This design comes from an exercise in tuning for small area, a short achievable clock period and few clock cycles per item on the open sky130 flow, not from production work. RTL that was checked went through simulation tests only; none was proved equivalent to the original. Not every run is shown, and edits may drop behaviour that the tests do not exercise. Function not checked in runs 6 and 7: the RTL went through the layout flow alone. Power figures rest on the tool's default switching activity, not on a simulated workload.

==> flow/design.v <==
`timescale 1ns / 1ps
module adder_189(a,b,cin,sum,cout);
parameter w=64;
input [w-1:0] a,b;
input cin;
output [w-1:0] sum;
output cout;
wire [w:0] total;
assign total=a+b+cin;
assign sum=total[w-1:0];
assign cout=total[w];
endmodule
`timescale 1ns / 1ps
module subtractor_256_bit_old(a,b,cin,sum,cout);
parameter w=64;
input [w-1:0] a,b;
input cin;
output [w-1:0] sum;
output cout;
wire [w:0] diff;
assign diff=a-b-cin;
assign sum=diff[w-1:0];
assign cout=diff[w];
endmodule
`timescale 1ns / 1ps
module simple_modular_adder(a,b,clk,rst,out,done);
input [255:0] a,b;
input clk,rst;
output [255:0] out;
wire [255:0] prime;
wire [255:0] add_out,sub_out;
output done;
wire sign;
assign prime=256'h7fffffffffffffffffffffffffffffffffffffffffffffffffffffffffffffed;
reg [255:0] reg_a, reg_b;
wire [63:0] sum_3,sum_4;
wire cout_3,cout_4;
reg cin_3,cin_4,rst_r,rst_rr;
reg [255:0] reg_sum_3,reg_sum_4,reg_p;
wire sum_4_en,sum_3_en;
reg [4:0] count;
wire done;
always@(posedge clk)
begin
if(rst)
count<=0;
else if(count==4'd6)
count<=count;
else
count<=count+1;
end
assign done=(count==4'd5)?1:0;
assign sum_3_en=(count<4'd4)?1:0;
assign sum_4_en=(count<4'd5)?1:0;
always@(posedge clk)
begin
if(rst)
begin
reg_a<=a;reg_b<=b;
cin_3<=1'd0;
end
else
begin
reg_a<={64'd0,reg_a[255:64]};reg_b<={64'd0,reg_b[255:64]};
cin_3<=cout_3;
end
end
always@(posedge clk)
begin
if(rst)
begin
reg_sum_3<=0;
end
else if(sum_3_en)
begin
reg_sum_3<={sum_3,reg_sum_3[255:64]};
end
else
reg_sum_3<=reg_sum_3;
end
always@(posedge clk)
begin
if(rst)
begin
reg_sum_4<=0;
end
else if(sum_4_en)
begin
reg_sum_4<={sum_4,reg_sum_4[255:64]};
end
else
reg_sum_4<=reg_sum_4;
end
always@(posedge clk)
begin
rst_r<=rst;
rst_rr<=rst_r;
end
always@(posedge clk)
begin
if(rst|rst_r)
begin
reg_p<=prime;
cin_4<=1'd0;
end
else 
begin
reg_p<={64'h0,reg_p[255:64]};
cin_4<=cout_4;
end
end
adder_189 #(.w(64)) add2(reg_a[63:0],reg_b[63:0],cin_3,sum_3,cout_3);
subtractor_256_bit_old #(.w(64)) sub(reg_sum_3[255:192],reg_p[63:0],cin_4,sum_4,cout_4);
assign sign=cin_4;
assign add_out=reg_sum_3[255:0];
assign sub_out=reg_sum_4[255:0];
assign out=(sign)?add_out:sub_out;
endmodule
==> flow/run.sh <==
#!/bin/bash
# synth_recipe.tcl (not shown) runs the flow's synth.tcl, then flattens the netlist and writes it again
# the make line also repeats each setting of config.mk as NAME=value (left out here)
make -C /OpenROAD-flow-scripts/flow DESIGN_CONFIG=/design/flow/config.mk WORK_HOME=/design/flow/orfs CLKGATE_MAP_FILE= SYNTH_SCRIPT=/design/flow/synth_recipe.tcl finish
==> flow/config.mk <==
export PLATFORM = sky130hd
export DESIGN_NAME = simple_modular_adder
export DESIGN_NICKNAME = simple_modular_adder
export VERILOG_FILES = /design/flow/design.v
export SDC_FILE = /design/flow/constraint.sdc
export NUM_CORES = 4
export LEC_CHECK = 0
export CAP_MARGIN = 20
export CORE_MARGIN = 2
export CORE_UTILIZATION = 40
export SLEW_MARGIN = 20
==> flow/constraint.sdc <==
create_clock -name core_clock -period 5.0 [get_ports {clk}]
set_input_delay 1.0000 -clock core_clock [delete_from_list [all_inputs] [get_ports {clk}]]
set_output_delay 1.0000 -clock core_clock [all_outputs]
set_load 0.01 [all_outputs]
Fig. 1: run 1, metal 2
Bar = 100 um.
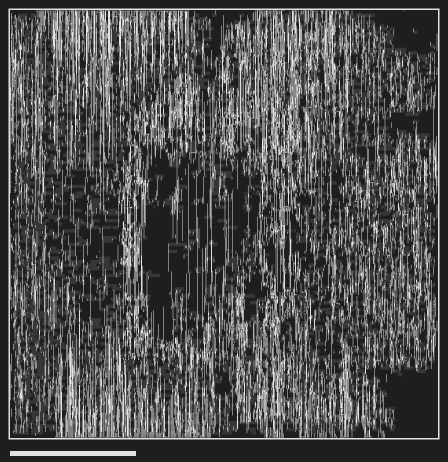
The layer carries 64.6 mm of wire. The wires run mostly vertical. The longest straight run is 153 um.

Fig. 2: run 1, a small window of the routed layout
Bar = 10 um. Region (243, 243) to (268, 268) um. Cells in gray, sequential cells in the stronger gray; small squares are vias.
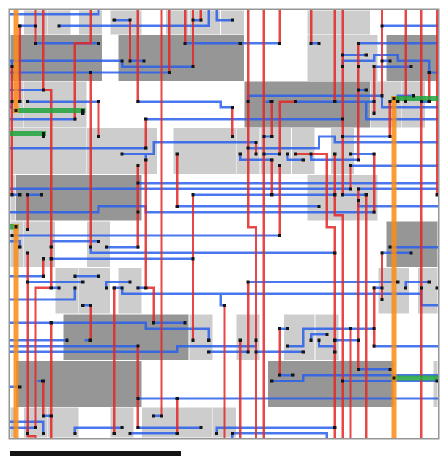
Key: met3 = green; met2 = red; met4 = orange; met1 = blue
Most frequent: nand2_1 (20), a21oi_1 (9), dfxtp_1 (7). 43 logic cells have their middle in the window. Sequential cells in the window: 7. Netlist names of flops here include reg_sum_3 (4), reg_sum_4 (3).

==> tab_implementation.tex, run 1 <==
\begin{tabular}{lr}
\hline
Metric & Value \\
\hline
\multicolumn{2}{l}{\textbf{Setup path}} \\
\quad Capture point of the critical path & reg\_sum\_4[228] \\
\quad Worst reg2reg setup slack & between 0.3 and 0.4 ns \\
\quad Slowest cell on the critical path & sky130\_fd\_sc\_hd\_\_fa\_1 \\
\quad Maximum fanout along the worst path & 4 \\
\quad Worst setup path category & register to register \\
\quad Crit-path leading delay family & compound AO/OA/AOI/OAI gates \\
\quad Required time reported for the critical path endpoint & around 5.5 ns \\
\quad WP buf/inv & 3 \\
\quad Crit path arrival time & 5.15 ns \\
\quad Largest stage delay on the critical path & between 0.5 and 0.6 ns \\
\quad Beginning of the worst register-to-register path & cin\_4 \\
\quad Worst Setup Start Kind & register \\
\quad Worst Reg2Reg Path Length in Cells & 18 \\
\quad Cells along the critical path & inv\_1, fa\_1, inv\_1, ha\_1, or2\_2, fa\_1, nand2b\_1, a31o\_2, a211oi\_1, o21ai\_0, buf\_4, a31o\_2, a21o\_1, a211oi\_2, nor2\_1, a211oi\_1, xor2\_1, o21ai\_0 \\
\quad Endpoint class of the critical path & register \\
\quad Start point of the critical path & cin\_4 \\
\quad Critical Path Stages & 18 \\
\quad Worst r2r dst & reg\_sum\_4[228] \\
\multicolumn{2}{l}{\textbf{Finish}} \\
\quad Number of signal-net inverters in the final layout & between 200 and 250 \\
\quad Finished Layout Cells & around 7.1k \\
\quad Commonest cells after routing, fill and taps aside & 1,038 x sky130\_fd\_sc\_hd\_\_dfxtp\_1, 1,030 x sky130\_fd\_sc\_hd\_\_nand2\_1, 769 x sky130\_fd\_sc\_hd\_\_clkdlybuf4s50\_1 \\
\quad Area taken by multi-input logic gates & approximately 0.022 mm\^{}2 \\
\quad Fraction of area in registers & between 30 and 40\% \\
\quad Most common library cell in the layout ignoring fill and taps & sky130\_fd\_sc\_hd\_\_dfxtp\_1 \\
\quad Leading cell kind & multi-input combinational cells \\
\quad Core Util, Final & around half \\
\quad Fraction of final layout cells with drive strength greater than 1 & around 16\% \\
\quad Final-layout clock-cell area share & under 10\% \\
\quad Number of buffers other than clock buffers in the final layout & between 800 and 900 \\
\quad Net count reported at finish & $\sim$6.2k \\
\quad Final sequential cell count & about 1.0k \\
\quad Number of inserted filler cells in the final layout & 10.4k \\
\quad Fraction of area in multi-input gates & roughly 39\% \\
\quad Final non-filler cell area & between 0.05 and 0.06 mm\^{}2 \\
\quad Multi-input combinational gate total & $\sim$3.3k \\
\quad Antenna diodes & 2 \\
\quad Total of clock buffers placed in the layout & 160 \\
\quad Reg area & about 0.021 mm\^{}2 \\
\quad Signed area change from the synthesized netlist to the final layout & 28.4\% \\
\quad Non-clock buffering overhead & 14.1\% \\
\multicolumn{2}{l}{\textbf{Global route}} \\
\quad Antenna violations before repair & 17 \\
\quad Grt met2 use & 37.6\% \\
\quad Fraction of met3 tracks used by global routing & between 5 and 6\% \\
\quad Busiest grt layer & met2 \\
\quad Remaining global-route overflow & 0 \\
\quad GRT met1 Usage & between 30\% and 40\% \\
\quad First-pass GRT wire length & about 210,000 um \\
\quad Maximum number of pins on one net before global-route repair & 200 \\
\quad Number of global-route vias before repair & around 35k \\
\quad Total track usage & between 20\% and 30\% \\
\multicolumn{2}{l}{\textbf{CTS}} \\
\quad Clock root buffer & sky130\_fd\_sc\_hd\_\_clkbuf\_16 \\
\quad TritonCTS clock tree & done \\
\quad Sink Count & $\sim$1.0k \\
\quad Quantity of hold-fixing buffers added after cts & 0 \\
\quad Number of gates resized after CTS & 0 \\
\quad Clock transition at the registers of the reported paths & around 0.06 ns \\
\quad Insertion delay of the later-clocked pin in the worst-skew pair & approximately 0.7 ns \\
\quad Total CTS buffers & roughly 110 \\
\quad Maximum level of the CTS H-tree & 3 \\
\quad Maximum root-to-sink buffer count & 3 \\
\quad Number of buffers inserted to repair setup after CTS & 0 \\
\multicolumn{2}{l}{\textbf{Placement}} \\
\quad Detailed Place HPWL & 101,000 um \\
\quad Cells after DPL & 6,914 \\
\quad GP Congestion & $\sim$0.9 \\
\quad Post-detailed-placement cell area & approximately 0.054 mm\^{}2 \\
\quad DP Worst Slack & 0.227 ns \\
\quad Port buffer count & 770 \\
\multicolumn{2}{l}{\textbf{STA}} \\
\quad Least setup slack across all paths after layout & 0.386 ns \\
\quad Post-route fraction of the period consumed by the critical path & around 90\% \\
\quad Final setup vio count & 0 \\
\quad Final hold violations & 0 \\
\quad Slew HR & a little over a quarter \\
\quad Min Hold Slack & 0.402 ns \\
\quad Final critical delay including setup and external delays & roughly 4.6 ns \\
\quad Worst-case clock skew & between 0.02 and 0.025 ns \\
\quad Slew at the pin closest to its max-slew limit & about 1.1 ns \\
\quad Summed negative setup slack over all endpoints & 0 ns \\
\quad Setup repair after global routing missed its margin & no \\
\quad Maximum clock rate & 217 MHz \\
\quad Number of slew-limit violations in the final report & 0 \\
\multicolumn{2}{l}{\textbf{Synth}} \\
\quad Mapped cell area & 0.0452 mm\^{}2 \\
\quad Xor and xnor fraction of the mapped netlist area & under 10\% \\
\quad Top cell types by occurrence after synthesis & 1,040 x sky130\_fd\_sc\_hd\_\_dfxtp\_1, 1,031 x sky130\_fd\_sc\_hd\_\_nand2\_1, 640 x sky130\_fd\_sc\_hd\_\_mux2\_2 \\
\quad Post-synth ARST share & 0\% \\
\quad Post-synthesis sequential element count & $\sim$1.0k \\
\quad Portion of synthesized cell area occupied by the leading cell type & between 40\% and 50\% \\
\quad Share of synthesized area occupied by flip-flops and latches & 46.1\% \\
\quad Number of cells produced by synthesis & roughly 4.9k \\
\quad Area fraction in compound gates after synthesis & between 10\% and 20\% \\
\quad Basic-gate share of the synthesized area counting and, or, nand and nor cells & between 10 and 15\% \\
\quad Most common flop cell mapped by yosys & sky130\_fd\_sc\_hd\_\_dfxtp\_1 \\
\quad Largest family of logic cells by synthesized area & multiplexers \\
\quad Average cell area after synthesis & 9.21 um\^{}2 \\
\quad Number of unique standard cell types used by synthesis & 69 \\
\quad Most area-hungry cell type in the Yosys netlist & sky130\_fd\_sc\_hd\_\_dfxtp\_1 \\
\quad Most frequent cell after synthesis & sky130\_fd\_sc\_hd\_\_dfxtp\_1 \\
\quad Share of cell area taken by muxes after synthesis & 16.0\% \\
\quad Main area contributors after synthesis & sky130\_fd\_sc\_hd\_\_dfxtp\_1 46\%, sky130\_fd\_sc\_hd\_\_mux2\_2 16\%, sky130\_fd\_sc\_hd\_\_nand2\_1 8.6\% \\
\quad Syn\_nets & between 5k and 6k \\
\quad Yosys warning total & 1 \\
\quad EDFF count, synth & 0 \\
\quad Post-Synth Adder-Cell Area & 5.50\% \\
\multicolumn{2}{l}{\textbf{Floorplan}} \\
\quad Floorplan row count & between 100 and 150 \\
\quad Chip width & 340 um \\
\quad Initial cell density of the core & $\sim$40\% \\
\quad Overall die area & approximately 0.12 mm\^{}2 \\
\quad Number of I/O pins & around 770 \\
\quad Number of tap instances & $\sim$1.5k \\
\quad Core region area & $\sim$0.11 mm\^{}2 \\
\quad Die height & 340 um \\
\multicolumn{2}{l}{\textbf{Job}} \\
\quad Reported max-cap violation count & 0 \\
\multicolumn{2}{l}{\textbf{Detailed routing}} \\
\quad Wire length on met1 & 63,700 um \\
\quad Routed wire length on met2 & between 60,000 and 70,000 um \\
\quad DR vias & about 36k \\
\quad Detailed Route WL & about 140,000 um \\
\quad Uppermost layer routed & met5 \\
\quad Count of antenna-violating nets left after detailed routing & 0 \\
\quad Routed met3 length & 8850 um \\
\quad Violation count after the first detailed-routing iteration & about 2.4k \\
\quad Routed length per instance & just under 20 um \\
\quad \# DRC & 0 \\
\quad Via density & approximately 5 \\
\quad Detailed Routing Iterations Pass 1 & 5 \\
\multicolumn{2}{l}{\textbf{Worst hold path}} \\
\quad Number of cells on the worst hold path & 1 \\
\quad HP Class & register to register \\
\quad Launch instance of the worst min-delay path & reg\_p[190] \\
\quad Sink of the worst hold path & reg\_p[126] \\
\multicolumn{2}{l}{\textbf{Power}} \\
\quad Power, Total & approximately 28 mW \\
\quad Group with the largest share of power & sequential cells \\
\quad Leakage power & 23.3 nW \\
\quad Int Pwr & approximately 19 mW \\
\quad Combinational Power Share & $\sim$33\% \\
\quad Power Dens Cells & just under 500 mW/mm\^{}2 \\
\quad Seq group & $\sim$10 mW \\
\quad Clock network fraction of total power & 30.8\% \\
\quad Reported net switching power & 9.29 mW \\
\quad Sequential Power Share & a little over a third \\
\quad Combinational logic power & between 9 and 10 mW \\
\quad Worst voltage drop across the vdd grid & around 0.27 mV \\
\quad Clock network power & between 8 and 9 mW \\
\quad Net Sw Frac & 33.0\% \\
\multicolumn{2}{l}{\textbf{Outcome}} \\
\quad Outcome & no timing/DRC/antenna violations \\
\hline
\end{tabular}
Testbench counts for the RTL of run 1, summed over its fixed seeds: cycles 3,072, items 512.
Fig. 3: run 1, cell area per tile
Bar = 100 um. 34 x 34 tiles, from white (low) to dark blue (high), 0 to 100% covered.
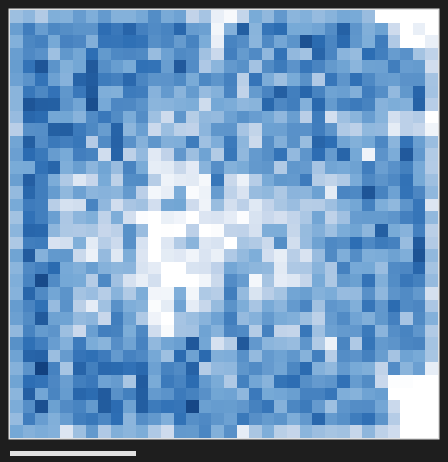
7.4% of the tiles are over 75% full. The fullest tile reaches 93%. The emptiest ninth of the die: middle. The mean over all tiles is 49%.

Fig. 4: run 1, register map, names as in the netlist
Other sequential cells in the stronger gray, the rest of the logic in the fainter gray.
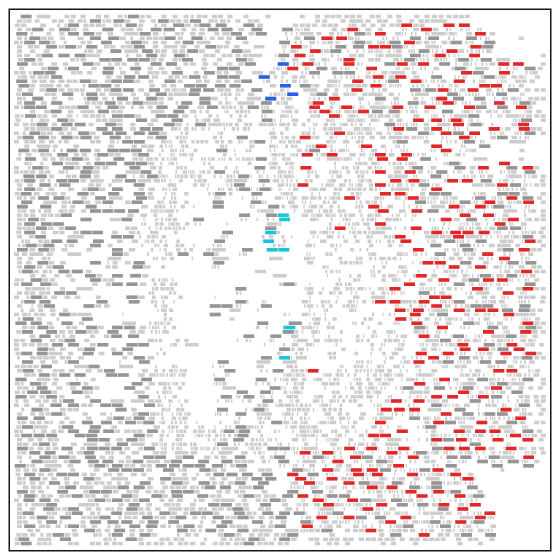

## Run 2: files that changed since run 1, shown whole
removed: flow/run.sh
==> flow/design.v <==
module ma_blk9(a, b, al, bl, hs, bg, bt);
  input [8:0] a, b;
  input al, bl;
  output [8:0] hs;
  output bg, bt;
  wire [8:0] x = a ^ b;
  wire [8:0] y = {a[7:0] & b[7:0], al & bl};
  wire [8:0] gp = x & y, tp = x | y, h = x ^ y;
  wire p0_1g = gp[1] | (tp[1] & gp[0]);
  wire p0_1t = tp[1] & tp[0];
  wire p0_3g = gp[3] | (tp[3] & gp[2]);
  wire p0_3t = tp[3] & tp[2];
  wire p0_5g = gp[5] | (tp[5] & gp[4]);
  wire p0_5t = tp[5] & tp[4];
  wire p0_7g = gp[7] | (tp[7] & gp[6]);
  wire p0_7t = tp[7] & tp[6];
  wire p1_2g = gp[2] | (tp[2] & p0_1g);
  wire p1_2t = tp[2] & p0_1t;
  wire p1_3g = p0_3g | (p0_3t & p0_1g);
  wire p1_3t = p0_3t & p0_1t;
  wire p1_6g = gp[6] | (tp[6] & p0_5g);
  wire p1_6t = tp[6] & p0_5t;
  wire p1_7g = p0_7g | (p0_7t & p0_5g);
  wire p1_7t = p0_7t & p0_5t;
  wire p2_4g = gp[4] | (tp[4] & p1_3g);
  wire p2_4t = tp[4] & p1_3t;
  wire p2_5g = p0_5g | (p0_5t & p1_3g);
  wire p2_5t = p0_5t & p1_3t;
  wire p2_6g = p1_6g | (p1_6t & p1_3g);
  wire p2_6t = p1_6t & p1_3t;
  wire p2_7g = p1_7g | (p1_7t & p1_3g);
  wire p2_7t = p1_7t & p1_3t;
  wire p3_8g = gp[8] | (tp[8] & p2_7g);
  wire p3_8t = tp[8] & p2_7t;
  assign hs[0] = h[0];
  assign hs[1] = h[1] ^ gp[0];
  assign hs[2] = h[2] ^ p0_1g;
  assign hs[3] = h[3] ^ p1_2g;
  assign hs[4] = h[4] ^ p1_3g;
  assign hs[5] = h[5] ^ p2_4g;
  assign hs[6] = h[6] ^ p2_5g;
  assign hs[7] = h[7] ^ p2_6g;
  assign hs[8] = h[8] ^ p2_7g;
  assign bg = p3_8g;
  assign bt = p3_8t;
endmodule
module mb_blk9(hs, cb, r);
  input [8:0] hs;
  input cb;
  output [8:0] r;
  wire f0_1 = hs[1] & hs[0];
  wire f0_3 = hs[3] & hs[2];
  wire f0_5 = hs[5] & hs[4];
  wire f0_7 = hs[7] & hs[6];
  wire f1_2 = hs[2] & f0_1;
  wire f1_3 = f0_3 & f0_1;
  wire f1_6 = hs[6] & f0_5;
  wire f1_7 = f0_7 & f0_5;
  wire f2_4 = hs[4] & f1_3;
  wire f2_5 = f0_5 & f1_3;
  wire f2_6 = f1_6 & f1_3;
  wire f2_7 = f1_7 & f1_3;
  wire f3_8 = hs[8] & f2_7;
  assign r[0] = hs[0] ^ cb;
  assign r[1] = hs[1] ^ (cb & hs[0]);
  assign r[2] = hs[2] ^ (cb & f0_1);
  assign r[3] = hs[3] ^ (cb & f1_2);
  assign r[4] = hs[4] ^ (cb & f1_3);
  assign r[5] = hs[5] ^ (cb & f2_4);
  assign r[6] = hs[6] ^ (cb & f2_5);
  assign r[7] = hs[7] ^ (cb & f2_6);
  assign r[8] = hs[8] ^ (cb & f2_7);
endmodule
module ma_blk16(a, b, al, bl, hs, bg, bt);
  input [15:0] a, b;
  input al, bl;
  output [15:0] hs;
  output bg, bt;
  wire [15:0] x = a ^ b;
  wire [15:0] y = {a[14:0] & b[14:0], al & bl};
  wire [15:0] gp = x & y, tp = x | y, h = x ^ y;
  wire p0_1g = gp[1] | (tp[1] & gp[0]);
  wire p0_1t = tp[1] & tp[0];
  wire p0_3g = gp[3] | (tp[3] & gp[2]);
  wire p0_3t = tp[3] & tp[2];
  wire p0_5g = gp[5] | (tp[5] & gp[4]);
  wire p0_5t = tp[5] & tp[4];
  wire p0_7g = gp[7] | (tp[7] & gp[6]);
  wire p0_7t = tp[7] & tp[6];
  wire p0_9g = gp[9] | (tp[9] & gp[8]);
  wire p0_9t = tp[9] & tp[8];
  wire p0_11g = gp[11] | (tp[11] & gp[10]);
  wire p0_11t = tp[11] & tp[10];
  wire p0_13g = gp[13] | (tp[13] & gp[12]);
  wire p0_13t = tp[13] & tp[12];
  wire p0_15g = gp[15] | (tp[15] & gp[14]);
  wire p0_15t = tp[15] & tp[14];
  wire p1_2g = gp[2] | (tp[2] & p0_1g);
  wire p1_2t = tp[2] & p0_1t;
  wire p1_3g = p0_3g | (p0_3t & p0_1g);
  wire p1_3t = p0_3t & p0_1t;
  wire p1_6g = gp[6] | (tp[6] & p0_5g);
  wire p1_6t = tp[6] & p0_5t;
  wire p1_7g = p0_7g | (p0_7t & p0_5g);
  wire p1_7t = p0_7t & p0_5t;
  wire p1_10g = gp[10] | (tp[10] & p0_9g);
  wire p1_10t = tp[10] & p0_9t;
  wire p1_11g = p0_11g | (p0_11t & p0_9g);
  wire p1_11t = p0_11t & p0_9t;
  wire p1_14g = gp[14] | (tp[14] & p0_13g);
  wire p1_14t = tp[14] & p0_13t;
  wire p1_15g = p0_15g | (p0_15t & p0_13g);
  wire p1_15t = p0_15t & p0_13t;
  wire p2_4g = gp[4] | (tp[4] & p1_3g);
  wire p2_4t = tp[4] & p1_3t;
  wire p2_5g = p0_5g | (p0_5t & p1_3g);
  wire p2_5t = p0_5t & p1_3t;
  wire p2_6g = p1_6g | (p1_6t & p1_3g);
  wire p2_6t = p1_6t & p1_3t;
  wire p2_7g = p1_7g | (p1_7t & p1_3g);
  wire p2_7t = p1_7t & p1_3t;
  wire p2_12g = gp[12] | (tp[12] & p1_11g);
  wire p2_12t = tp[12] & p1_11t;
  wire p2_13g = p0_13g | (p0_13t & p1_11g);
  wire p2_13t = p0_13t & p1_11t;
  wire p2_14g = p1_14g | (p1_14t & p1_11g);
  wire p2_14t = p1_14t & p1_11t;
  wire p2_15g = p1_15g | (p1_15t & p1_11g);
  wire p2_15t = p1_15t & p1_11t;
  wire p3_8g = gp[8] | (tp[8] & p2_7g);
  wire p3_8t = tp[8] & p2_7t;
  wire p3_9g = p0_9g | (p0_9t & p2_7g);
  wire p3_9t = p0_9t & p2_7t;
  wire p3_10g = p1_10g | (p1_10t & p2_7g);
  wire p3_10t = p1_10t & p2_7t;
  wire p3_11g = p1_11g | (p1_11t & p2_7g);
  wire p3_11t = p1_11t & p2_7t;
  wire p3_12g = p2_12g | (p2_12t & p2_7g);
  wire p3_12t = p2_12t & p2_7t;
  wire p3_13g = p2_13g | (p2_13t & p2_7g);
  wire p3_13t = p2_13t & p2_7t;
  wire p3_14g = p2_14g | (p2_14t & p2_7g);
  wire p3_14t = p2_14t & p2_7t;
  wire p3_15g = p2_15g | (p2_15t & p2_7g);
  wire p3_15t = p2_15t & p2_7t;
  assign hs[0] = h[0];
  assign hs[1] = h[1] ^ gp[0];
  assign hs[2] = h[2] ^ p0_1g;
  assign hs[3] = h[3] ^ p1_2g;
  assign hs[4] = h[4] ^ p1_3g;
  assign hs[5] = h[5] ^ p2_4g;
  assign hs[6] = h[6] ^ p2_5g;
  assign hs[7] = h[7] ^ p2_6g;
  assign hs[8] = h[8] ^ p2_7g;
  assign hs[9] = h[9] ^ p3_8g;
  assign hs[10] = h[10] ^ p3_9g;
  assign hs[11] = h[11] ^ p3_10g;
  assign hs[12] = h[12] ^ p3_11g;
  assign hs[13] = h[13] ^ p3_12g;
  assign hs[14] = h[14] ^ p3_13g;
  assign hs[15] = h[15] ^ p3_14g;
  assign bg = p3_15g;
  assign bt = p3_15t;
endmodule
module mb_blk16(hs, cb, r);
  input [15:0] hs;
  input cb;
  output [15:0] r;
  wire f0_1 = hs[1] & hs[0];
  wire f0_3 = hs[3] & hs[2];
  wire f0_5 = hs[5] & hs[4];
  wire f0_7 = hs[7] & hs[6];
  wire f0_9 = hs[9] & hs[8];
  wire f0_11 = hs[11] & hs[10];
  wire f0_13 = hs[13] & hs[12];
  wire f0_15 = hs[15] & hs[14];
  wire f1_2 = hs[2] & f0_1;
  wire f1_3 = f0_3 & f0_1;
  wire f1_6 = hs[6] & f0_5;
  wire f1_7 = f0_7 & f0_5;
  wire f1_10 = hs[10] & f0_9;
  wire f1_11 = f0_11 & f0_9;
  wire f1_14 = hs[14] & f0_13;
  wire f1_15 = f0_15 & f0_13;
  wire f2_4 = hs[4] & f1_3;
  wire f2_5 = f0_5 & f1_3;
  wire f2_6 = f1_6 & f1_3;
  wire f2_7 = f1_7 & f1_3;
  wire f2_12 = hs[12] & f1_11;
  wire f2_13 = f0_13 & f1_11;
  wire f2_14 = f1_14 & f1_11;
  wire f2_15 = f1_15 & f1_11;
  wire f3_8 = hs[8] & f2_7;
  wire f3_9 = f0_9 & f2_7;
  wire f3_10 = f1_10 & f2_7;
  wire f3_11 = f1_11 & f2_7;
  wire f3_12 = f2_12 & f2_7;
  wire f3_13 = f2_13 & f2_7;
  wire f3_14 = f2_14 & f2_7;
  wire f3_15 = f2_15 & f2_7;
  assign r[0] = hs[0] ^ cb;
  assign r[1] = hs[1] ^ (cb & hs[0]);
  assign r[2] = hs[2] ^ (cb & f0_1);
  assign r[3] = hs[3] ^ (cb & f1_2);
  assign r[4] = hs[4] ^ (cb & f1_3);
  assign r[5] = hs[5] ^ (cb & f2_4);
  assign r[6] = hs[6] ^ (cb & f2_5);
  assign r[7] = hs[7] ^ (cb & f2_6);
  assign r[8] = hs[8] ^ (cb & f2_7);
  assign r[9] = hs[9] ^ (cb & f3_8);
  assign r[10] = hs[10] ^ (cb & f3_9);
  assign r[11] = hs[11] ^ (cb & f3_10);
  assign r[12] = hs[12] ^ (cb & f3_11);
  assign r[13] = hs[13] ^ (cb & f3_12);
  assign r[14] = hs[14] ^ (cb & f3_13);
  assign r[15] = hs[15] ^ (cb & f3_14);
endmodule
module ma_low(a, b, x5, l0, l1, c0, c1);
  input [4:0] a, b;
  input x5;
  output [5:0] l0, l1;
  output c0, c1;
  wire [6:0] s0 = {2'b0, a} + {2'b0, b} + {1'b0, x5, 5'b0};
  wire [6:0] s1 = s0 + 7'd19;
  assign l0 = s0[5:0];
  assign l1 = s1[5:0];
  assign c0 = s0[6];
  assign c1 = s1[6];
endmodule
module mb_carry(bg, bt, c0, c1, y, sel, cb);
  input [15:0] bg, bt;
  input c0, c1, y;
  output sel;
  output [15:0] cb;
  wire q0_1g = bg[1] | (bt[1] & bg[0]);
  wire q0_1t = bt[1] & bt[0];
  wire q0_3g = bg[3] | (bt[3] & bg[2]);
  wire q0_3t = bt[3] & bt[2];
  wire q0_5g = bg[5] | (bt[5] & bg[4]);
  wire q0_5t = bt[5] & bt[4];
  wire q0_7g = bg[7] | (bt[7] & bg[6]);
  wire q0_7t = bt[7] & bt[6];
  wire q0_9g = bg[9] | (bt[9] & bg[8]);
  wire q0_9t = bt[9] & bt[8];
  wire q0_11g = bg[11] | (bt[11] & bg[10]);
  wire q0_11t = bt[11] & bt[10];
  wire q0_13g = bg[13] | (bt[13] & bg[12]);
  wire q0_13t = bt[13] & bt[12];
  wire q0_15g = bg[15] | (bt[15] & bg[14]);
  wire q0_15t = bt[15] & bt[14];
  wire q1_2g = bg[2] | (bt[2] & q0_1g);
  wire q1_2t = bt[2] & q0_1t;
  wire q1_3g = q0_3g | (q0_3t & q0_1g);
  wire q1_3t = q0_3t & q0_1t;
  wire q1_6g = bg[6] | (bt[6] & q0_5g);
  wire q1_6t = bt[6] & q0_5t;
  wire q1_7g = q0_7g | (q0_7t & q0_5g);
  wire q1_7t = q0_7t & q0_5t;
  wire q1_10g = bg[10] | (bt[10] & q0_9g);
  wire q1_10t = bt[10] & q0_9t;
  wire q1_11g = q0_11g | (q0_11t & q0_9g);
  wire q1_11t = q0_11t & q0_9t;
  wire q1_14g = bg[14] | (bt[14] & q0_13g);
  wire q1_14t = bt[14] & q0_13t;
  wire q1_15g = q0_15g | (q0_15t & q0_13g);
  wire q1_15t = q0_15t & q0_13t;
  wire q2_4g = bg[4] | (bt[4] & q1_3g);
  wire q2_4t = bt[4] & q1_3t;
  wire q2_5g = q0_5g | (q0_5t & q1_3g);
  wire q2_5t = q0_5t & q1_3t;
  wire q2_6g = q1_6g | (q1_6t & q1_3g);
  wire q2_6t = q1_6t & q1_3t;
  wire q2_7g = q1_7g | (q1_7t & q1_3g);
  wire q2_7t = q1_7t & q1_3t;
  wire q2_12g = bg[12] | (bt[12] & q1_11g);
  wire q2_12t = bt[12] & q1_11t;
  wire q2_13g = q0_13g | (q0_13t & q1_11g);
  wire q2_13t = q0_13t & q1_11t;
  wire q2_14g = q1_14g | (q1_14t & q1_11g);
  wire q2_14t = q1_14t & q1_11t;
  wire q2_15g = q1_15g | (q1_15t & q1_11g);
  wire q2_15t = q1_15t & q1_11t;
  wire q3_8g = bg[8] | (bt[8] & q2_7g);
  wire q3_8t = bt[8] & q2_7t;
  wire q3_9g = q0_9g | (q0_9t & q2_7g);
  wire q3_9t = q0_9t & q2_7t;
  wire q3_10g = q1_10g | (q1_10t & q2_7g);
  wire q3_10t = q1_10t & q2_7t;
  wire q3_11g = q1_11g | (q1_11t & q2_7g);
  wire q3_11t = q1_11t & q2_7t;
  wire q3_12g = q2_12g | (q2_12t & q2_7g);
  wire q3_12t = q2_12t & q2_7t;
  wire q3_13g = q2_13g | (q2_13t & q2_7g);
  wire q3_13t = q2_13t & q2_7t;
  wire q3_14g = q2_14g | (q2_14t & q2_7g);
  wire q3_14t = q2_14t & q2_7t;
  wire q3_15g = q2_15g | (q2_15t & q2_7g);
  wire q3_15t = q2_15t & q2_7t;
  assign sel = y | q3_15g | (q3_15t & c1);
  wire cin = c0 | (sel & c1);
  assign cb[0] = cin;
  assign cb[1] = bg[0] | (bt[0] & cin);
  assign cb[2] = q0_1g | (q0_1t & cin);
  assign cb[3] = q1_2g | (q1_2t & cin);
  assign cb[4] = q1_3g | (q1_3t & cin);
  assign cb[5] = q2_4g | (q2_4t & cin);
  assign cb[6] = q2_5g | (q2_5t & cin);
  assign cb[7] = q2_6g | (q2_6t & cin);
  assign cb[8] = q2_7g | (q2_7t & cin);
  assign cb[9] = q3_8g | (q3_8t & cin);
  assign cb[10] = q3_9g | (q3_9t & cin);
  assign cb[11] = q3_10g | (q3_10t & cin);
  assign cb[12] = q3_11g | (q3_11t & cin);
  assign cb[13] = q3_12g | (q3_12t & cin);
  assign cb[14] = q3_13g | (q3_13t & cin);
  assign cb[15] = q3_14g | (q3_14t & cin);
endmodule
module simple_modular_adder(a,b,clk,rst,out,done);
input [255:0] a,b;
input clk,rst;
output [255:0] out;
output done;
wire [254:6] hs;
wire [15:0] bg, bt;
wire [5:0] l0, l1;
wire c0, c1;
ma_low u_low(.a(a[4:0]), .b(b[4:0]), .x5(a[5] ^ b[5]), .l0(l0), .l1(l1), .c0(c0), .c1(c1));
ma_blk16 u_a0(.a(a[21:6]), .b(b[21:6]), .al(a[5]), .bl(b[5]), .hs(hs[21:6]), .bg(bg[0]), .bt(bt[0]));
ma_blk16 u_a1(.a(a[37:22]), .b(b[37:22]), .al(a[21]), .bl(b[21]), .hs(hs[37:22]), .bg(bg[1]), .bt(bt[1]));
ma_blk16 u_a2(.a(a[53:38]), .b(b[53:38]), .al(a[37]), .bl(b[37]), .hs(hs[53:38]), .bg(bg[2]), .bt(bt[2]));
ma_blk16 u_a3(.a(a[69:54]), .b(b[69:54]), .al(a[53]), .bl(b[53]), .hs(hs[69:54]), .bg(bg[3]), .bt(bt[3]));
ma_blk16 u_a4(.a(a[85:70]), .b(b[85:70]), .al(a[69]), .bl(b[69]), .hs(hs[85:70]), .bg(bg[4]), .bt(bt[4]));
ma_blk16 u_a5(.a(a[101:86]), .b(b[101:86]), .al(a[85]), .bl(b[85]), .hs(hs[101:86]), .bg(bg[5]), .bt(bt[5]));
ma_blk16 u_a6(.a(a[117:102]), .b(b[117:102]), .al(a[101]), .bl(b[101]), .hs(hs[117:102]), .bg(bg[6]), .bt(bt[6]));
ma_blk16 u_a7(.a(a[133:118]), .b(b[133:118]), .al(a[117]), .bl(b[117]), .hs(hs[133:118]), .bg(bg[7]), .bt(bt[7]));
ma_blk16 u_a8(.a(a[149:134]), .b(b[149:134]), .al(a[133]), .bl(b[133]), .hs(hs[149:134]), .bg(bg[8]), .bt(bt[8]));
ma_blk16 u_a9(.a(a[165:150]), .b(b[165:150]), .al(a[149]), .bl(b[149]), .hs(hs[165:150]), .bg(bg[9]), .bt(bt[9]));
ma_blk16 u_a10(.a(a[181:166]), .b(b[181:166]), .al(a[165]), .bl(b[165]), .hs(hs[181:166]), .bg(bg[10]), .bt(bt[10]));
ma_blk16 u_a11(.a(a[197:182]), .b(b[197:182]), .al(a[181]), .bl(b[181]), .hs(hs[197:182]), .bg(bg[11]), .bt(bt[11]));
ma_blk16 u_a12(.a(a[213:198]), .b(b[213:198]), .al(a[197]), .bl(b[197]), .hs(hs[213:198]), .bg(bg[12]), .bt(bt[12]));
ma_blk16 u_a13(.a(a[229:214]), .b(b[229:214]), .al(a[213]), .bl(b[213]), .hs(hs[229:214]), .bg(bg[13]), .bt(bt[13]));
ma_blk16 u_a14(.a(a[245:230]), .b(b[245:230]), .al(a[229]), .bl(b[229]), .hs(hs[245:230]), .bg(bg[14]), .bt(bt[14]));
ma_blk9 u_a15(.a(a[254:246]), .b(b[254:246]), .al(a[245]), .bl(b[245]), .hs(hs[254:246]), .bg(bg[15]), .bt(bt[15]));
reg [254:6] hs_r;
reg [15:0] bg_r, bt_r;
reg [5:0] l0_r, l1_r;
reg c0_r, c1_r, y_r;
always @(posedge clk) begin
  hs_r <= hs;
  bg_r <= bg;
  bt_r <= bt;
  l0_r <= l0;
  l1_r <= l1;
  c0_r <= c0;
  c1_r <= c1;
  y_r <= a[254] & b[254];
end
wire sel;
wire [15:0] cb;
wire [254:0] r;
mb_carry u_c(.bg(bg_r), .bt(bt_r), .c0(c0_r), .c1(c1_r), .y(y_r), .sel(sel), .cb(cb));
assign r[5:0] = sel ? l1_r : l0_r;
mb_blk16 u_b0(.hs(hs_r[21:6]), .cb(cb[0]), .r(r[21:6]));
mb_blk16 u_b1(.hs(hs_r[37:22]), .cb(cb[1]), .r(r[37:22]));
mb_blk16 u_b2(.hs(hs_r[53:38]), .cb(cb[2]), .r(r[53:38]));
mb_blk16 u_b3(.hs(hs_r[69:54]), .cb(cb[3]), .r(r[69:54]));
mb_blk16 u_b4(.hs(hs_r[85:70]), .cb(cb[4]), .r(r[85:70]));
mb_blk16 u_b5(.hs(hs_r[101:86]), .cb(cb[5]), .r(r[101:86]));
mb_blk16 u_b6(.hs(hs_r[117:102]), .cb(cb[6]), .r(r[117:102]));
mb_blk16 u_b7(.hs(hs_r[133:118]), .cb(cb[7]), .r(r[133:118]));
mb_blk16 u_b8(.hs(hs_r[149:134]), .cb(cb[8]), .r(r[149:134]));
mb_blk16 u_b9(.hs(hs_r[165:150]), .cb(cb[9]), .r(r[165:150]));
mb_blk16 u_b10(.hs(hs_r[181:166]), .cb(cb[10]), .r(r[181:166]));
mb_blk16 u_b11(.hs(hs_r[197:182]), .cb(cb[11]), .r(r[197:182]));
mb_blk16 u_b12(.hs(hs_r[213:198]), .cb(cb[12]), .r(r[213:198]));
mb_blk16 u_b13(.hs(hs_r[229:214]), .cb(cb[13]), .r(r[229:214]));
mb_blk16 u_b14(.hs(hs_r[245:230]), .cb(cb[14]), .r(r[245:230]));
mb_blk9 u_b15(.hs(hs_r[254:246]), .cb(cb[15]), .r(r[254:246]));
reg [254:0] res;
reg st, dn;
always @(posedge clk) begin
  res <= r;
  st <= rst;
  dn <= st & ~rst;
end
assign out = {1'b0, res};
assign done = dn;
endmodule
==> flow/flow/run.sh <==
#!/bin/bash
# Layout flow: the standard ORFS flow (standard.sh) with two changes:
#  - the port buffers are the smallest plain buffer, sky130_fd_sc_hd__buf_1, instead of
#    the delay cell buffer_ports picks by default;
#  - synthesis maps no half/full adder cells (ADDER_MAP_FILE empty), so ABC maps all the
#    combinational logic itself.
# Registers are untouched: they come from the standard synthesis.
set -euo pipefail
export BUFFER_PORTS_ARGS="-buffer_cell sky130_fd_sc_hd__buf_1"
export ADDER_MAP_FILE=
bash standard.sh > standard.log 2>&1
==> flow/standard.sh <==
#!/bin/bash
# synth_recipe.tcl (not shown) runs the flow's synth.tcl, then flattens the netlist and writes it again
# the make line also repeats each setting of config.mk as NAME=value (left out here)
make -C /OpenROAD-flow-scripts/flow DESIGN_CONFIG=/design/flow/config.mk WORK_HOME=/design/flow/orfs CLKGATE_MAP_FILE= SYNTH_SCRIPT=/design/flow/synth_recipe.tcl "${@:-finish}"
==> flow/config.mk <==
export PLATFORM = sky130hd
export DESIGN_NAME = simple_modular_adder
export DESIGN_NICKNAME = simple_modular_adder
export VERILOG_FILES = /design/flow/design.v
export SDC_FILE = /design/flow/constraint.sdc
export NUM_CORES = 4
export LEC_CHECK = 0
export CAP_MARGIN = 20
export CORE_MARGIN = 2
export CORE_UTILIZATION = 40
export GPL_TIMING_DRIVEN = 0
export SLEW_MARGIN = 20
export SYNTH_HIERARCHICAL = 1
Fig. 5: run 2, register map, names as in the netlist
Other sequential cells in the stronger gray, the rest of the logic in the fainter gray.
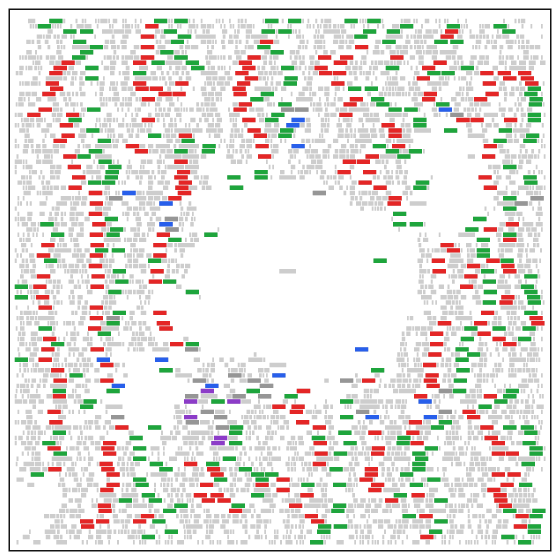
Key: l0_r = purple [flops 6]; hs_r = red [flops 249, where all over the die]; bt_r = blue [flops 16]; res = green [flops 255, where all over the die]

Fig. 6: run 2, a small window of the routed layout
Bar = 10 um. Region (199, 199) to (224, 224) um. Cells in gray, sequential cells in the stronger gray; small squares are vias.
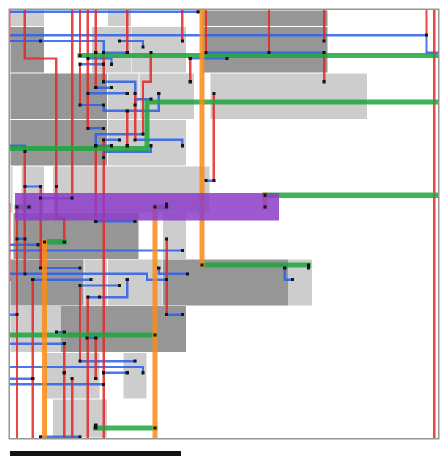
Key: met4 = orange; met2 = red; met3 = green; met5 = purple; met1 = blue
22 logic cells have their middle in the window. Netlist names of flops here include res (4), hs_r (3). Most frequent: dfxtp_1 (7), xnor2_1 (3), buf_1 (3). Sequential cells in the window: 7.

==> tab_implementation.tex, run 2 <==
\begin{tabular}{lr}
\hline
Metric & Value \\
\hline
\multicolumn{2}{l}{\textbf{Finish}} \\
\quad Commonest cells after routing, fill and taps aside & 704 x sky130\_fd\_sc\_hd\_\_buf\_1, 553 x sky130\_fd\_sc\_hd\_\_dfxtp\_1, 427 x sky130\_fd\_sc\_hd\_\_xnor2\_1 \\
\quad Number of inserted filler cells in the final layout & 7,554 (-28\%) \\
\quad Antenna diodes & 17 (+15) \\
\quad Multi-input combinational gate total & 2,613 (-22\%) \\
\quad Number of signal-net inverters in the final layout & 58 (-73\%) \\
\quad Fraction of final layout cells with drive strength greater than 1 & 10.8\% (-5.1 points) \\
\quad Area taken by multi-input logic gates & 0.0189 mm\^{}2 (-16\%) \\
\quad Non-clock buffering overhead & 8.94\% (-5.2 points) \\
\quad Fraction of area in multi-input gates & 51.2\% (+13 points) \\
\quad Finished Layout Cells & 5,151 (-28\%) \\
\quad Final non-filler cell area & 0.0370 mm\^{}2 (-36\%) \\
\quad Signed area change from the synthesized netlist to the final layout & 19.7\% \\
\quad Leading cell kind & multi-input combinational cells \\
\quad Final sequential cell count & 553 (-47\%) \\
\quad Largest register by flop count & res \\
\quad Fraction of area in registers & 30.0\% (-6.0 points) \\
\quad Final-layout clock-cell area share & 5.69\% (-0.97 points) \\
\quad Net count reported at finish & 4,576 (-27\%) \\
\quad Most common library cell in the layout ignoring fill and taps & sky130\_fd\_sc\_hd\_\_buf\_1 \\
\quad Reg area & 0.0111 mm\^{}2 (-47\%) \\
\quad Total of clock buffers placed in the layout & 92 (-43\%) \\
\quad Core Util, Final & 48.5\% (-3.2 points) \\
\quad Number of buffers other than clock buffers in the final layout & 770 (-5.2\%) \\
\multicolumn{2}{l}{\textbf{Synth}} \\
\quad Share of synthesized area occupied by flip-flops and latches & 35.9\% (-10 points) \\
\quad Largest family of logic cells by synthesized area & XOR/XNOR gates \\
\quad Top cell types by occurrence after synthesis & 553 x sky130\_fd\_sc\_hd\_\_dfxtp\_1, 427 x sky130\_fd\_sc\_hd\_\_xnor2\_1, 323 x sky130\_fd\_sc\_hd\_\_nand2\_1 \\
\quad Number of cells produced by synthesis & 3,290 (-33\%) \\
\quad Portion of synthesized cell area occupied by the leading cell type & 35.9\% (-10 points) \\
\quad Post-synthesis sequential element count & 553 (-47\%) \\
\quad Post-synth ARST share & 0\% (unchanged) \\
\quad Yosys warning total & 7 (+6) \\
\quad Post-Synth Adder-Cell Area & 2.69\% (-2.8 points) \\
\quad Most area-hungry cell type in the Yosys netlist & sky130\_fd\_sc\_hd\_\_dfxtp\_1 \\
\quad Average cell area after synthesis & 9.39 um\^{}2 (+1.9\%) \\
\quad Number of unique standard cell types used by synthesis & 78 (+13\%) \\
\quad Most frequent cell after synthesis & sky130\_fd\_sc\_hd\_\_dfxtp\_1 \\
\quad Mapped cell area & 0.0309 mm\^{}2 (-32\%) \\
\quad Syn\_nets & 3,804 (-32\%) \\
\multicolumn{2}{l}{\textbf{STA}} \\
\quad Number of slew-limit violations in the final report & 0 (unchanged) \\
\quad Final critical delay including setup and external delays & 3.68 ns (-0.937 ns) \\
\quad Min Hold Slack & 0.414 ns (+0.0115 ns) \\
\quad Summed negative setup slack over all endpoints & 0 ns (unchanged) \\
\quad Setup repair after global routing missed its margin & no \\
\quad Worst-case clock skew & 0.0436 ns (+0.0189 ns) \\
\quad Post-route fraction of the period consumed by the critical path & 73.5\% (-19 points) \\
\quad Slew HR & 45.0\% (+18 points) \\
\quad Final hold violations & 0 (unchanged) \\
\quad Least setup slack across all paths after layout & 1.32 ns (+0.937 ns) \\
\quad Maximum clock rate & 272 MHz (+25\%) \\
\multicolumn{2}{l}{\textbf{Setup path}} \\
\quad Beginning of the worst register-to-register path & bt\_r[9] \\
\quad Slowest cell on the critical path & sky130\_fd\_sc\_hd\_\_or4\_1 \\
\quad Maximum fanout along the worst path & 10 (+6) \\
\quad Cells along the critical path & nand4\_1, or4\_1, a22o\_1, a31oi\_4, nand2b\_1, a21o\_1, nand4\_4, nor4\_1, xor2\_1 \\
\quad Worst setup path category & register to register \\
\quad Critical Path Stages & 9 (-9) \\
\quad Required time reported for the critical path endpoint & 5.50 ns (-0.04 ns) \\
\quad Largest stage delay on the critical path & 0.62 ns (+0.10 ns) \\
\quad Crit-path leading delay family & simple AND/OR/NAND/NOR gates \\
\quad Crit path arrival time & 4.18 ns (-0.97 ns) \\
\quad Worst r2r dst & res[148] \\
\quad Worst Reg2Reg Path Length in Cells & 9 (-9) \\
\quad Endpoint class of the critical path & register \\
\quad Start point of the critical path & bt\_r[9] \\
\quad Worst Setup Start Kind & register \\
\quad WP buf/inv & 0 (-3) \\
\multicolumn{2}{l}{\textbf{CTS}} \\
\quad Maximum level of the CTS H-tree & 3 (unchanged) \\
\quad Insertion delay of the later-clocked pin in the worst-skew pair & 0.60 ns (-0.10 ns) \\
\quad Quantity of hold-fixing buffers added after cts & 0 (unchanged) \\
\quad TritonCTS clock tree & done \\
\quad Maximum root-to-sink buffer count & 3 (unchanged) \\
\quad Clock root buffer & sky130\_fd\_sc\_hd\_\_clkbuf\_16 \\
\quad Total CTS buffers & 66 (-42\%) \\
\quad Number of gates resized after CTS & 0 (unchanged) \\
\quad Sink Count & 553 (-47\%) \\
\multicolumn{2}{l}{\textbf{Floorplan}} \\
\quad Floorplan row count & 101 (-18\%) \\
\quad Die height & 282 um (-17\%) \\
\quad Number of tap instances & 1,030 (-31\%) \\
\quad Initial cell density of the core & 40.5\% (+0.26 points) \\
\quad Core region area & 0.0762 mm\^{}2 (-32\%) \\
\quad Chip width & 282 um (-17\%) \\
\quad Overall die area & 0.0794 mm\^{}2 (-31\%) \\
\quad Number of I/O pins & 771 (unchanged) \\
\multicolumn{2}{l}{\textbf{Global route}} \\
\quad Busiest grt layer & met2 \\
\quad Grt met2 use & 40.0\% (+2.3 points) \\
\quad Maximum number of pins on one net before global-route repair & 14 (-93\%) \\
\quad Remaining global-route overflow & 0 (unchanged) \\
\quad First-pass GRT wire length & 139,000 um (-34\%) \\
\quad Fraction of met3 tracks used by global routing & 6.89\% (+1.9 points) \\
\quad Number of global-route vias before repair & 24.9k (-28\%) \\
\quad Total track usage & 22.5\% (-0.80 points) \\
\quad GRT met1 Usage & 25.0\% (-6.9 points) \\
\multicolumn{2}{l}{\textbf{Power}} \\
\quad Combinational Power Share & 25.0\% (-7.8 points) \\
\quad Sequential Power Share & 42.4\% (+5.9 points) \\
\quad Power, Total & 14.5 mW (-49\%) \\
\quad Power Dens Cells & 391 mW/mm\^{}2 (-19\%) \\
\quad Leakage power & 13.5 nW (-42\%) \\
\quad Int Pwr & 9.77 mW (-48\%) \\
\quad Combinational logic power & 3.61 mW (-61\%) \\
\quad Seq group & 6.13 mW (-40\%) \\
\quad Clock network fraction of total power & 32.6\% (+1.8 points) \\
\quad Worst voltage drop across the vdd grid & 0.224 mV (-16\%) \\
\quad Net Sw Frac & 32.4\% (-0.64 points) \\
\multicolumn{2}{l}{\textbf{Placement}} \\
\quad DP Worst Slack & 1.24 ns (+1.01 ns) \\
\quad Post-detailed-placement cell area & 0.0348 mm\^{}2 (-36\%) \\
\quad Detailed Place HPWL & 78,800 um (-22\%) \\
\quad Cells after DPL & 5,024 (-27\%) \\
\quad GP Congestion & 0.928 (+3.4\%) \\
\multicolumn{2}{l}{\textbf{Detailed routing}} \\
\quad Violation count after the first detailed-routing iteration & 1,053 (-55\%) \\
\quad Uppermost layer routed & met5 \\
\quad Count of antenna-violating nets left after detailed routing & 0 (unchanged) \\
\quad Via density & 5.20 (+3.8\%) \\
\quad Routed wire length on met2 & 46,900 um (-27\%) \\
\quad \# DRC & 0 (unchanged) \\
\quad Detailed Route WL & 94,000 um (-33\%) \\
\quad DR vias & 26.8k (-25\%) \\
\quad Wire length on met1 & 36,800 um (-42\%) \\
\quad Routed length per instance & 18.2 um (-6.7\%) \\
\multicolumn{2}{l}{\textbf{Outcome}} \\
\quad Outcome & no timing/DRC/antenna violations \\
\multicolumn{2}{l}{\textbf{Job}} \\
\quad Reported max-cap violation count & 0 (unchanged) \\
\multicolumn{2}{l}{\textbf{Worst hold path}} \\
\quad Number of cells on the worst hold path & 1 (unchanged) \\
\quad Launch instance of the worst min-delay path & hs\_r[21] \\
\quad HP Class & register to register \\
\quad Sink of the worst hold path & res[21] \\
\hline
\end{tabular}
Testbench counts for the RTL of run 2, summed over its fixed seeds: cycles 1,024, items 512.
Fig. 7: run 2, metal 2
Bar = 100 um.
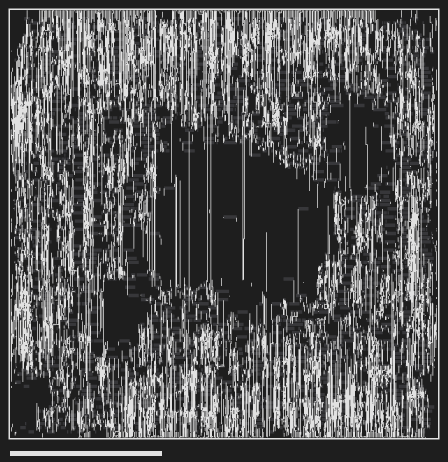
The layer holds 50% of the routed length. The layer carries 46.9 mm of wire. 3,920 nets have wire on it.

Fig. 8: run 2, track usage over the die
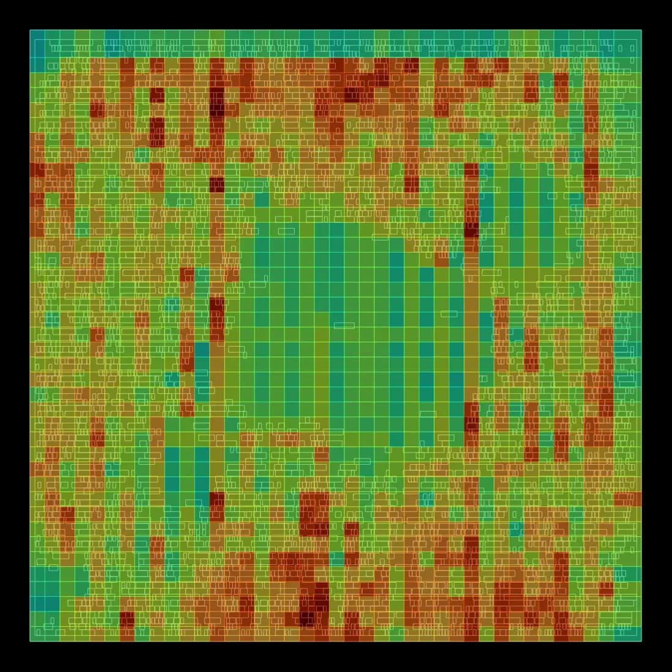

==> run 3, diff against run 2 <==
--- a/flow/config.mk
+++ b/flow/config.mk
@@ -8,6 +8,6 @@
 export CAP_MARGIN = 20
 export CORE_MARGIN = 2
 export CORE_UTILIZATION = 40
-export GPL_TIMING_DRIVEN = 0
+export SETUP_SLACK_MARGIN = 2.0
 export SLEW_MARGIN = 20
 export SYNTH_HIERARCHICAL = 1
Fig. 9: run 3, track usage over the die
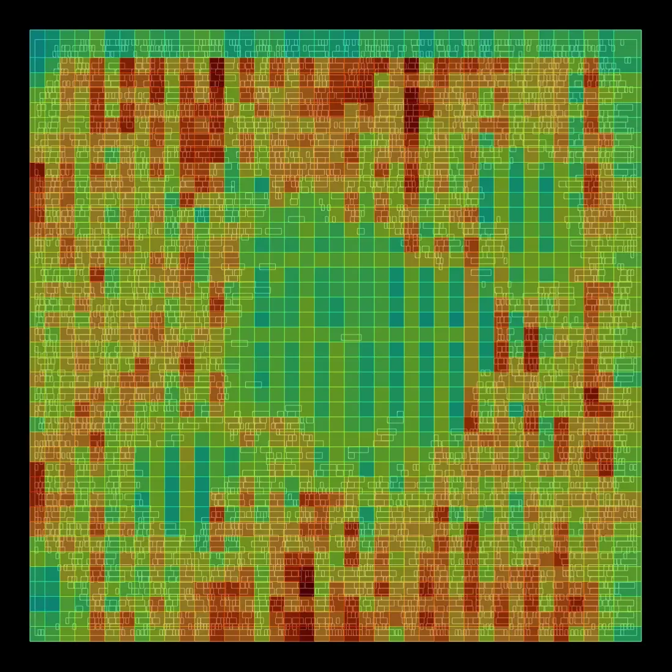
routed length per instance: 18.3 um
GRT met1 Usage: 24.8%

Fig. 10: run 3, a small window of the routed layout
Bar = 10 um. Region (199, 199) to (224, 224) um. Cells in gray, sequential cells in the stronger gray; small squares are vias.
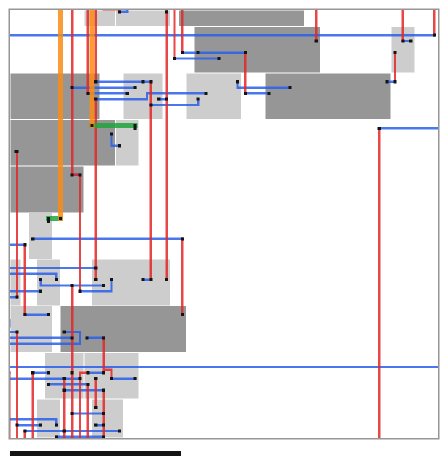
Key: met2 = red; met3 = green; met4 = orange; met1 = blue
Sequential cells in the window: 6. Netlist names of flops here include res (4), hs_r (2). Most frequent: dfxtp_1 (6), buf_1 (3), xor2_1 (2). 18 logic cells have their middle in the window.

Fig. 11: run 3, metal 2
Bar = 100 um.
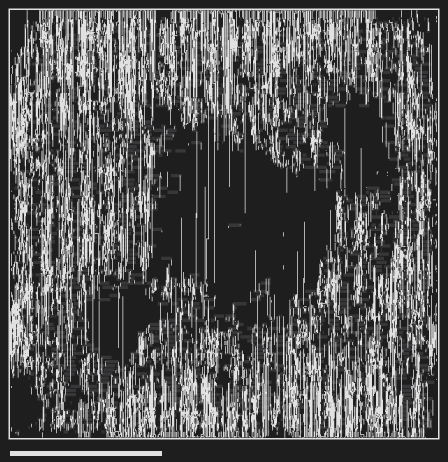
The layer carries 47.8 mm of wire. The longest straight run is 118 um. The wires run mostly vertical. 3,964 nets have wire on it. The layer holds 50% of the routed length.

==> tab_implementation.tex, run 3 <==
\begin{tabular}{lr}
\hline
Metric & Value \\
\hline
\multicolumn{2}{l}{\textbf{Synth}} \\
\quad Main area contributors after synthesis & sky130\_fd\_sc\_hd\_\_dfxtp\_1 36\%, sky130\_fd\_sc\_hd\_\_xnor2\_1 12\%, sky130\_fd\_sc\_hd\_\_xor2\_1 9.0\% \\
\quad Portion of synthesized cell area occupied by the leading cell type & 35.9\% (unchanged) \\
\quad Number of cells produced by synthesis & 3,290 (unchanged) \\
\quad Number of unique standard cell types used by synthesis & 78 (unchanged) \\
\quad Top cell types by occurrence after synthesis & 553 x sky130\_fd\_sc\_hd\_\_dfxtp\_1, 427 x sky130\_fd\_sc\_hd\_\_xnor2\_1, 323 x sky130\_fd\_sc\_hd\_\_nand2\_1 \\
\quad Syn\_nets & 3,804 (unchanged) \\
\quad Share of cell area taken by muxes after synthesis & less than 1\% \\
\quad Share of synthesized area occupied by flip-flops and latches & 35.9\% (unchanged) \\
\quad Mapped cell area & 0.0309 mm\^{}2 (unchanged) \\
\quad Area fraction in compound gates after synthesis & about a fifth \\
\quad Most frequent cell after synthesis & sky130\_fd\_sc\_hd\_\_dfxtp\_1 \\
\quad Most area-hungry cell type in the Yosys netlist & sky130\_fd\_sc\_hd\_\_dfxtp\_1 \\
\quad EDFF count, synth & 0 \\
\quad Post-Synth Adder-Cell Area & 2.69\% (unchanged) \\
\quad Most common flop cell mapped by yosys & sky130\_fd\_sc\_hd\_\_dfxtp\_1 \\
\quad Average cell area after synthesis & 9.39 um\^{}2 (unchanged) \\
\quad Post-synth ARST share & 0\% (unchanged) \\
\quad Yosys warning total & 7 (unchanged) \\
\quad Xor and xnor fraction of the mapped netlist area & between 20\% and 30\% \\
\quad Post-synthesis sequential element count & 553 (unchanged) \\
\quad Basic-gate share of the synthesized area counting and, or, nand and nor cells & between 10\% and 20\% \\
\quad Largest family of logic cells by synthesized area & XOR/XNOR gates \\
\multicolumn{2}{l}{\textbf{Detailed routing}} \\
\quad Violation count after the first detailed-routing iteration & 1,060 (+0.66\%) \\
\quad DR vias & 27.0k (+1.0\%) \\
\quad Detailed Route WL & 95,200 um (+1.3\%) \\
\quad \# DRC & 0 (unchanged) \\
\quad Routed met3 length & $\sim$6400 um \\
\quad Via density & 5.21 (+0.15\%) \\
\quad Wire length on met1 & 37,000 um (+0.60\%) \\
\quad Uppermost layer routed & met5 \\
\quad Count of antenna-violating nets left after detailed routing & 0 (unchanged) \\
\quad Detailed Routing Iterations Pass 1 & 5 \\
\quad Routed wire length on met2 & 47,800 um (+2.0\%) \\
\multicolumn{2}{l}{\textbf{Finish}} \\
\quad Multi-input combinational gate total & 2,618 (+0.19\%) \\
\quad Leading cell kind & multi-input combinational cells \\
\quad Reg area & 0.0111 mm\^{}2 (+0.15\%) \\
\quad Leading registers by flop count & res: 255 flops, hs\_r: 249 flops \\
\quad Total of clock buffers placed in the layout & 79 (-14\%) \\
\quad Fraction of area in registers & 29.3\% (-0.69 points) \\
\quad Number of buffers other than clock buffers in the final layout & 802 (+4.2\%) \\
\quad Finished Layout Cells & 5,195 (+0.85\%) \\
\quad Number of signal-net inverters in the final layout & 58 (unchanged) \\
\quad Final non-filler cell area & 0.0379 mm\^{}2 (+2.5\%) \\
\quad Fraction of final layout cells with drive strength greater than 1 & 12.3\% (+1.5 points) \\
\quad Commonest cells after routing, fill and taps aside & 767 x sky130\_fd\_sc\_hd\_\_buf\_1, 546 x sky130\_fd\_sc\_hd\_\_dfxtp\_1, 425 x sky130\_fd\_sc\_hd\_\_xnor2\_1 \\
\quad Final-layout clock-cell area share & 5.83\% (+0.15 points) \\
\quad Number of inserted filler cells in the final layout & 7,426 (-1.7\%) \\
\quad Final sequential cell count & 553 (unchanged) \\
\quad Signed area change from the synthesized netlist to the final layout & 22.7\% \\
\quad Number of flip-flops under the largest register name & around 260 \\
\quad Largest register by flop count & res \\
\quad Antenna diodes & 21 (+4) \\
\quad Non-clock buffering overhead & 8.51\% (-0.42 points) \\
\quad Area taken by multi-input logic gates & 0.0198 mm\^{}2 (+4.6\%) \\
\quad Fraction of area in multi-input gates & 52.3\% (+1.0 points) \\
\quad Core Util, Final & 49.7\% (+1.2 points) \\
\quad Most common library cell in the layout ignoring fill and taps & sky130\_fd\_sc\_hd\_\_buf\_1 \\
\quad Net count reported at finish & 4,607 (+0.68\%) \\
\multicolumn{2}{l}{\textbf{Power}} \\
\quad Power, Total & 14.8 mW (+2.1\%) \\
\quad Worst voltage drop across the vdd grid & 0.262 mV (+17\%) \\
\quad Reported net switching power & a little under 5 mW \\
\quad Leakage power & 13.9 nW (+2.8\%) \\
\quad Net Sw Frac & 32.9\% (+0.55 points) \\
\quad Int Pwr & 9.90 mW (+1.3\%) \\
\quad Power Dens Cells & 390 mW/mm\^{}2 (-0.35\%) \\
\quad Group with the largest share of power & sequential cells \\
\quad Combinational Power Share & 25.2\% (+0.2 points) \\
\quad Clock network fraction of total power & 32.8\% (+0.2 points) \\
\quad Combinational logic power & 3.72 mW (+3\%) \\
\quad Sequential Power Share & 42.0\% (-0.4 points) \\
\quad Seq group & 6.20 mW (+1\%) \\
\quad Clock network power & about 4.9 mW \\
\multicolumn{2}{l}{\textbf{STA}} \\
\quad Summed negative setup slack over all endpoints & 0 ns (unchanged) \\
\quad Maximum clock rate & 334 MHz (+23\%) \\
\quad Worst-case clock skew & 0.0353 ns (-0.00832 ns) \\
\quad Setup repair after global routing missed its margin & yes \\
\quad Final hold violations & 0 (unchanged) \\
\quad Post-route fraction of the period consumed by the critical path & 59.8\% (-14 points) \\
\quad Slew HR & 43.3\% (-1.7 points) \\
\quad Least setup slack across all paths after layout & 2.01 ns (+0.686 ns) \\
\quad Slew at the pin closest to its max-slew limit & roughly 0.84 ns \\
\quad Number of slew-limit violations in the final report & 0 (unchanged) \\
\quad Final critical delay including setup and external delays & 2.99 ns (-0.686 ns) \\
\quad Final setup vio count & 0 \\
\quad Min Hold Slack & 0.416 ns (+0.00248 ns) \\
\multicolumn{2}{l}{\textbf{Global route}} \\
\quad Total track usage & 22.4\% (-0.12 points) \\
\quad Number of global-route vias before repair & 25.2k (+0.98\%) \\
\quad Remaining global-route overflow & 0 (unchanged) \\
\quad Busiest grt layer & met2 \\
\quad Fraction of met3 tracks used by global routing & 6.19\% (-0.70 points) \\
\quad First-pass GRT wire length & 139,000 um (-0.16\%) \\
\quad Maximum number of pins on one net before global-route repair & 16 (+2) \\
\quad Grt met2 use & 40.4\% (+0.47 points) \\
\quad Antenna violations before repair & 43 \\
\multicolumn{2}{l}{\textbf{Job}} \\
\quad Reported max-cap violation count & 0 (unchanged) \\
\multicolumn{2}{l}{\textbf{Worst hold path}} \\
\quad Number of cells on the worst hold path & 1 (unchanged) \\
\quad Sink of the worst hold path & res[197] \\
\quad Launch instance of the worst min-delay path & hs\_r[197] \\
\quad HP Class & register to register \\
\multicolumn{2}{l}{\textbf{Setup path}} \\
\quad Worst r2r dst & res[132] \\
\quad Worst setup path category & register to register \\
\quad Critical Path Stages & 11 (+2) \\
\quad Required time reported for the critical path endpoint & 5.53 ns (+0.03 ns) \\
\quad Beginning of the worst register-to-register path & bt\_r[4] \\
\quad Worst reg2reg setup slack & 2.01 ns \\
\quad Cells along the critical path & nand4\_1, or4\_4, a22o\_4, a31oi\_4, buf\_12, a31o\_4, a21o\_4, nand4\_4, buf\_4, nor4\_4, xor2\_1 \\
\quad Worst Reg2Reg Path Length in Cells & 11 (+2) \\
\quad Crit-path leading delay family & simple AND/OR/NAND/NOR gates \\
\quad Capture point of the critical path & res[132] \\
\quad Endpoint class of the critical path & register \\
\quad Worst Setup Start Kind & register \\
\quad WP buf/inv & 2 (+2) \\
\quad Slowest cell on the critical path & sky130\_fd\_sc\_hd\_\_or4\_4 \\
\quad Largest stage delay on the critical path & 0.56 ns (-0.06 ns) \\
\quad Maximum fanout along the worst path & 6 (-4) \\
\quad Start point of the critical path & bt\_r[4] \\
\quad Crit path arrival time & 3.52 ns (-0.66 ns) \\
\multicolumn{2}{l}{\textbf{CTS}} \\
\quad Maximum root-to-sink buffer count & 3 (unchanged) \\
\quad Insertion delay of the later-clocked pin in the worst-skew pair & 0.63 ns (+0.03 ns) \\
\quad Maximum level of the CTS H-tree & 2 (-1) \\
\quad Clock transition at the registers of the reported paths & 0.06 ns \\
\quad Sink Count & 553 (unchanged) \\
\quad Number of buffers inserted to repair setup after CTS & 7 \\
\quad Total CTS buffers & 60 (-9.1\%) \\
\quad Clock root buffer & sky130\_fd\_sc\_hd\_\_clkbuf\_16 \\
\quad TritonCTS clock tree & done \\
\quad Quantity of hold-fixing buffers added after cts & 0 (unchanged) \\
\quad Number of gates resized after CTS & 45 (+45) \\
\multicolumn{2}{l}{\textbf{Placement}} \\
\quad Detailed Place HPWL & 78,300 um (-0.65\%) \\
\quad GP Congestion & 0.946 (+1.9\%) \\
\quad Port buffer count & roughly 770 \\
\quad Post-detailed-placement cell area & 0.0344 mm\^{}2 (-1.2\%) \\
\quad Cells after DPL & 5,021 (-0.060\%) \\
\quad DP Worst Slack & 1.53 ns (+0.289 ns) \\
\multicolumn{2}{l}{\textbf{Floorplan}} \\
\quad Core region area & 0.0762 mm\^{}2 (unchanged) \\
\quad Number of I/O pins & 771 (unchanged) \\
\quad Floorplan row count & 101 (unchanged) \\
\quad Initial cell density of the core & 40.5\% (unchanged) \\
\quad Die height & 282 um (unchanged) \\
\quad Number of tap instances & 1,030 (unchanged) \\
\quad Chip width & 282 um (unchanged) \\
\quad Overall die area & 0.0794 mm\^{}2 (unchanged) \\
\multicolumn{2}{l}{\textbf{Outcome}} \\
\quad Outcome & no timing/DRC/antenna violations \\
\hline
\end{tabular}
Fig. 12: run 3, register map, names as in the netlist
Other sequential cells in the stronger gray, the rest of the logic in the fainter gray.
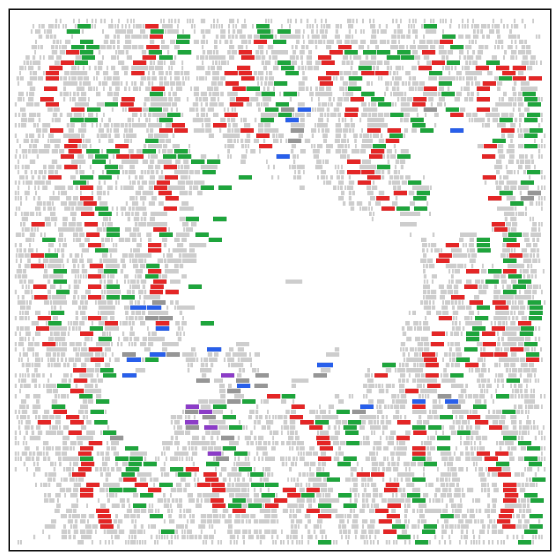

==> run 4, diff against run 3 <==
--- a/flow/config.mk
+++ b/flow/config.mk
@@ -8,6 +8,6 @@
 export CAP_MARGIN = 20
 export CORE_MARGIN = 2
 export CORE_UTILIZATION = 40
-export SETUP_SLACK_MARGIN = 2.0
+export SETUP_SLACK_MARGIN = 2.5
 export SLEW_MARGIN = 20
 export SYNTH_HIERARCHICAL = 1
Fig. 13: run 4, register map, names as in the netlist
Other sequential cells in the stronger gray, the rest of the logic in the fainter gray.
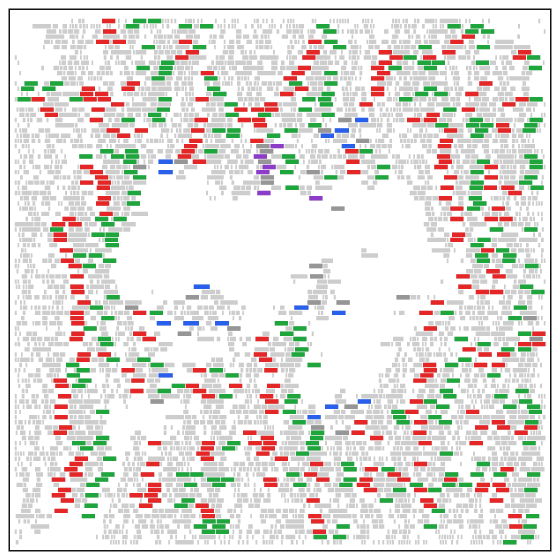
Key: bt_r = blue [flops 16]; l0_r = purple [flops 6]; res = green [flops 255, where all over the die]; hs_r = red [flops 249, where all over the die]
Another 27 sequential cells are not colored.

Fig. 14: run 4, cell area per tile
Bar = 100 um. 28 x 28 tiles, from white (low) to dark blue (high), 0 to 100% covered.
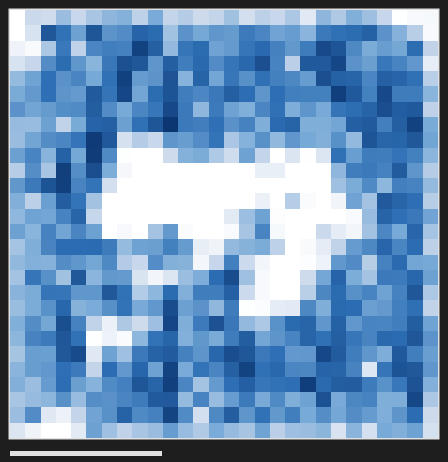
The mean over all tiles is 51%. 9.8% of the tiles are nearly empty. 19% of the tiles are over 75% full. The fullest tile reaches 98%.

==> tab_implementation.tex, run 4 <==
\begin{tabular}{lr}
\hline
Metric & Value \\
\hline
\multicolumn{2}{l}{\textbf{STA}} \\
\quad Summed negative setup slack over all endpoints & 0 ns (unchanged) \\
\quad Final critical delay including setup and external delays & 2.89 ns (-0.104 ns) \\
\quad Final setup vio count & 0 (unchanged) \\
\quad Worst-case clock skew & 0.0164 ns (-0.0188 ns) \\
\quad Least setup slack across all paths after layout & 2.11 ns (+0.104 ns) \\
\quad Number of slew-limit violations in the final report & 0 (unchanged) \\
\multicolumn{2}{l}{\textbf{Setup path}} \\
\quad Crit-path leading delay family & simple AND/OR/NAND/NOR gates \\
\quad Worst Reg2Reg Path Length in Cells & 11 (unchanged) \\
\quad Maximum fanout along the worst path & 5 (-1) \\
\quad Worst r2r dst & res[242] \\
\quad Beginning of the worst register-to-register path & bt\_r[9] \\
\quad Endpoint class of the critical path & register \\
\quad Start point of the critical path & bt\_r[9] \\
\quad WP buf/inv & 2 (unchanged) \\
\multicolumn{2}{l}{\textbf{Placement}} \\
\quad Cells after DPL & 5,021 (unchanged) \\
\quad Port buffer count & 767 (unchanged) \\
\quad Post-detailed-placement cell area & 0.0352 mm\^{}2 (+2.4\%) \\
\multicolumn{2}{l}{\textbf{Floorplan}} \\
\quad Initial cell density of the core & 40.5\% (unchanged) \\
\quad Die height & 282 um (unchanged) \\
\quad Core region area & 0.0762 mm\^{}2 (unchanged) \\
\multicolumn{2}{l}{\textbf{CTS}} \\
\quad Sink Count & 553 (unchanged) \\
\quad Total CTS buffers & 60 (unchanged) \\
\quad Maximum level of the CTS H-tree & 2 (unchanged) \\
\quad Maximum root-to-sink buffer count & 3 (unchanged) \\
\quad Clock transition at the registers of the reported paths & 0.06 ns (about the same) \\
\multicolumn{2}{l}{\textbf{Detailed routing}} \\
\quad Wire length on met1 & 40,600 um (+9.7\%) \\
\quad Count of antenna-violating nets left after detailed routing & 0 (unchanged) \\
\quad Detailed Routing Iterations Pass 1 & 8 (+3) \\
\multicolumn{2}{l}{\textbf{Global route}} \\
\quad Maximum number of pins on one net before global-route repair & 15 (-1) \\
\quad Number of global-route vias before repair & 26.2k (+4.0\%) \\
\quad First-pass GRT wire length & 148,000 um (+6.3\%) \\
\quad GRT met1 Usage & 27.6\% (+2.9 points) \\
\multicolumn{2}{l}{\textbf{Finish}} \\
\quad Leading cell kind & multi-input combinational cells \\
\quad Number of buffers other than clock buffers in the final layout & 928 (+16\%) \\
\quad Multi-input combinational gate total & 2,624 (+0.23\%) \\
\quad Total of clock buffers placed in the layout & 85 (+7.6\%) \\
\quad Final non-filler cell area & 0.0417 mm\^{}2 (+10\%) \\
\quad Signed area change from the synthesized netlist to the final layout & 34.9\% \\
\quad Antenna diodes & 21 (unchanged) \\
\quad Core Util, Final & 54.7\% (+5.0 points) \\
\quad Largest register by flop count & res \\
\quad Finished Layout Cells & 5,323 (+2.5\%) \\
\quad Leading registers by flop count & res: 255 flops, hs\_r: 249 flops \\
\quad Final sequential cell count & 553 (unchanged) \\
\multicolumn{2}{l}{\textbf{Power}} \\
\quad Power Dens Cells & 366 mW/mm\^{}2 (-6.2\%) \\
\quad Group with the largest share of power & sequential cells \\
\quad Clock network power & 4.65 mW (-4.1\%) \\
\quad Clock network fraction of total power & 30.5\% (-2.3 points) \\
\quad Reported net switching power & 5.20 mW (+7.0\%) \\
\quad Combinational logic power & 4.31 mW (+16\%) \\
\multicolumn{2}{l}{\textbf{Synth}} \\
\quad Share of synthesized area occupied by flip-flops and latches & 35.9\% (unchanged) \\
\quad Share of cell area taken by muxes after synthesis & 0.292\% (unchanged) \\
\quad Portion of synthesized cell area occupied by the leading cell type & 35.9\% (unchanged) \\
\quad Average cell area after synthesis & 9.39 um\^{}2 (unchanged) \\
\quad Number of unique standard cell types used by synthesis & 78 (unchanged) \\
\quad Number of cells produced by synthesis & 3,290 (unchanged) \\
\quad Yosys warning total & 7 (unchanged) \\
\quad Post-synth ARST share & 0\% (unchanged) \\
\quad Most common flop cell mapped by yosys & sky130\_fd\_sc\_hd\_\_dfxtp\_1 \\
\multicolumn{2}{l}{\textbf{Worst hold path}} \\
\quad Launch instance of the worst min-delay path & hs\_r[254] \\
\quad Sink of the worst hold path & res[254] \\
\multicolumn{2}{l}{\textbf{Outcome}} \\
\quad Outcome & no timing/DRC/antenna violations \\
\multicolumn{2}{l}{\textbf{Job}} \\
\quad Reported max-cap violation count & 0 (unchanged) \\
\hline
\end{tabular}
Fig. 15: run 4, track usage over the die
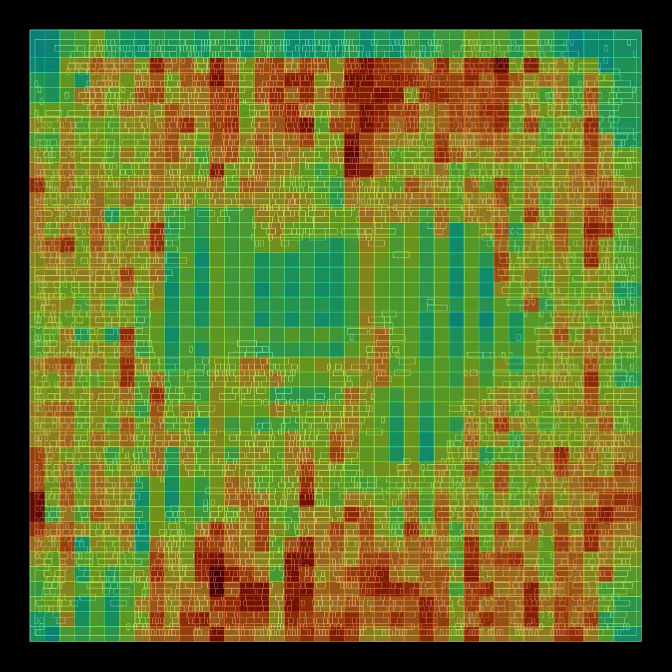
busiest grt layer: met2
routed length per instance: 19.1 um
fraction of met3 tracks used by global routing: 5.71%
total track usage: 23.8%

Fig. 16: run 4, a small window of the routed layout
Bar = 10 um. Region (199, 199) to (224, 224) um. Cells in gray, sequential cells in the stronger gray; small squares are vias.
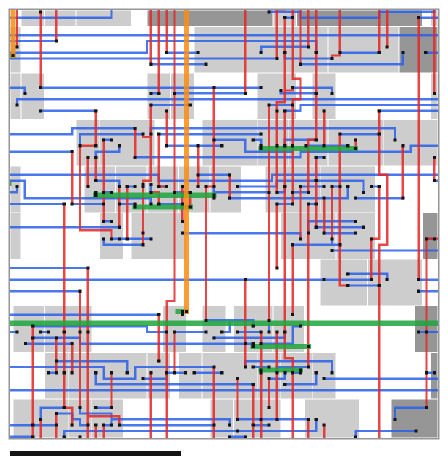

==> run 5, diff against run 4 <==
--- a/flow/config.mk
+++ b/flow/config.mk
@@ -8,6 +8,5 @@
 export CAP_MARGIN = 20
 export CORE_MARGIN = 2
 export CORE_UTILIZATION = 40
-export SETUP_SLACK_MARGIN = 2.5
 export SLEW_MARGIN = 20
 export SYNTH_HIERARCHICAL = 1
Fig. 17: run 5, a small window of the routed layout
Bar = 10 um. Region (199, 199) to (224, 224) um. Cells in gray, sequential cells in the stronger gray; small squares are vias.
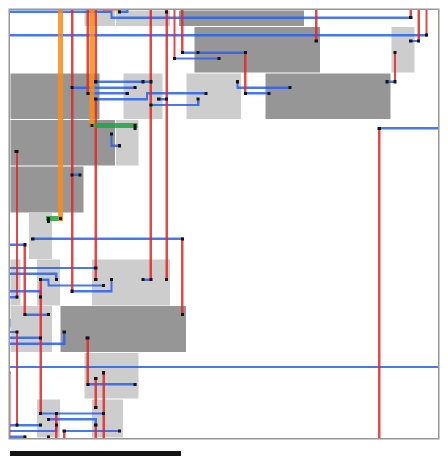
Key: met1 = blue; met2 = red; met3 = green; met4 = orange
Sequential cells in the window: 6. Most frequent: dfxtp_1 (6), buf_1 (3), xor2_1 (2). 17 logic cells have their middle in the window. Netlist names of flops here include res (4), hs_r (2).

Fig. 18: run 5, register map, names as in the netlist
Other sequential cells in the stronger gray, the rest of the logic in the fainter gray.
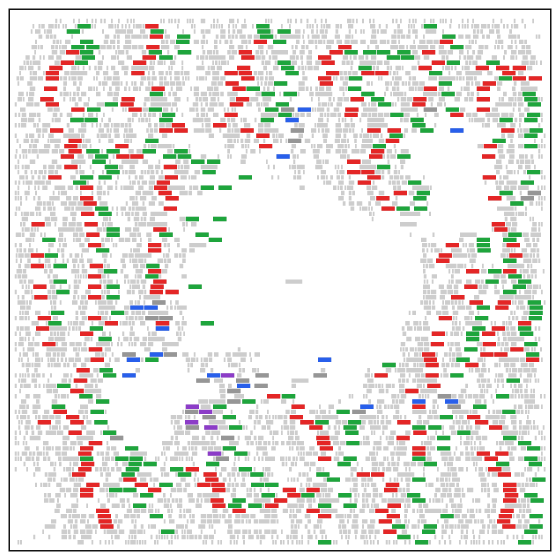
Key: bt_r = blue [flops 16]; res = green [flops 255, where all over the die]; l0_r = purple [flops 6]; hs_r = red [flops 249, where all over the die]
Reg area: 0.0111 mm^2
Core Util, Final: 48.1%
Seq group: 6.17 mW
fraction of area in registers: 30.2%

==> tab_implementation.tex, run 5 <==
\begin{tabular}{lr}
\hline
Metric & Value \\
\hline
\multicolumn{2}{l}{\textbf{Outcome}} \\
\quad Outcome & no timing/DRC/antenna violations \\
\multicolumn{2}{l}{\textbf{Synth}} \\
\quad Top cell types by occurrence after synthesis & 553 x sky130\_fd\_sc\_hd\_\_dfxtp\_1, 427 x sky130\_fd\_sc\_hd\_\_xnor2\_1, 323 x sky130\_fd\_sc\_hd\_\_nand2\_1 \\
\quad Area fraction in compound gates after synthesis & 19.1\% \\
\quad Most frequent cell after synthesis & sky130\_fd\_sc\_hd\_\_dfxtp\_1 \\
\quad Portion of synthesized cell area occupied by the leading cell type & 35.9\% (unchanged) \\
\quad Share of synthesized area occupied by flip-flops and latches & 35.9\% (unchanged) \\
\quad Average cell area after synthesis & 9.39 um\^{}2 (unchanged) \\
\quad EDFF count, synth & 0 \\
\quad Most area-hungry cell type in the Yosys netlist & sky130\_fd\_sc\_hd\_\_dfxtp\_1 \\
\quad Largest family of logic cells by synthesized area & XOR/XNOR gates \\
\quad Post-synthesis sequential element count & about 550 \\
\quad Basic-gate share of the synthesized area counting and, or, nand and nor cells & 16.4\% \\
\quad Share of cell area taken by muxes after synthesis & 0.292\% (unchanged) \\
\quad Number of unique standard cell types used by synthesis & 78 (unchanged) \\
\quad Post-synth ARST share & 0\% (unchanged) \\
\quad Yosys warning total & 7 (unchanged) \\
\quad Mapped cell area & just over 0.03 mm\^{}2 \\
\quad Number of cells produced by synthesis & 3,290 (unchanged) \\
\quad Most common flop cell mapped by yosys & sky130\_fd\_sc\_hd\_\_dfxtp\_1 \\
\quad Post-Synth Adder-Cell Area & between 2 and 3\% \\
\multicolumn{2}{l}{\textbf{Detailed routing}} \\
\quad Routed wire length on met2 & between 40,000 and 50,000 um \\
\quad Wire length on met1 & 36,200 um (-11\%) \\
\quad Violation count after the first detailed-routing iteration & 1,137 \\
\quad Detailed Routing Iterations Pass 1 & 5 (-3) \\
\quad Routed length per instance & 18.0 um (-5.5\%) \\
\quad Count of antenna-violating nets left after detailed routing & 0 (unchanged) \\
\quad \# DRC & 0 \\
\quad DR vias & roughly 27k \\
\quad Uppermost layer routed & met5 \\
\multicolumn{2}{l}{\textbf{Global route}} \\
\quad First-pass GRT wire length & 138,000 um (-7.0\%) \\
\quad Total track usage & 22.2\% (-1.6 points) \\
\quad Remaining global-route overflow & 0 \\
\quad GRT met1 Usage & 24.4\% (-3.2 points) \\
\quad Fraction of met3 tracks used by global routing & 6.41\% (+0.70 points) \\
\quad Maximum number of pins on one net before global-route repair & 16 (+1) \\
\quad Busiest grt layer & met2 \\
\quad Number of global-route vias before repair & 24.9k (-4.8\%) \\
\quad Antenna violations before repair & 46 \\
\quad Grt met2 use & approximately two fifths \\
\multicolumn{2}{l}{\textbf{Finish}} \\
\quad Commonest cells after routing, fill and taps aside & 767 x sky130\_fd\_sc\_hd\_\_buf\_1, 553 x sky130\_fd\_sc\_hd\_\_dfxtp\_1, 427 x sky130\_fd\_sc\_hd\_\_xnor2\_1 \\
\quad Most common library cell in the layout ignoring fill and taps & sky130\_fd\_sc\_hd\_\_buf\_1 \\
\quad Signed area change from the synthesized netlist to the final layout & 18.7\% \\
\quad Number of inserted filler cells in the final layout & 7,542 \\
\quad Area taken by multi-input logic gates & around 0.019 mm\^{}2 \\
\quad Final-layout clock-cell area share & under 10\% \\
\quad Multi-input combinational gate total & 2,613 (-0.42\%) \\
\quad Number of signal-net inverters in the final layout & between 50 and 60 \\
\quad Final sequential cell count & 553 (unchanged) \\
\quad Fraction of final layout cells with drive strength greater than 1 & under 10\% \\
\quad Antenna diodes & 21 (unchanged) \\
\quad Largest register by flop count & res \\
\quad Finished Layout Cells & 5,155 (-3.2\%) \\
\quad Leading registers by flop count & res: 255 flops, hs\_r: 249 flops \\
\quad Leading cell kind & multi-input combinational cells \\
\quad Final non-filler cell area & 0.0366 mm\^{}2 (-12\%) \\
\quad Number of flip-flops under the largest register name & approximately 260 \\
\quad Number of buffers other than clock buffers in the final layout & 767 (-17\%) \\
\quad Total of clock buffers placed in the layout & 79 (-7.1\%) \\
\multicolumn{2}{l}{\textbf{Power}} \\
\quad Combinational Power Share & 24.4\% \\
\quad Worst voltage drop across the vdd grid & roughly 0.26 mV \\
\quad Reported net switching power & 4.71 mW (-9.5\%) \\
\quad Sequential Power Share & 42.4\% \\
\quad Group with the largest share of power & sequential cells \\
\quad Leakage power & 13.2 nW \\
\quad Int Pwr & 9.84 mW \\
\quad Clock network fraction of total power & 33.2\% (+2.7 points) \\
\quad Net Sw Frac & 32.4\% \\
\quad Combinational logic power & 3.54 mW (-18\%) \\
\quad Power Dens Cells & 397 mW/mm\^{}2 (+8.6\%) \\
\quad Clock network power & 4.83 mW (+4\%) \\
\multicolumn{2}{l}{\textbf{CTS}} \\
\quad Maximum level of the CTS H-tree & 2 (unchanged) \\
\quad Quantity of hold-fixing buffers added after cts & 0 \\
\quad Number of gates resized after CTS & 0 \\
\quad Sink Count & 553 (unchanged) \\
\quad TritonCTS clock tree & done \\
\quad Number of buffers inserted to repair setup after CTS & 0 \\
\quad Maximum root-to-sink buffer count & 3 (unchanged) \\
\quad Insertion delay of the later-clocked pin in the worst-skew pair & slightly above 0.6 ns \\
\quad Clock transition at the registers of the reported paths & 0.06 ns (about the same) \\
\quad Total CTS buffers & 60 (unchanged) \\
\multicolumn{2}{l}{\textbf{Placement}} \\
\quad Detailed Place HPWL & a little under 80,000 um \\
\quad DP Worst Slack & roughly 1.5 ns \\
\quad Post-detailed-placement cell area & 0.0344 mm\^{}2 (-2.3\%) \\
\quad Port buffer count & 767 (unchanged) \\
\quad GP Congestion & 0.946 \\
\quad Cells after DPL & 5,021 (unchanged) \\
\multicolumn{2}{l}{\textbf{STA}} \\
\quad Setup repair after global routing missed its margin & no \\
\quad Final critical delay including setup and external delays & 3.47 ns (+0.580 ns) \\
\quad Maximum clock rate & 288 MHz \\
\quad Least setup slack across all paths after layout & 1.53 ns (-0.580 ns) \\
\quad Slew HR & a little under 40\% \\
\quad Slew at the pin closest to its max-slew limit & 0.907 ns \\
\quad Summed negative setup slack over all endpoints & 0 ns (unchanged) \\
\quad Number of slew-limit violations in the final report & 0 (unchanged) \\
\quad Min Hold Slack & approximately 0.42 ns \\
\quad Post-route fraction of the period consumed by the critical path & between 60\% and 70\% \\
\quad Final setup vio count & 0 (unchanged) \\
\quad Worst-case clock skew & 0.0318 ns (+0.0154 ns) \\
\multicolumn{2}{l}{\textbf{Setup path}} \\
\quad Slowest cell on the critical path & sky130\_fd\_sc\_hd\_\_o21bai\_1 \\
\quad Worst reg2reg setup slack & around 1.5 ns \\
\quad Cells along the critical path & nand3\_1, or4\_1, a22o\_1, a31oi\_4, a21boi\_2, o21bai\_1, nand4\_4, nor4\_1, xor2\_1 \\
\quad Beginning of the worst register-to-register path & bt\_r[13] \\
\quad Maximum fanout along the worst path & 10 (+5) \\
\quad Worst Reg2Reg Path Length in Cells & 9 (-2) \\
\quad Endpoint class of the critical path & register \\
\quad Worst r2r dst & res[228] \\
\quad Crit path arrival time & 4.01 ns \\
\quad Largest stage delay on the critical path & $\sim$0.61 ns \\
\quad Start point of the critical path & bt\_r[13] \\
\quad Crit-path leading delay family & simple AND/OR/NAND/NOR gates \\
\quad WP buf/inv & 0 (-2) \\
\quad Capture point of the critical path & res[228] \\
\multicolumn{2}{l}{\textbf{Worst hold path}} \\
\quad Launch instance of the worst min-delay path & hs\_r[197] \\
\quad Sink of the worst hold path & res[197] \\
\quad Number of cells on the worst hold path & 1 \\
\multicolumn{2}{l}{\textbf{Floorplan}} \\
\quad Overall die area & between 0.07 and 0.08 mm\^{}2 \\
\quad Floorplan row count & 101 \\
\quad Chip width & approximately 280 um \\
\quad Number of I/O pins & between 700 and 800 \\
\quad Core region area & 0.0762 mm\^{}2 (unchanged) \\
\quad Die height & 282 um (unchanged) \\
\quad Initial cell density of the core & 40.5\% (unchanged) \\
\multicolumn{2}{l}{\textbf{Job}} \\
\quad Reported max-cap violation count & 0 (unchanged) \\
\hline
\end{tabular}
Fig. 19: run 5, metal 2
Bar = 100 um.
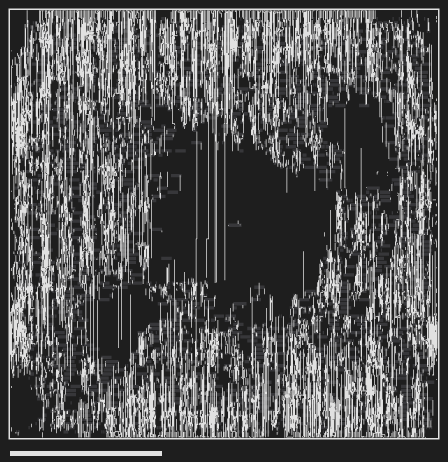
3,909 nets have wire on it. The wires run mostly vertical. The layer carries 46.7 mm of wire. The layer holds 50% of the routed length. The longest straight run is 119 um.

Fig. 20: run 5, track usage over the die
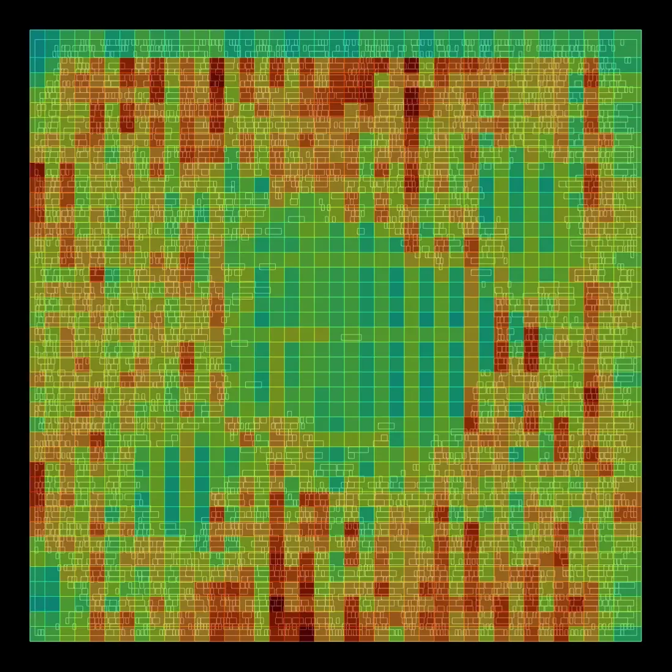

==> run 6, diff against run 5 <==
--- a/flow/design.v
+++ b/flow/design.v
@@ -227,11 +227,9 @@
   assign c0 = s0[6];
   assign c1 = s1[6];
 endmodule
-module mb_carry(bg, bt, c0, c1, y, sel, cb);
+module ma_pre(bg, bt, pg, pt);
   input [15:0] bg, bt;
-  input c0, c1, y;
-  output sel;
-  output [15:0] cb;
+  output [15:0] pg, pt;
   wire q0_1g = bg[1] | (bt[1] & bg[0]);
   wire q0_1t = bt[1] & bt[0];
   wire q0_3g = bg[3] | (bt[3] & bg[2]);
@@ -264,56 +262,94 @@
   wire q1_14t = bt[14] & q0_13t;
   wire q1_15g = q0_15g | (q0_15t & q0_13g);
   wire q1_15t = q0_15t & q0_13t;
-  wire q2_4g = bg[4] | (bt[4] & q1_3g);
-  wire q2_4t = bt[4] & q1_3t;
-  wire q2_5g = q0_5g | (q0_5t & q1_3g);
-  wire q2_5t = q0_5t & q1_3t;
-  wire q2_6g = q1_6g | (q1_6t & q1_3g);
-  wire q2_6t = q1_6t & q1_3t;
-  wire q2_7g = q1_7g | (q1_7t & q1_3g);
-  wire q2_7t = q1_7t & q1_3t;
-  wire q2_12g = bg[12] | (bt[12] & q1_11g);
-  wire q2_12t = bt[12] & q1_11t;
-  wire q2_13g = q0_13g | (q0_13t & q1_11g);
-  wire q2_13t = q0_13t & q1_11t;
-  wire q2_14g = q1_14g | (q1_14t & q1_11g);
-  wire q2_14t = q1_14t & q1_11t;
-  wire q2_15g = q1_15g | (q1_15t & q1_11g);
-  wire q2_15t = q1_15t & q1_11t;
-  wire q3_8g = bg[8] | (bt[8] & q2_7g);
-  wire q3_8t = bt[8] & q2_7t;
-  wire q3_9g = q0_9g | (q0_9t & q2_7g);
-  wire q3_9t = q0_9t & q2_7t;
-  wire q3_10g = q1_10g | (q1_10t & q2_7g);
-  wire q3_10t = q1_10t & q2_7t;
-  wire q3_11g = q1_11g | (q1_11t & q2_7g);
-  wire q3_11t = q1_11t & q2_7t;
-  wire q3_12g = q2_12g | (q2_12t & q2_7g);
-  wire q3_12t = q2_12t & q2_7t;
-  wire q3_13g = q2_13g | (q2_13t & q2_7g);
-  wire q3_13t = q2_13t & q2_7t;
-  wire q3_14g = q2_14g | (q2_14t & q2_7g);
-  wire q3_14t = q2_14t & q2_7t;
-  wire q3_15g = q2_15g | (q2_15t & q2_7g);
-  wire q3_15t = q2_15t & q2_7t;
-  assign sel = y | q3_15g | (q3_15t & c1);
+  assign pg[0] = bg[0];
+  assign pt[0] = bt[0];
+  assign pg[1] = q0_1g;
+  assign pt[1] = q0_1t;
+  assign pg[2] = q1_2g;
+  assign pt[2] = q1_2t;
+  assign pg[3] = q1_3g;
+  assign pt[3] = q1_3t;
+  assign pg[4] = bg[4];
+  assign pt[4] = bt[4];
+  assign pg[5] = q0_5g;
+  assign pt[5] = q0_5t;
+  assign pg[6] = q1_6g;
+  assign pt[6] = q1_6t;
+  assign pg[7] = q1_7g;
+  assign pt[7] = q1_7t;
+  assign pg[8] = bg[8];
+  assign pt[8] = bt[8];
+  assign pg[9] = q0_9g;
+  assign pt[9] = q0_9t;
+  assign pg[10] = q1_10g;
+  assign pt[10] = q1_10t;
+  assign pg[11] = q1_11g;
+  assign pt[11] = q1_11t;
+  assign pg[12] = bg[12];
+  assign pt[12] = bt[12];
+  assign pg[13] = q0_13g;
+  assign pt[13] = q0_13t;
+  assign pg[14] = q1_14g;
+  assign pt[14] = q1_14t;
+  assign pg[15] = q1_15g;
+  assign pt[15] = q1_15t;
+endmodule
+module mb_carry(pg, pt, c0, c1, y, sel, cb);
+  input [15:0] pg, pt;
+  input c0, c1, y;
+  output sel;
+  output [15:0] cb;
+  wire r2_4g = pg[4] | (pt[4] & pg[3]);
+  wire r2_4t = pt[4] & pt[3];
+  wire r2_5g = pg[5] | (pt[5] & pg[3]);
+  wire r2_5t = pt[5] & pt[3];
+  wire r2_6g = pg[6] | (pt[6] & pg[3]);
+  wire r2_6t = pt[6] & pt[3];
+  wire r2_7g = pg[7] | (pt[7] & pg[3]);
+  wire r2_7t = pt[7] & pt[3];
+  wire r2_12g = pg[12] | (pt[12] & pg[11]);
+  wire r2_12t = pt[12] & pt[11];
+  wire r2_13g = pg[13] | (pt[13] & pg[11]);
+  wire r2_13t = pt[13] & pt[11];
+  wire r2_14g = pg[14] | (pt[14] & pg[11]);
+  wire r2_14t = pt[14] & pt[11];
+  wire r2_15g = pg[15] | (pt[15] & pg[11]);
+  wire r2_15t = pt[15] & pt[11];
+  wire r3_8g = pg[8] | (pt[8] & r2_7g);
+  wire r3_8t = pt[8] & r2_7t;
+  wire r3_9g = pg[9] | (pt[9] & r2_7g);
+  wire r3_9t = pt[9] & r2_7t;
+  wire r3_10g = pg[10] | (pt[10] & r2_7g);
+  wire r3_10t = pt[10] & r2_7t;
+  wire r3_11g = pg[11] | (pt[11] & r2_7g);
+  wire r3_11t = pt[11] & r2_7t;
+  wire r3_12g = r2_12g | (r2_12t & r2_7g);
+  wire r3_12t = r2_12t & r2_7t;
+  wire r3_13g = r2_13g | (r2_13t & r2_7g);
+  wire r3_13t = r2_13t & r2_7t;
+  wire r3_14g = r2_14g | (r2_14t & r2_7g);
+  wire r3_14t = r2_14t & r2_7t;
+  wire r3_15g = r2_15g | (r2_15t & r2_7g);
+  wire r3_15t = r2_15t & r2_7t;
+  assign sel = y | r3_15g | (r3_15t & c1);
   wire cin = c0 | (sel & c1);
   assign cb[0] = cin;
-  assign cb[1] = bg[0] | (bt[0] & cin);
-  assign cb[2] = q0_1g | (q0_1t & cin);
-  assign cb[3] = q1_2g | (q1_2t & cin);
-  assign cb[4] = q1_3g | (q1_3t & cin);
-  assign cb[5] = q2_4g | (q2_4t & cin);
-  assign cb[6] = q2_5g | (q2_5t & cin);
-  assign cb[7] = q2_6g | (q2_6t & cin);
-  assign cb[8] = q2_7g | (q2_7t & cin);
-  assign cb[9] = q3_8g | (q3_8t & cin);
-  assign cb[10] = q3_9g | (q3_9t & cin);
-  assign cb[11] = q3_10g | (q3_10t & cin);
-  assign cb[12] = q3_11g | (q3_11t & cin);
-  assign cb[13] = q3_12g | (q3_12t & cin);
-  assign cb[14] = q3_13g | (q3_13t & cin);
-  assign cb[15] = q3_14g | (q3_14t & cin);
+  assign cb[1] = pg[0] | (pt[0] & cin);
+  assign cb[2] = pg[1] | (pt[1] & cin);
+  assign cb[3] = pg[2] | (pt[2] & cin);
+  assign cb[4] = pg[3] | (pt[3] & cin);
+  assign cb[5] = r2_4g | (r2_4t & cin);
+  assign cb[6] = r2_5g | (r2_5t & cin);
+  assign cb[7] = r2_6g | (r2_6t & cin);
+  assign cb[8] = r2_7g | (r2_7t & cin);
+  assign cb[9] = r3_8g | (r3_8t & cin);
+  assign cb[10] = r3_9g | (r3_9t & cin);
+  assign cb[11] = r3_10g | (r3_10t & cin);
+  assign cb[12] = r3_11g | (r3_11t & cin);
+  assign cb[13] = r3_12g | (r3_12t & cin);
+  assign cb[14] = r3_13g | (r3_13t & cin);
+  assign cb[15] = r3_14g | (r3_14t & cin);
 endmodule
 module simple_modular_adder(a,b,clk,rst,out,done);
 input [255:0] a,b;
@@ -322,6 +358,7 @@
 output done;
 wire [254:6] hs;
 wire [15:0] bg, bt;
+wire [15:0] pg, pt;
 wire [5:0] l0, l1;
 wire c0, c1;
 ma_low u_low(.a(a[4:0]), .b(b[4:0]), .x5(a[5] ^ b[5]), .l0(l0), .l1(l1), .c0(c0), .c1(c1));
@@ -341,14 +378,15 @@
 ma_blk16 u_a13(.a(a[229:214]), .b(b[229:214]), .al(a[213]), .bl(b[213]), .hs(hs[229:214]), .bg(bg[13]), .bt(bt[13]));
 ma_blk16 u_a14(.a(a[245:230]), .b(b[245:230]), .al(a[229]), .bl(b[229]), .hs(hs[245:230]), .bg(bg[14]), .bt(bt[14]));
 ma_blk9 u_a15(.a(a[254:246]), .b(b[254:246]), .al(a[245]), .bl(b[245]), .hs(hs[254:246]), .bg(bg[15]), .bt(bt[15]));
+ma_pre u_p(.bg(bg), .bt(bt), .pg(pg), .pt(pt));
 reg [254:6] hs_r;
-reg [15:0] bg_r, bt_r;
+reg [15:0] pg_r, pt_r;
 reg [5:0] l0_r, l1_r;
 reg c0_r, c1_r, y_r;
 always @(posedge clk) begin
   hs_r <= hs;
-  bg_r <= bg;
-  bt_r <= bt;
+  pg_r <= pg;
+  pt_r <= pt;
   l0_r <= l0;
   l1_r <= l1;
   c0_r <= c0;
@@ -358,7 +396,7 @@
 wire sel;
 wire [15:0] cb;
 wire [254:0] r;
-mb_carry u_c(.bg(bg_r), .bt(bt_r), .c0(c0_r), .c1(c1_r), .y(y_r), .sel(sel), .cb(cb));
+mb_carry u_c(.pg(pg_r), .pt(pt_r), .c0(c0_r), .c1(c1_r), .y(y_r), .sel(sel), .cb(cb));
 assign r[5:0] = sel ? l1_r : l0_r;
 mb_blk16 u_b0(.hs(hs_r[21:6]), .cb(cb[0]), .r(r[21:6]));
 mb_blk16 u_b1(.hs(hs_r[37:22]), .cb(cb[1]), .r(r[37:22]));
==> flow/flow/run.sh (replaced) <==
#!/bin/bash
# Layout flow: the standard ORFS flow (standard.sh) with three changes:
#  - the port buffers are the smallest plain buffer, sky130_fd_sc_hd__buf_1, instead of
#    the delay cell buffer_ports picks by default;
#  - synthesis maps no half/full adder cells (ADDER_MAP_FILE empty), so ABC maps all the
#    combinational logic itself;
#  - slow cells with long PMOS stacks (3- and 4-input OR/NOR and some complex gates) are
#    not used.
# Registers are untouched: they come from the standard synthesis.
set -euo pipefail
export BUFFER_PORTS_ARGS="-buffer_cell sky130_fd_sc_hd__buf_1"
export ADDER_MAP_FILE=
export DONT_USE_CELLS="sky130_fd_sc_hd__nor3_1 sky130_fd_sc_hd__nor3_2 sky130_fd_sc_hd__nor3_4 sky130_fd_sc_hd__nor3b_1 sky130_fd_sc_hd__nor3b_2 sky130_fd_sc_hd__nor3b_4 sky130_fd_sc_hd__nor4_1 sky130_fd_sc_hd__nor4_2 sky130_fd_sc_hd__nor4_4 sky130_fd_sc_hd__nor4b_1 sky130_fd_sc_hd__nor4b_2 sky130_fd_sc_hd__nor4b_4 sky130_fd_sc_hd__nor4bb_1 sky130_fd_sc_hd__nor4bb_2 sky130_fd_sc_hd__nor4bb_4 sky130_fd_sc_hd__or3_1 sky130_fd_sc_hd__or3_2 sky130_fd_sc_hd__or3_4 sky130_fd_sc_hd__or3b_1 sky130_fd_sc_hd__or3b_2 sky130_fd_sc_hd__or3b_4 sky130_fd_sc_hd__or4_1 sky130_fd_sc_hd__or4_2 sky130_fd_sc_hd__or4_4 sky130_fd_sc_hd__or4b_1 sky130_fd_sc_hd__or4b_2 sky130_fd_sc_hd__or4b_4 sky130_fd_sc_hd__or4bb_1 sky130_fd_sc_hd__or4bb_2 sky130_fd_sc_hd__or4bb_4  sky130_fd_sc_hd__a2111o_1 sky130_fd_sc_hd__a2111o_2 sky130_fd_sc_hd__a2111o_4 sky130_fd_sc_hd__a2111oi_0 sky130_fd_sc_hd__a2111oi_1 sky130_fd_sc_hd__a2111oi_2 sky130_fd_sc_hd__a2111oi_4 sky130_fd_sc_hd__a222oi_1 sky130_fd_sc_hd__a2bb2o_1 sky130_fd_sc_hd__a2bb2o_2 sky130_fd_sc_hd__a2bb2o_4 sky130_fd_sc_hd__a2bb2oi_1 sky130_fd_sc_hd__a2bb2oi_2 sky130_fd_sc_hd__a2bb2oi_4 sky130_fd_sc_hd__a311o_1 sky130_fd_sc_hd__a311o_2 sky130_fd_sc_hd__a311o_4 sky130_fd_sc_hd__a311oi_1 sky130_fd_sc_hd__a311oi_2 sky130_fd_sc_hd__a311oi_4 sky130_fd_sc_hd__a32o_1 sky130_fd_sc_hd__a32o_2 sky130_fd_sc_hd__a32o_4 sky130_fd_sc_hd__a32oi_1 sky130_fd_sc_hd__a32oi_2 sky130_fd_sc_hd__a32oi_4 sky130_fd_sc_hd__a41o_1 sky130_fd_sc_hd__a41o_2 sky130_fd_sc_hd__a41o_4 sky130_fd_sc_hd__a41oi_1 sky130_fd_sc_hd__a41oi_2 sky130_fd_sc_hd__a41oi_4 sky130_fd_sc_hd__o2111a_1 sky130_fd_sc_hd__o2111a_2 sky130_fd_sc_hd__o2111a_4 sky130_fd_sc_hd__o2111ai_1 sky130_fd_sc_hd__o2111ai_2 sky130_fd_sc_hd__o2111ai_4 sky130_fd_sc_hd__o2bb2a_1 sky130_fd_sc_hd__o2bb2a_2 sky130_fd_sc_hd__o2bb2a_4 sky130_fd_sc_hd__o2bb2ai_1 sky130_fd_sc_hd__o2bb2ai_2 sky130_fd_sc_hd__o2bb2ai_4 sky130_fd_sc_hd__o311a_1 sky130_fd_sc_hd__o311a_2 sky130_fd_sc_hd__o311a_4 sky130_fd_sc_hd__o311ai_0 sky130_fd_sc_hd__o311ai_1 sky130_fd_sc_hd__o311ai_2 sky130_fd_sc_hd__o311ai_4 sky130_fd_sc_hd__o32a_1 sky130_fd_sc_hd__o32a_2 sky130_fd_sc_hd__o32a_4 sky130_fd_sc_hd__o32ai_1 sky130_fd_sc_hd__o32ai_2 sky130_fd_sc_hd__o32ai_4 sky130_fd_sc_hd__o41a_1 sky130_fd_sc_hd__o41a_2 sky130_fd_sc_hd__o41a_4 sky130_fd_sc_hd__o41ai_1 sky130_fd_sc_hd__o41ai_2 sky130_fd_sc_hd__o41ai_4 "
bash standard.sh > standard.log 2>&1
Fig. 21: run 6, track usage over the die
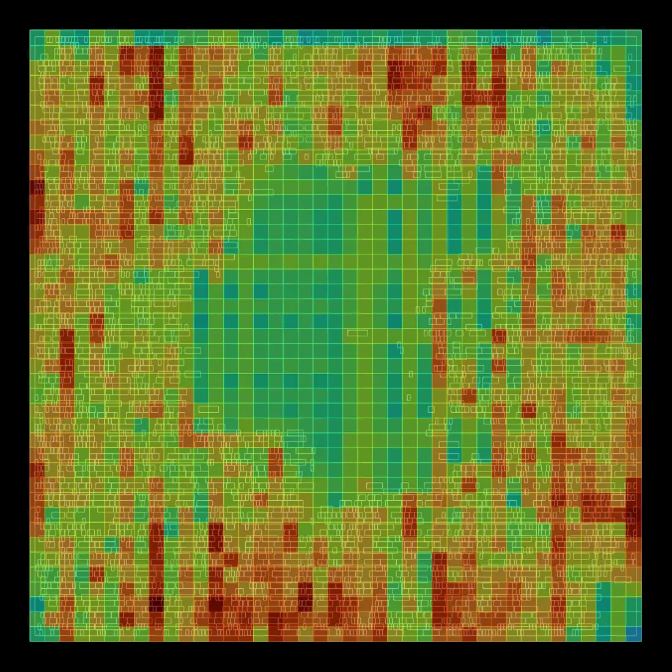
routed length per instance: 18.1 um
grt met2 use: 38.3%
total track usage: 22.2%
fraction of met3 tracks used by global routing: 7.48%

Fig. 22: run 6, cell area per tile
Bar = 100 um. 28 x 28 tiles, from white (low) to dark blue (high), 0 to 100% covered.
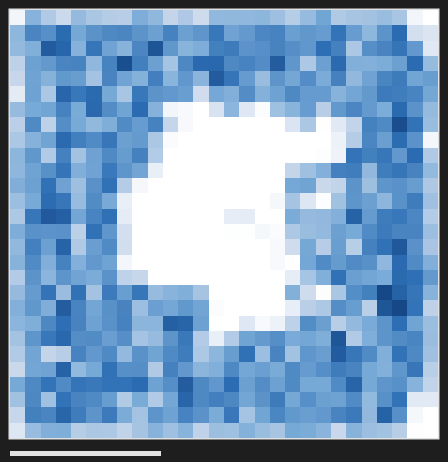
The mean over all tiles is 44%. 6.1% of the tiles are over 75% full. 15% of the tiles are nearly empty. The emptiest ninth of the die: middle. The fullest tile reaches 91%.

==> tab_implementation.tex, run 6 <==
\begin{tabular}{lr}
\hline
Metric & Value \\
\hline
\multicolumn{2}{l}{\textbf{Synth}} \\
\quad EDFF count, synth & 0 (unchanged) \\
\quad Share of cell area taken by muxes after synthesis & 0.289\% (-0.0029 points) \\
\quad Most frequent cell after synthesis & sky130\_fd\_sc\_hd\_\_dfxtp\_1 \\
\quad Most area-hungry cell type in the Yosys netlist & sky130\_fd\_sc\_hd\_\_dfxtp\_1 \\
\quad Top cell types by occurrence after synthesis & 553 x sky130\_fd\_sc\_hd\_\_dfxtp\_1, 427 x sky130\_fd\_sc\_hd\_\_xnor2\_1, 325 x sky130\_fd\_sc\_hd\_\_nand2\_1 \\
\quad Most common flop cell mapped by yosys & sky130\_fd\_sc\_hd\_\_dfxtp\_1 \\
\quad Area fraction in compound gates after synthesis & 19.1\% (+0.019 points) \\
\quad Portion of synthesized cell area occupied by the leading cell type & 35.5\% (-0.36 points) \\
\quad Share of synthesized area occupied by flip-flops and latches & 35.5\% (-0.36 points) \\
\quad Post-synth ARST share & 0\% (unchanged) \\
\quad Yosys warning total & 7 (unchanged) \\
\quad Average cell area after synthesis & 9.37 um\^{}2 (-0.12\%) \\
\quad Largest family of logic cells by synthesized area & XOR/XNOR gates \\
\quad Post-Synth Adder-Cell Area & 2.66\% (-0.027 points) \\
\multicolumn{2}{l}{\textbf{STA}} \\
\quad Least setup slack across all paths after layout & 1.98 ns (+0.450 ns) \\
\quad Final setup vio count & 0 (unchanged) \\
\quad Maximum clock rate & 331 MHz (+15\%) \\
\quad Summed negative setup slack over all endpoints & 0 ns (unchanged) \\
\quad Slew at the pin closest to its max-slew limit & 1.00 ns (+0.0939 ns) \\
\quad Worst-case clock skew & 0.0150 ns (-0.0168 ns) \\
\quad Post-route fraction of the period consumed by the critical path & 60.3\% (-9.0 points) \\
\quad Number of slew-limit violations in the final report & 0 (unchanged) \\
\quad Final critical delay including setup and external delays & 3.02 ns (-0.450 ns) \\
\quad Slew HR & 32.5\% (-6.8 points) \\
\multicolumn{2}{l}{\textbf{Global route}} \\
\quad First-pass GRT wire length & 141,000 um (+2.5\%) \\
\quad Number of global-route vias before repair & 25.1k (+0.55\%) \\
\quad Antenna violations before repair & 45 (-2.2\%) \\
\quad Busiest grt layer & met2 \\
\quad Remaining global-route overflow & 0 (unchanged) \\
\quad GRT met1 Usage & 25.0\% (+0.59 points) \\
\quad Maximum number of pins on one net before global-route repair & 15 (-1) \\
\multicolumn{2}{l}{\textbf{Setup path}} \\
\quad Capture point of the critical path & res[225] \\
\quad Crit-path leading delay family & simple AND/OR/NAND/NOR gates \\
\quad Crit path arrival time & 3.54 ns (-0.47 ns) \\
\quad Maximum fanout along the worst path & 10 (unchanged) \\
\quad WP buf/inv & 0 (unchanged) \\
\quad Start point of the critical path & c0\_r \\
\quad Endpoint class of the critical path & register \\
\quad Worst r2r dst & res[225] \\
\quad Slowest cell on the critical path & sky130\_fd\_sc\_hd\_\_o21ai\_0 \\
\multicolumn{2}{l}{\textbf{Power}} \\
\quad Int Pwr & 9.54 mW (-3.1\%) \\
\quad Group with the largest share of power & sequential cells \\
\quad Leakage power & 13.3 nW (+0.48\%) \\
\quad Combinational logic power & 3.57 mW (about the same) \\
\quad Clock network power & 4.45 mW (-7.9\%) \\
\quad Combinational Power Share & 25.2\% (+0.8 points) \\
\quad Sequential Power Share & 43.3\% (+0.9 points) \\
\quad Clock network fraction of total power & 31.5\% (-1.7 points) \\
\quad Reported net switching power & 4.62 mW (-1.9\%) \\
\multicolumn{2}{l}{\textbf{CTS}} \\
\quad Insertion delay of the later-clocked pin in the worst-skew pair & 0.61 ns (about the same) \\
\quad TritonCTS clock tree & done \\
\quad Maximum root-to-sink buffer count & 3 (unchanged) \\
\quad Clock transition at the registers of the reported paths & 0.06 ns (about the same) \\
\quad Quantity of hold-fixing buffers added after cts & 0 (unchanged) \\
\quad Sink Count & 553 (unchanged) \\
\quad Maximum level of the CTS H-tree & 2 (unchanged) \\
\quad Number of buffers inserted to repair setup after CTS & 0 (unchanged) \\
\quad Total CTS buffers & 61 (+1.7\%) \\
\multicolumn{2}{l}{\textbf{Finish}} \\
\quad Signed area change from the synthesized netlist to the final layout & 17.1\% \\
\quad Finished Layout Cells & 5,169 (+0.27\%) \\
\quad Number of signal-net inverters in the final layout & 55 (-5.2\%) \\
\quad Final sequential cell count & 553 (unchanged) \\
\quad Antenna diodes & 20 (-4.8\%) \\
\quad Total of clock buffers placed in the layout & 88 (+11\%) \\
\quad Area taken by multi-input logic gates & 0.0190 mm\^{}2 (+0.42\%) \\
\quad Final non-filler cell area & 0.0365 mm\^{}2 (-0.32\%) \\
\quad Largest register by flop count & res \\
\quad Number of flip-flops under the largest register name & 255 (unchanged) \\
\quad Reg area & 0.0111 mm\^{}2 (unchanged) \\
\quad Most common library cell in the layout ignoring fill and taps & sky130\_fd\_sc\_hd\_\_buf\_1 \\
\multicolumn{2}{l}{\textbf{Placement}} \\
\quad Cells after DPL & 5,037 (+0.32\%) \\
\quad Post-detailed-placement cell area & 0.0345 mm\^{}2 (+0.26\%) \\
\quad DP Worst Slack & 1.63 ns (+0.106 ns) \\
\quad Port buffer count & 767 (unchanged) \\
\multicolumn{2}{l}{\textbf{Floorplan}} \\
\quad Initial cell density of the core & 40.3\% (-0.20 points) \\
\quad Chip width & 283 um (+0.49\%) \\
\quad Floorplan row count & 102 (+0.99\%) \\
\quad Overall die area & 0.0802 mm\^{}2 (+0.99\%) \\
\quad Number of I/O pins & 771 (unchanged) \\
\quad Die height & 283 um (+0.49\%) \\
\quad Core region area & 0.0773 mm\^{}2 (+1.5\%) \\
\multicolumn{2}{l}{\textbf{Job}} \\
\quad Reported max-cap violation count & 0 (unchanged) \\
\multicolumn{2}{l}{\textbf{Detailed routing}} \\
\quad Routed wire length on met2 & 44,900 um (-3.9\%) \\
\quad Violation count after the first detailed-routing iteration & 1,151 (+1.2\%) \\
\quad Count of antenna-violating nets left after detailed routing & 0 (unchanged) \\
\quad \# DRC & 0 (unchanged) \\
\quad Uppermost layer routed & met5 \\
\quad Wire length on met1 & 36,500 um (+0.95\%) \\
\quad DR vias & 26.9k (+0.48\%) \\
\multicolumn{2}{l}{\textbf{Worst hold path}} \\
\quad Number of cells on the worst hold path & 1 (unchanged) \\
\quad Sink of the worst hold path & res[213] \\
\quad Launch instance of the worst min-delay path & hs\_r[213] \\
\multicolumn{2}{l}{\textbf{Outcome}} \\
\quad Outcome & no timing/DRC/antenna violations \\
\hline
\end{tabular}
Fig. 23: run 6, register map, names as in the netlist
Other sequential cells in the stronger gray, the rest of the logic in the fainter gray.
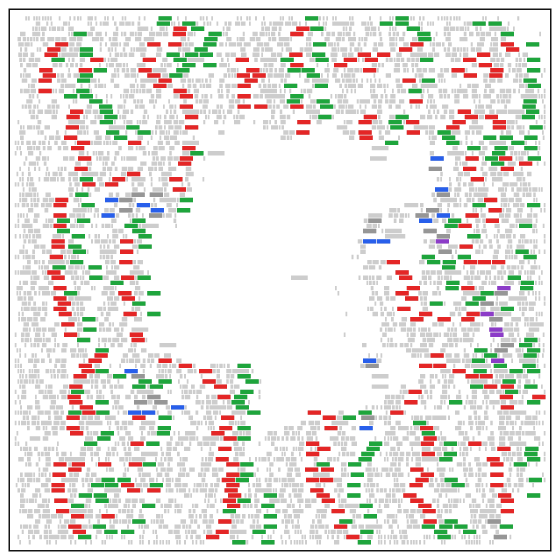
Key: l0_r = purple [flops 6, where right middle]; hs_r = red [flops 249, where all over the die]; res = green [flops 255, where all over the die]; pg_r = blue [flops 16]
Another 27 sequential cells are not colored.
Seq group: 6.13 mW
Core Util, Final: 47.2%
fraction of area in registers: 30.3%

Fig. 24: run 6, metal 2
Bar = 100 um.
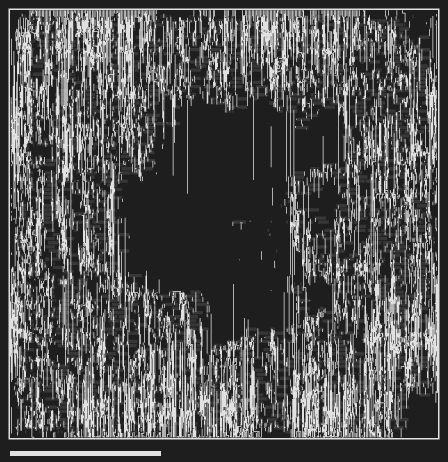

==> run 7, diff against run 6 <==
--- a/flow/design.v
+++ b/flow/design.v
@@ -246,84 +246,84 @@
   wire q0_13t = bt[13] & bt[12];
   wire q0_15g = bg[15] | (bt[15] & bg[14]);
   wire q0_15t = bt[15] & bt[14];
-  wire q1_2g = bg[2] | (bt[2] & q0_1g);
-  wire q1_2t = bt[2] & q0_1t;
-  wire q1_3g = q0_3g | (q0_3t & q0_1g);
-  wire q1_3t = q0_3t & q0_1t;
-  wire q1_6g = bg[6] | (bt[6] & q0_5g);
-  wire q1_6t = bt[6] & q0_5t;
-  wire q1_7g = q0_7g | (q0_7t & q0_5g);
-  wire q1_7t = q0_7t & q0_5t;
-  wire q1_10g = bg[10] | (bt[10] & q0_9g);
-  wire q1_10t = bt[10] & q0_9t;
-  wire q1_11g = q0_11g | (q0_11t & q0_9g);
-  wire q1_11t = q0_11t & q0_9t;
-  wire q1_14g = bg[14] | (bt[14] & q0_13g);
-  wire q1_14t = bt[14] & q0_13t;
-  wire q1_15g = q0_15g | (q0_15t & q0_13g);
-  wire q1_15t = q0_15t & q0_13t;
   assign pg[0] = bg[0];
   assign pt[0] = bt[0];
   assign pg[1] = q0_1g;
   assign pt[1] = q0_1t;
-  assign pg[2] = q1_2g;
-  assign pt[2] = q1_2t;
-  assign pg[3] = q1_3g;
-  assign pt[3] = q1_3t;
+  assign pg[2] = bg[2];
+  assign pt[2] = bt[2];
+  assign pg[3] = q0_3g;
+  assign pt[3] = q0_3t;
   assign pg[4] = bg[4];
   assign pt[4] = bt[4];
   assign pg[5] = q0_5g;
   assign pt[5] = q0_5t;
-  assign pg[6] = q1_6g;
-  assign pt[6] = q1_6t;
-  assign pg[7] = q1_7g;
-  assign pt[7] = q1_7t;
+  assign pg[6] = bg[6];
+  assign pt[6] = bt[6];
+  assign pg[7] = q0_7g;
+  assign pt[7] = q0_7t;
   assign pg[8] = bg[8];
   assign pt[8] = bt[8];
   assign pg[9] = q0_9g;
   assign pt[9] = q0_9t;
-  assign pg[10] = q1_10g;
-  assign pt[10] = q1_10t;
-  assign pg[11] = q1_11g;
-  assign pt[11] = q1_11t;
+  assign pg[10] = bg[10];
+  assign pt[10] = bt[10];
+  assign pg[11] = q0_11g;
+  assign pt[11] = q0_11t;
   assign pg[12] = bg[12];
   assign pt[12] = bt[12];
   assign pg[13] = q0_13g;
   assign pt[13] = q0_13t;
-  assign pg[14] = q1_14g;
-  assign pt[14] = q1_14t;
-  assign pg[15] = q1_15g;
-  assign pt[15] = q1_15t;
+  assign pg[14] = bg[14];
+  assign pt[14] = bt[14];
+  assign pg[15] = q0_15g;
+  assign pt[15] = q0_15t;
 endmodule
 module mb_carry(pg, pt, c0, c1, y, sel, cb);
   input [15:0] pg, pt;
   input c0, c1, y;
   output sel;
   output [15:0] cb;
-  wire r2_4g = pg[4] | (pt[4] & pg[3]);
-  wire r2_4t = pt[4] & pt[3];
-  wire r2_5g = pg[5] | (pt[5] & pg[3]);
-  wire r2_5t = pt[5] & pt[3];
-  wire r2_6g = pg[6] | (pt[6] & pg[3]);
-  wire r2_6t = pt[6] & pt[3];
-  wire r2_7g = pg[7] | (pt[7] & pg[3]);
-  wire r2_7t = pt[7] & pt[3];
-  wire r2_12g = pg[12] | (pt[12] & pg[11]);
-  wire r2_12t = pt[12] & pt[11];
-  wire r2_13g = pg[13] | (pt[13] & pg[11]);
-  wire r2_13t = pt[13] & pt[11];
-  wire r2_14g = pg[14] | (pt[14] & pg[11]);
-  wire r2_14t = pt[14] & pt[11];
-  wire r2_15g = pg[15] | (pt[15] & pg[11]);
-  wire r2_15t = pt[15] & pt[11];
+  wire r1_2g = pg[2] | (pt[2] & pg[1]);
+  wire r1_2t = pt[2] & pt[1];
+  wire r1_3g = pg[3] | (pt[3] & pg[1]);
+  wire r1_3t = pt[3] & pt[1];
+  wire r1_6g = pg[6] | (pt[6] & pg[5]);
+  wire r1_6t = pt[6] & pt[5];
+  wire r1_7g = pg[7] | (pt[7] & pg[5]);
+  wire r1_7t = pt[7] & pt[5];
+  wire r1_10g = pg[10] | (pt[10] & pg[9]);
+  wire r1_10t = pt[10] & pt[9];
+  wire r1_11g = pg[11] | (pt[11] & pg[9]);
+  wire r1_11t = pt[11] & pt[9];
+  wire r1_14g = pg[14] | (pt[14] & pg[13]);
+  wire r1_14t = pt[14] & pt[13];
+  wire r1_15g = pg[15] | (pt[15] & pg[13]);
+  wire r1_15t = pt[15] & pt[13];
+  wire r2_4g = pg[4] | (pt[4] & r1_3g);
+  wire r2_4t = pt[4] & r1_3t;
+  wire r2_5g = pg[5] | (pt[5] & r1_3g);
+  wire r2_5t = pt[5] & r1_3t;
+  wire r2_6g = r1_6g | (r1_6t & r1_3g);
+  wire r2_6t = r1_6t & r1_3t;
+  wire r2_7g = r1_7g | (r1_7t & r1_3g);
+  wire r2_7t = r1_7t & r1_3t;
+  wire r2_12g = pg[12] | (pt[12] & r1_11g);
+  wire r2_12t = pt[12] & r1_11t;
+  wire r2_13g = pg[13] | (pt[13] & r1_11g);
+  wire r2_13t = pt[13] & r1_11t;
+  wire r2_14g = r1_14g | (r1_14t & r1_11g);
+  wire r2_14t = r1_14t & r1_11t;
+  wire r2_15g = r1_15g | (r1_15t & r1_11g);
+  wire r2_15t = r1_15t & r1_11t;
   wire r3_8g = pg[8] | (pt[8] & r2_7g);
   wire r3_8t = pt[8] & r2_7t;
   wire r3_9g = pg[9] | (pt[9] & r2_7g);
   wire r3_9t = pt[9] & r2_7t;
-  wire r3_10g = pg[10] | (pt[10] & r2_7g);
-  wire r3_10t = pt[10] & r2_7t;
-  wire r3_11g = pg[11] | (pt[11] & r2_7g);
-  wire r3_11t = pt[11] & r2_7t;
+  wire r3_10g = r1_10g | (r1_10t & r2_7g);
+  wire r3_10t = r1_10t & r2_7t;
+  wire r3_11g = r1_11g | (r1_11t & r2_7g);
+  wire r3_11t = r1_11t & r2_7t;
   wire r3_12g = r2_12g | (r2_12t & r2_7g);
   wire r3_12t = r2_12t & r2_7t;
   wire r3_13g = r2_13g | (r2_13t & r2_7g);
@@ -337,8 +337,8 @@
   assign cb[0] = cin;
   assign cb[1] = pg[0] | (pt[0] & cin);
   assign cb[2] = pg[1] | (pt[1] & cin);
-  assign cb[3] = pg[2] | (pt[2] & cin);
-  assign cb[4] = pg[3] | (pt[3] & cin);
+  assign cb[3] = r1_2g | (r1_2t & cin);
+  assign cb[4] = r1_3g | (r1_3t & cin);
   assign cb[5] = r2_4g | (r2_4t & cin);
   assign cb[6] = r2_5g | (r2_5t & cin);
   assign cb[7] = r2_6g | (r2_6t & cin);
Fig. 25: run 7, metal 2
Bar = 100 um.
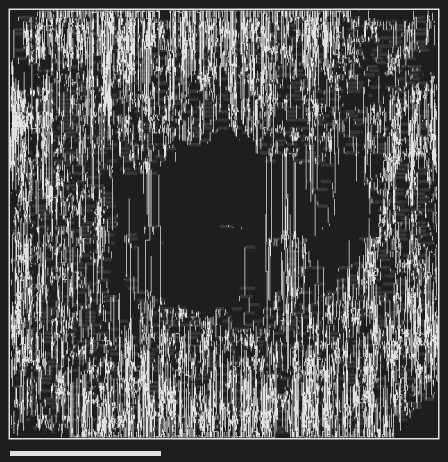
The wires run mostly vertical. The layer carries 46.0 mm of wire. The layer holds 49% of the routed length. The longest straight run is 100 um.
DR vias: 26.9k
Detailed Route WL: 93,500 um
grt met2 use: 39.2%

Fig. 26: run 7, a small window of the routed layout
Bar = 10 um. Region (200, 200) to (225, 225) um. Cells in gray, sequential cells in the stronger gray; small squares are vias.
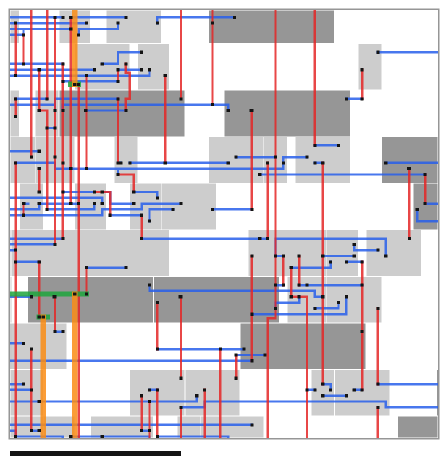
Key: met1 = blue; met4 = orange; met3 = green; met2 = red
Most frequent: xnor2_1 (7), dfxtp_1 (6), xor2_1 (4). Netlist names of flops here include hs_r (3), res (3). 33 logic cells have their middle in the window. Sequential cells in the window: 6.

Fig. 27: run 7, register map, names as in the netlist
Other sequential cells in the stronger gray, the rest of the logic in the fainter gray.
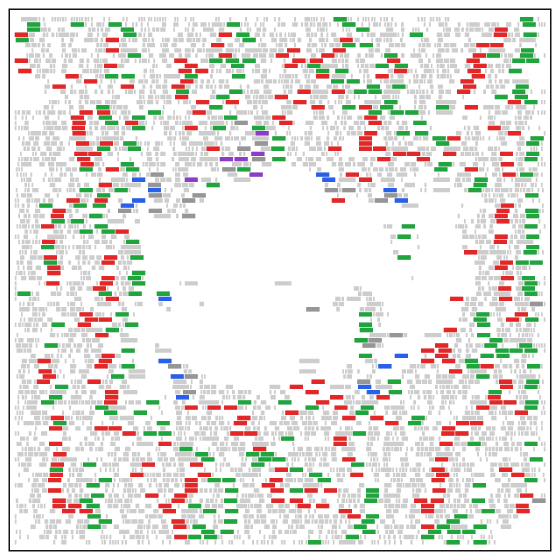
Key: pg_r = blue [flops 16]; res = green [flops 255, where all over the die]; hs_r = red [flops 249, where all over the die]; l0_r = purple [flops 6, where top middle]
Another 27 sequential cells are not colored.

==> tab_implementation.tex, run 7 <==
\begin{tabular}{lr}
\hline
Metric & Value \\
\hline
\multicolumn{2}{l}{\textbf{Outcome}} \\
\quad Outcome & no timing/DRC/antenna violations \\
\multicolumn{2}{l}{\textbf{STA}} \\
\quad Final setup vio count & 0 (unchanged) \\
\quad Post-route fraction of the period consumed by the critical path & 59.0\% (-1.4 points) \\
\quad Final critical delay including setup and external delays & 2.95 ns (-0.0694 ns) \\
\quad Least setup slack across all paths after layout & 2.05 ns (+0.0694 ns) \\
\quad Summed negative setup slack over all endpoints & 0 ns (unchanged) \\
\quad Worst-case clock skew & 0.0319 ns (+0.0168 ns) \\
\multicolumn{2}{l}{\textbf{Setup path}} \\
\quad Worst r2r dst & res[117] \\
\quad Endpoint class of the critical path & register \\
\quad Crit path arrival time & 3.48 ns (-0.06 ns) \\
\quad Start point of the critical path & pt\_r[1] \\
\multicolumn{2}{l}{\textbf{Synth}} \\
\quad Most area-hungry cell type in the Yosys netlist & sky130\_fd\_sc\_hd\_\_dfxtp\_1 \\
\quad Post-Synth Adder-Cell Area & 2.66\% (-0.0086 points) \\
\quad Post-synth ARST share & 0\% (unchanged) \\
\quad Portion of synthesized cell area occupied by the leading cell type & 35.4\% (-0.11 points) \\
\quad Yosys warning total & 7 (unchanged) \\
\quad Share of cell area taken by muxes after synthesis & 0.288\% (-0.00094 points) \\
\multicolumn{2}{l}{\textbf{Power}} \\
\quad Seq group & 6.13 mW (about the same) \\
\quad Clock network power & 4.99 mW (+12\%) \\
\quad Combinational logic power & 3.60 mW (about the same) \\
\quad Sequential Power Share & 41.6\% (-1.7 points) \\
\quad Group with the largest share of power & sequential cells \\
\multicolumn{2}{l}{\textbf{Detailed routing}} \\
\quad Uppermost layer routed & met5 \\
\multicolumn{2}{l}{\textbf{Global route}} \\
\quad Busiest grt layer & met2 \\
\quad Number of global-route vias before repair & 25.4k (+1.3\%) \\
\quad Fraction of met3 tracks used by global routing & 5.87\% (-1.6 points) \\
\multicolumn{2}{l}{\textbf{Placement}} \\
\quad Port buffer count & 767 (unchanged) \\
\multicolumn{2}{l}{\textbf{CTS}} \\
\quad TritonCTS clock tree & done \\
\quad Sink Count & 553 (unchanged) \\
\quad Clock transition at the registers of the reported paths & 0.06 ns (about the same) \\
\quad Number of buffers inserted to repair setup after CTS & 0 (unchanged) \\
\quad Maximum root-to-sink buffer count & 3 (unchanged) \\
\multicolumn{2}{l}{\textbf{Worst hold path}} \\
\quad Launch instance of the worst min-delay path & hs\_r[69] \\
\multicolumn{2}{l}{\textbf{Floorplan}} \\
\quad Initial cell density of the core & 40.4\% (+0.064 points) \\
\quad Core region area & 0.0775 mm\^{}2 (+0.16\%) \\
\multicolumn{2}{l}{\textbf{Finish}} \\
\quad Number of signal-net inverters in the final layout & 59 (+7.3\%) \\
\quad Final non-filler cell area & 0.0369 mm\^{}2 (+1.1\%) \\
\hline
\end{tabular}

[afterwards: timing with drivers on the ports]
Ports are ideal in the flow. The routed layouts listed here were re-timed in OpenROAD.
Step 1: set_driving_cell puts a clkbuf_16 on clk and a buf_2 on each other input, an assumption about the parent block.
Step 2 moves the port delays by t, midway between the first and last clock arrival at a register: inputs arrive t later, outputs are due t later. That takes back most of the time a late clock gives input paths.
Slacks: ideal / step 1 / step 2; pairs: ideal / step 1.
run | t, ns | setup slack, ns | slew at the worst register clock pin (ns)
run 1 | 0.762 | 0.386 / 0.386 / 0.386 | 0.07 / 0.07
run 2 | 0.641 | 1.323 / 1.323 / 1.323 | 0.06 / 0.06
run 3 | 0.675 | 2.009 / 2.009 / 1.681 | 0.07 / 0.07
run 4 | 0.672 | 2.113 / 2.113 / 1.902 | 0.07 / 0.07
run 5 | 0.672 | 1.533 / 1.533 / 1.533 | 0.07 / 0.07
run 6 | 0.667 | 1.983 / 1.983 / 1.588 | 0.06 / 0.06
run 7 | 0.656 | 2.052 / 2.052 / 1.736 | 0.06 / 0.06
After both steps every run listed still meets setup and hold. The setup slack of run 6, which loses most, moves by 0.000 ns with the drivers and by -0.395 ns with both steps.
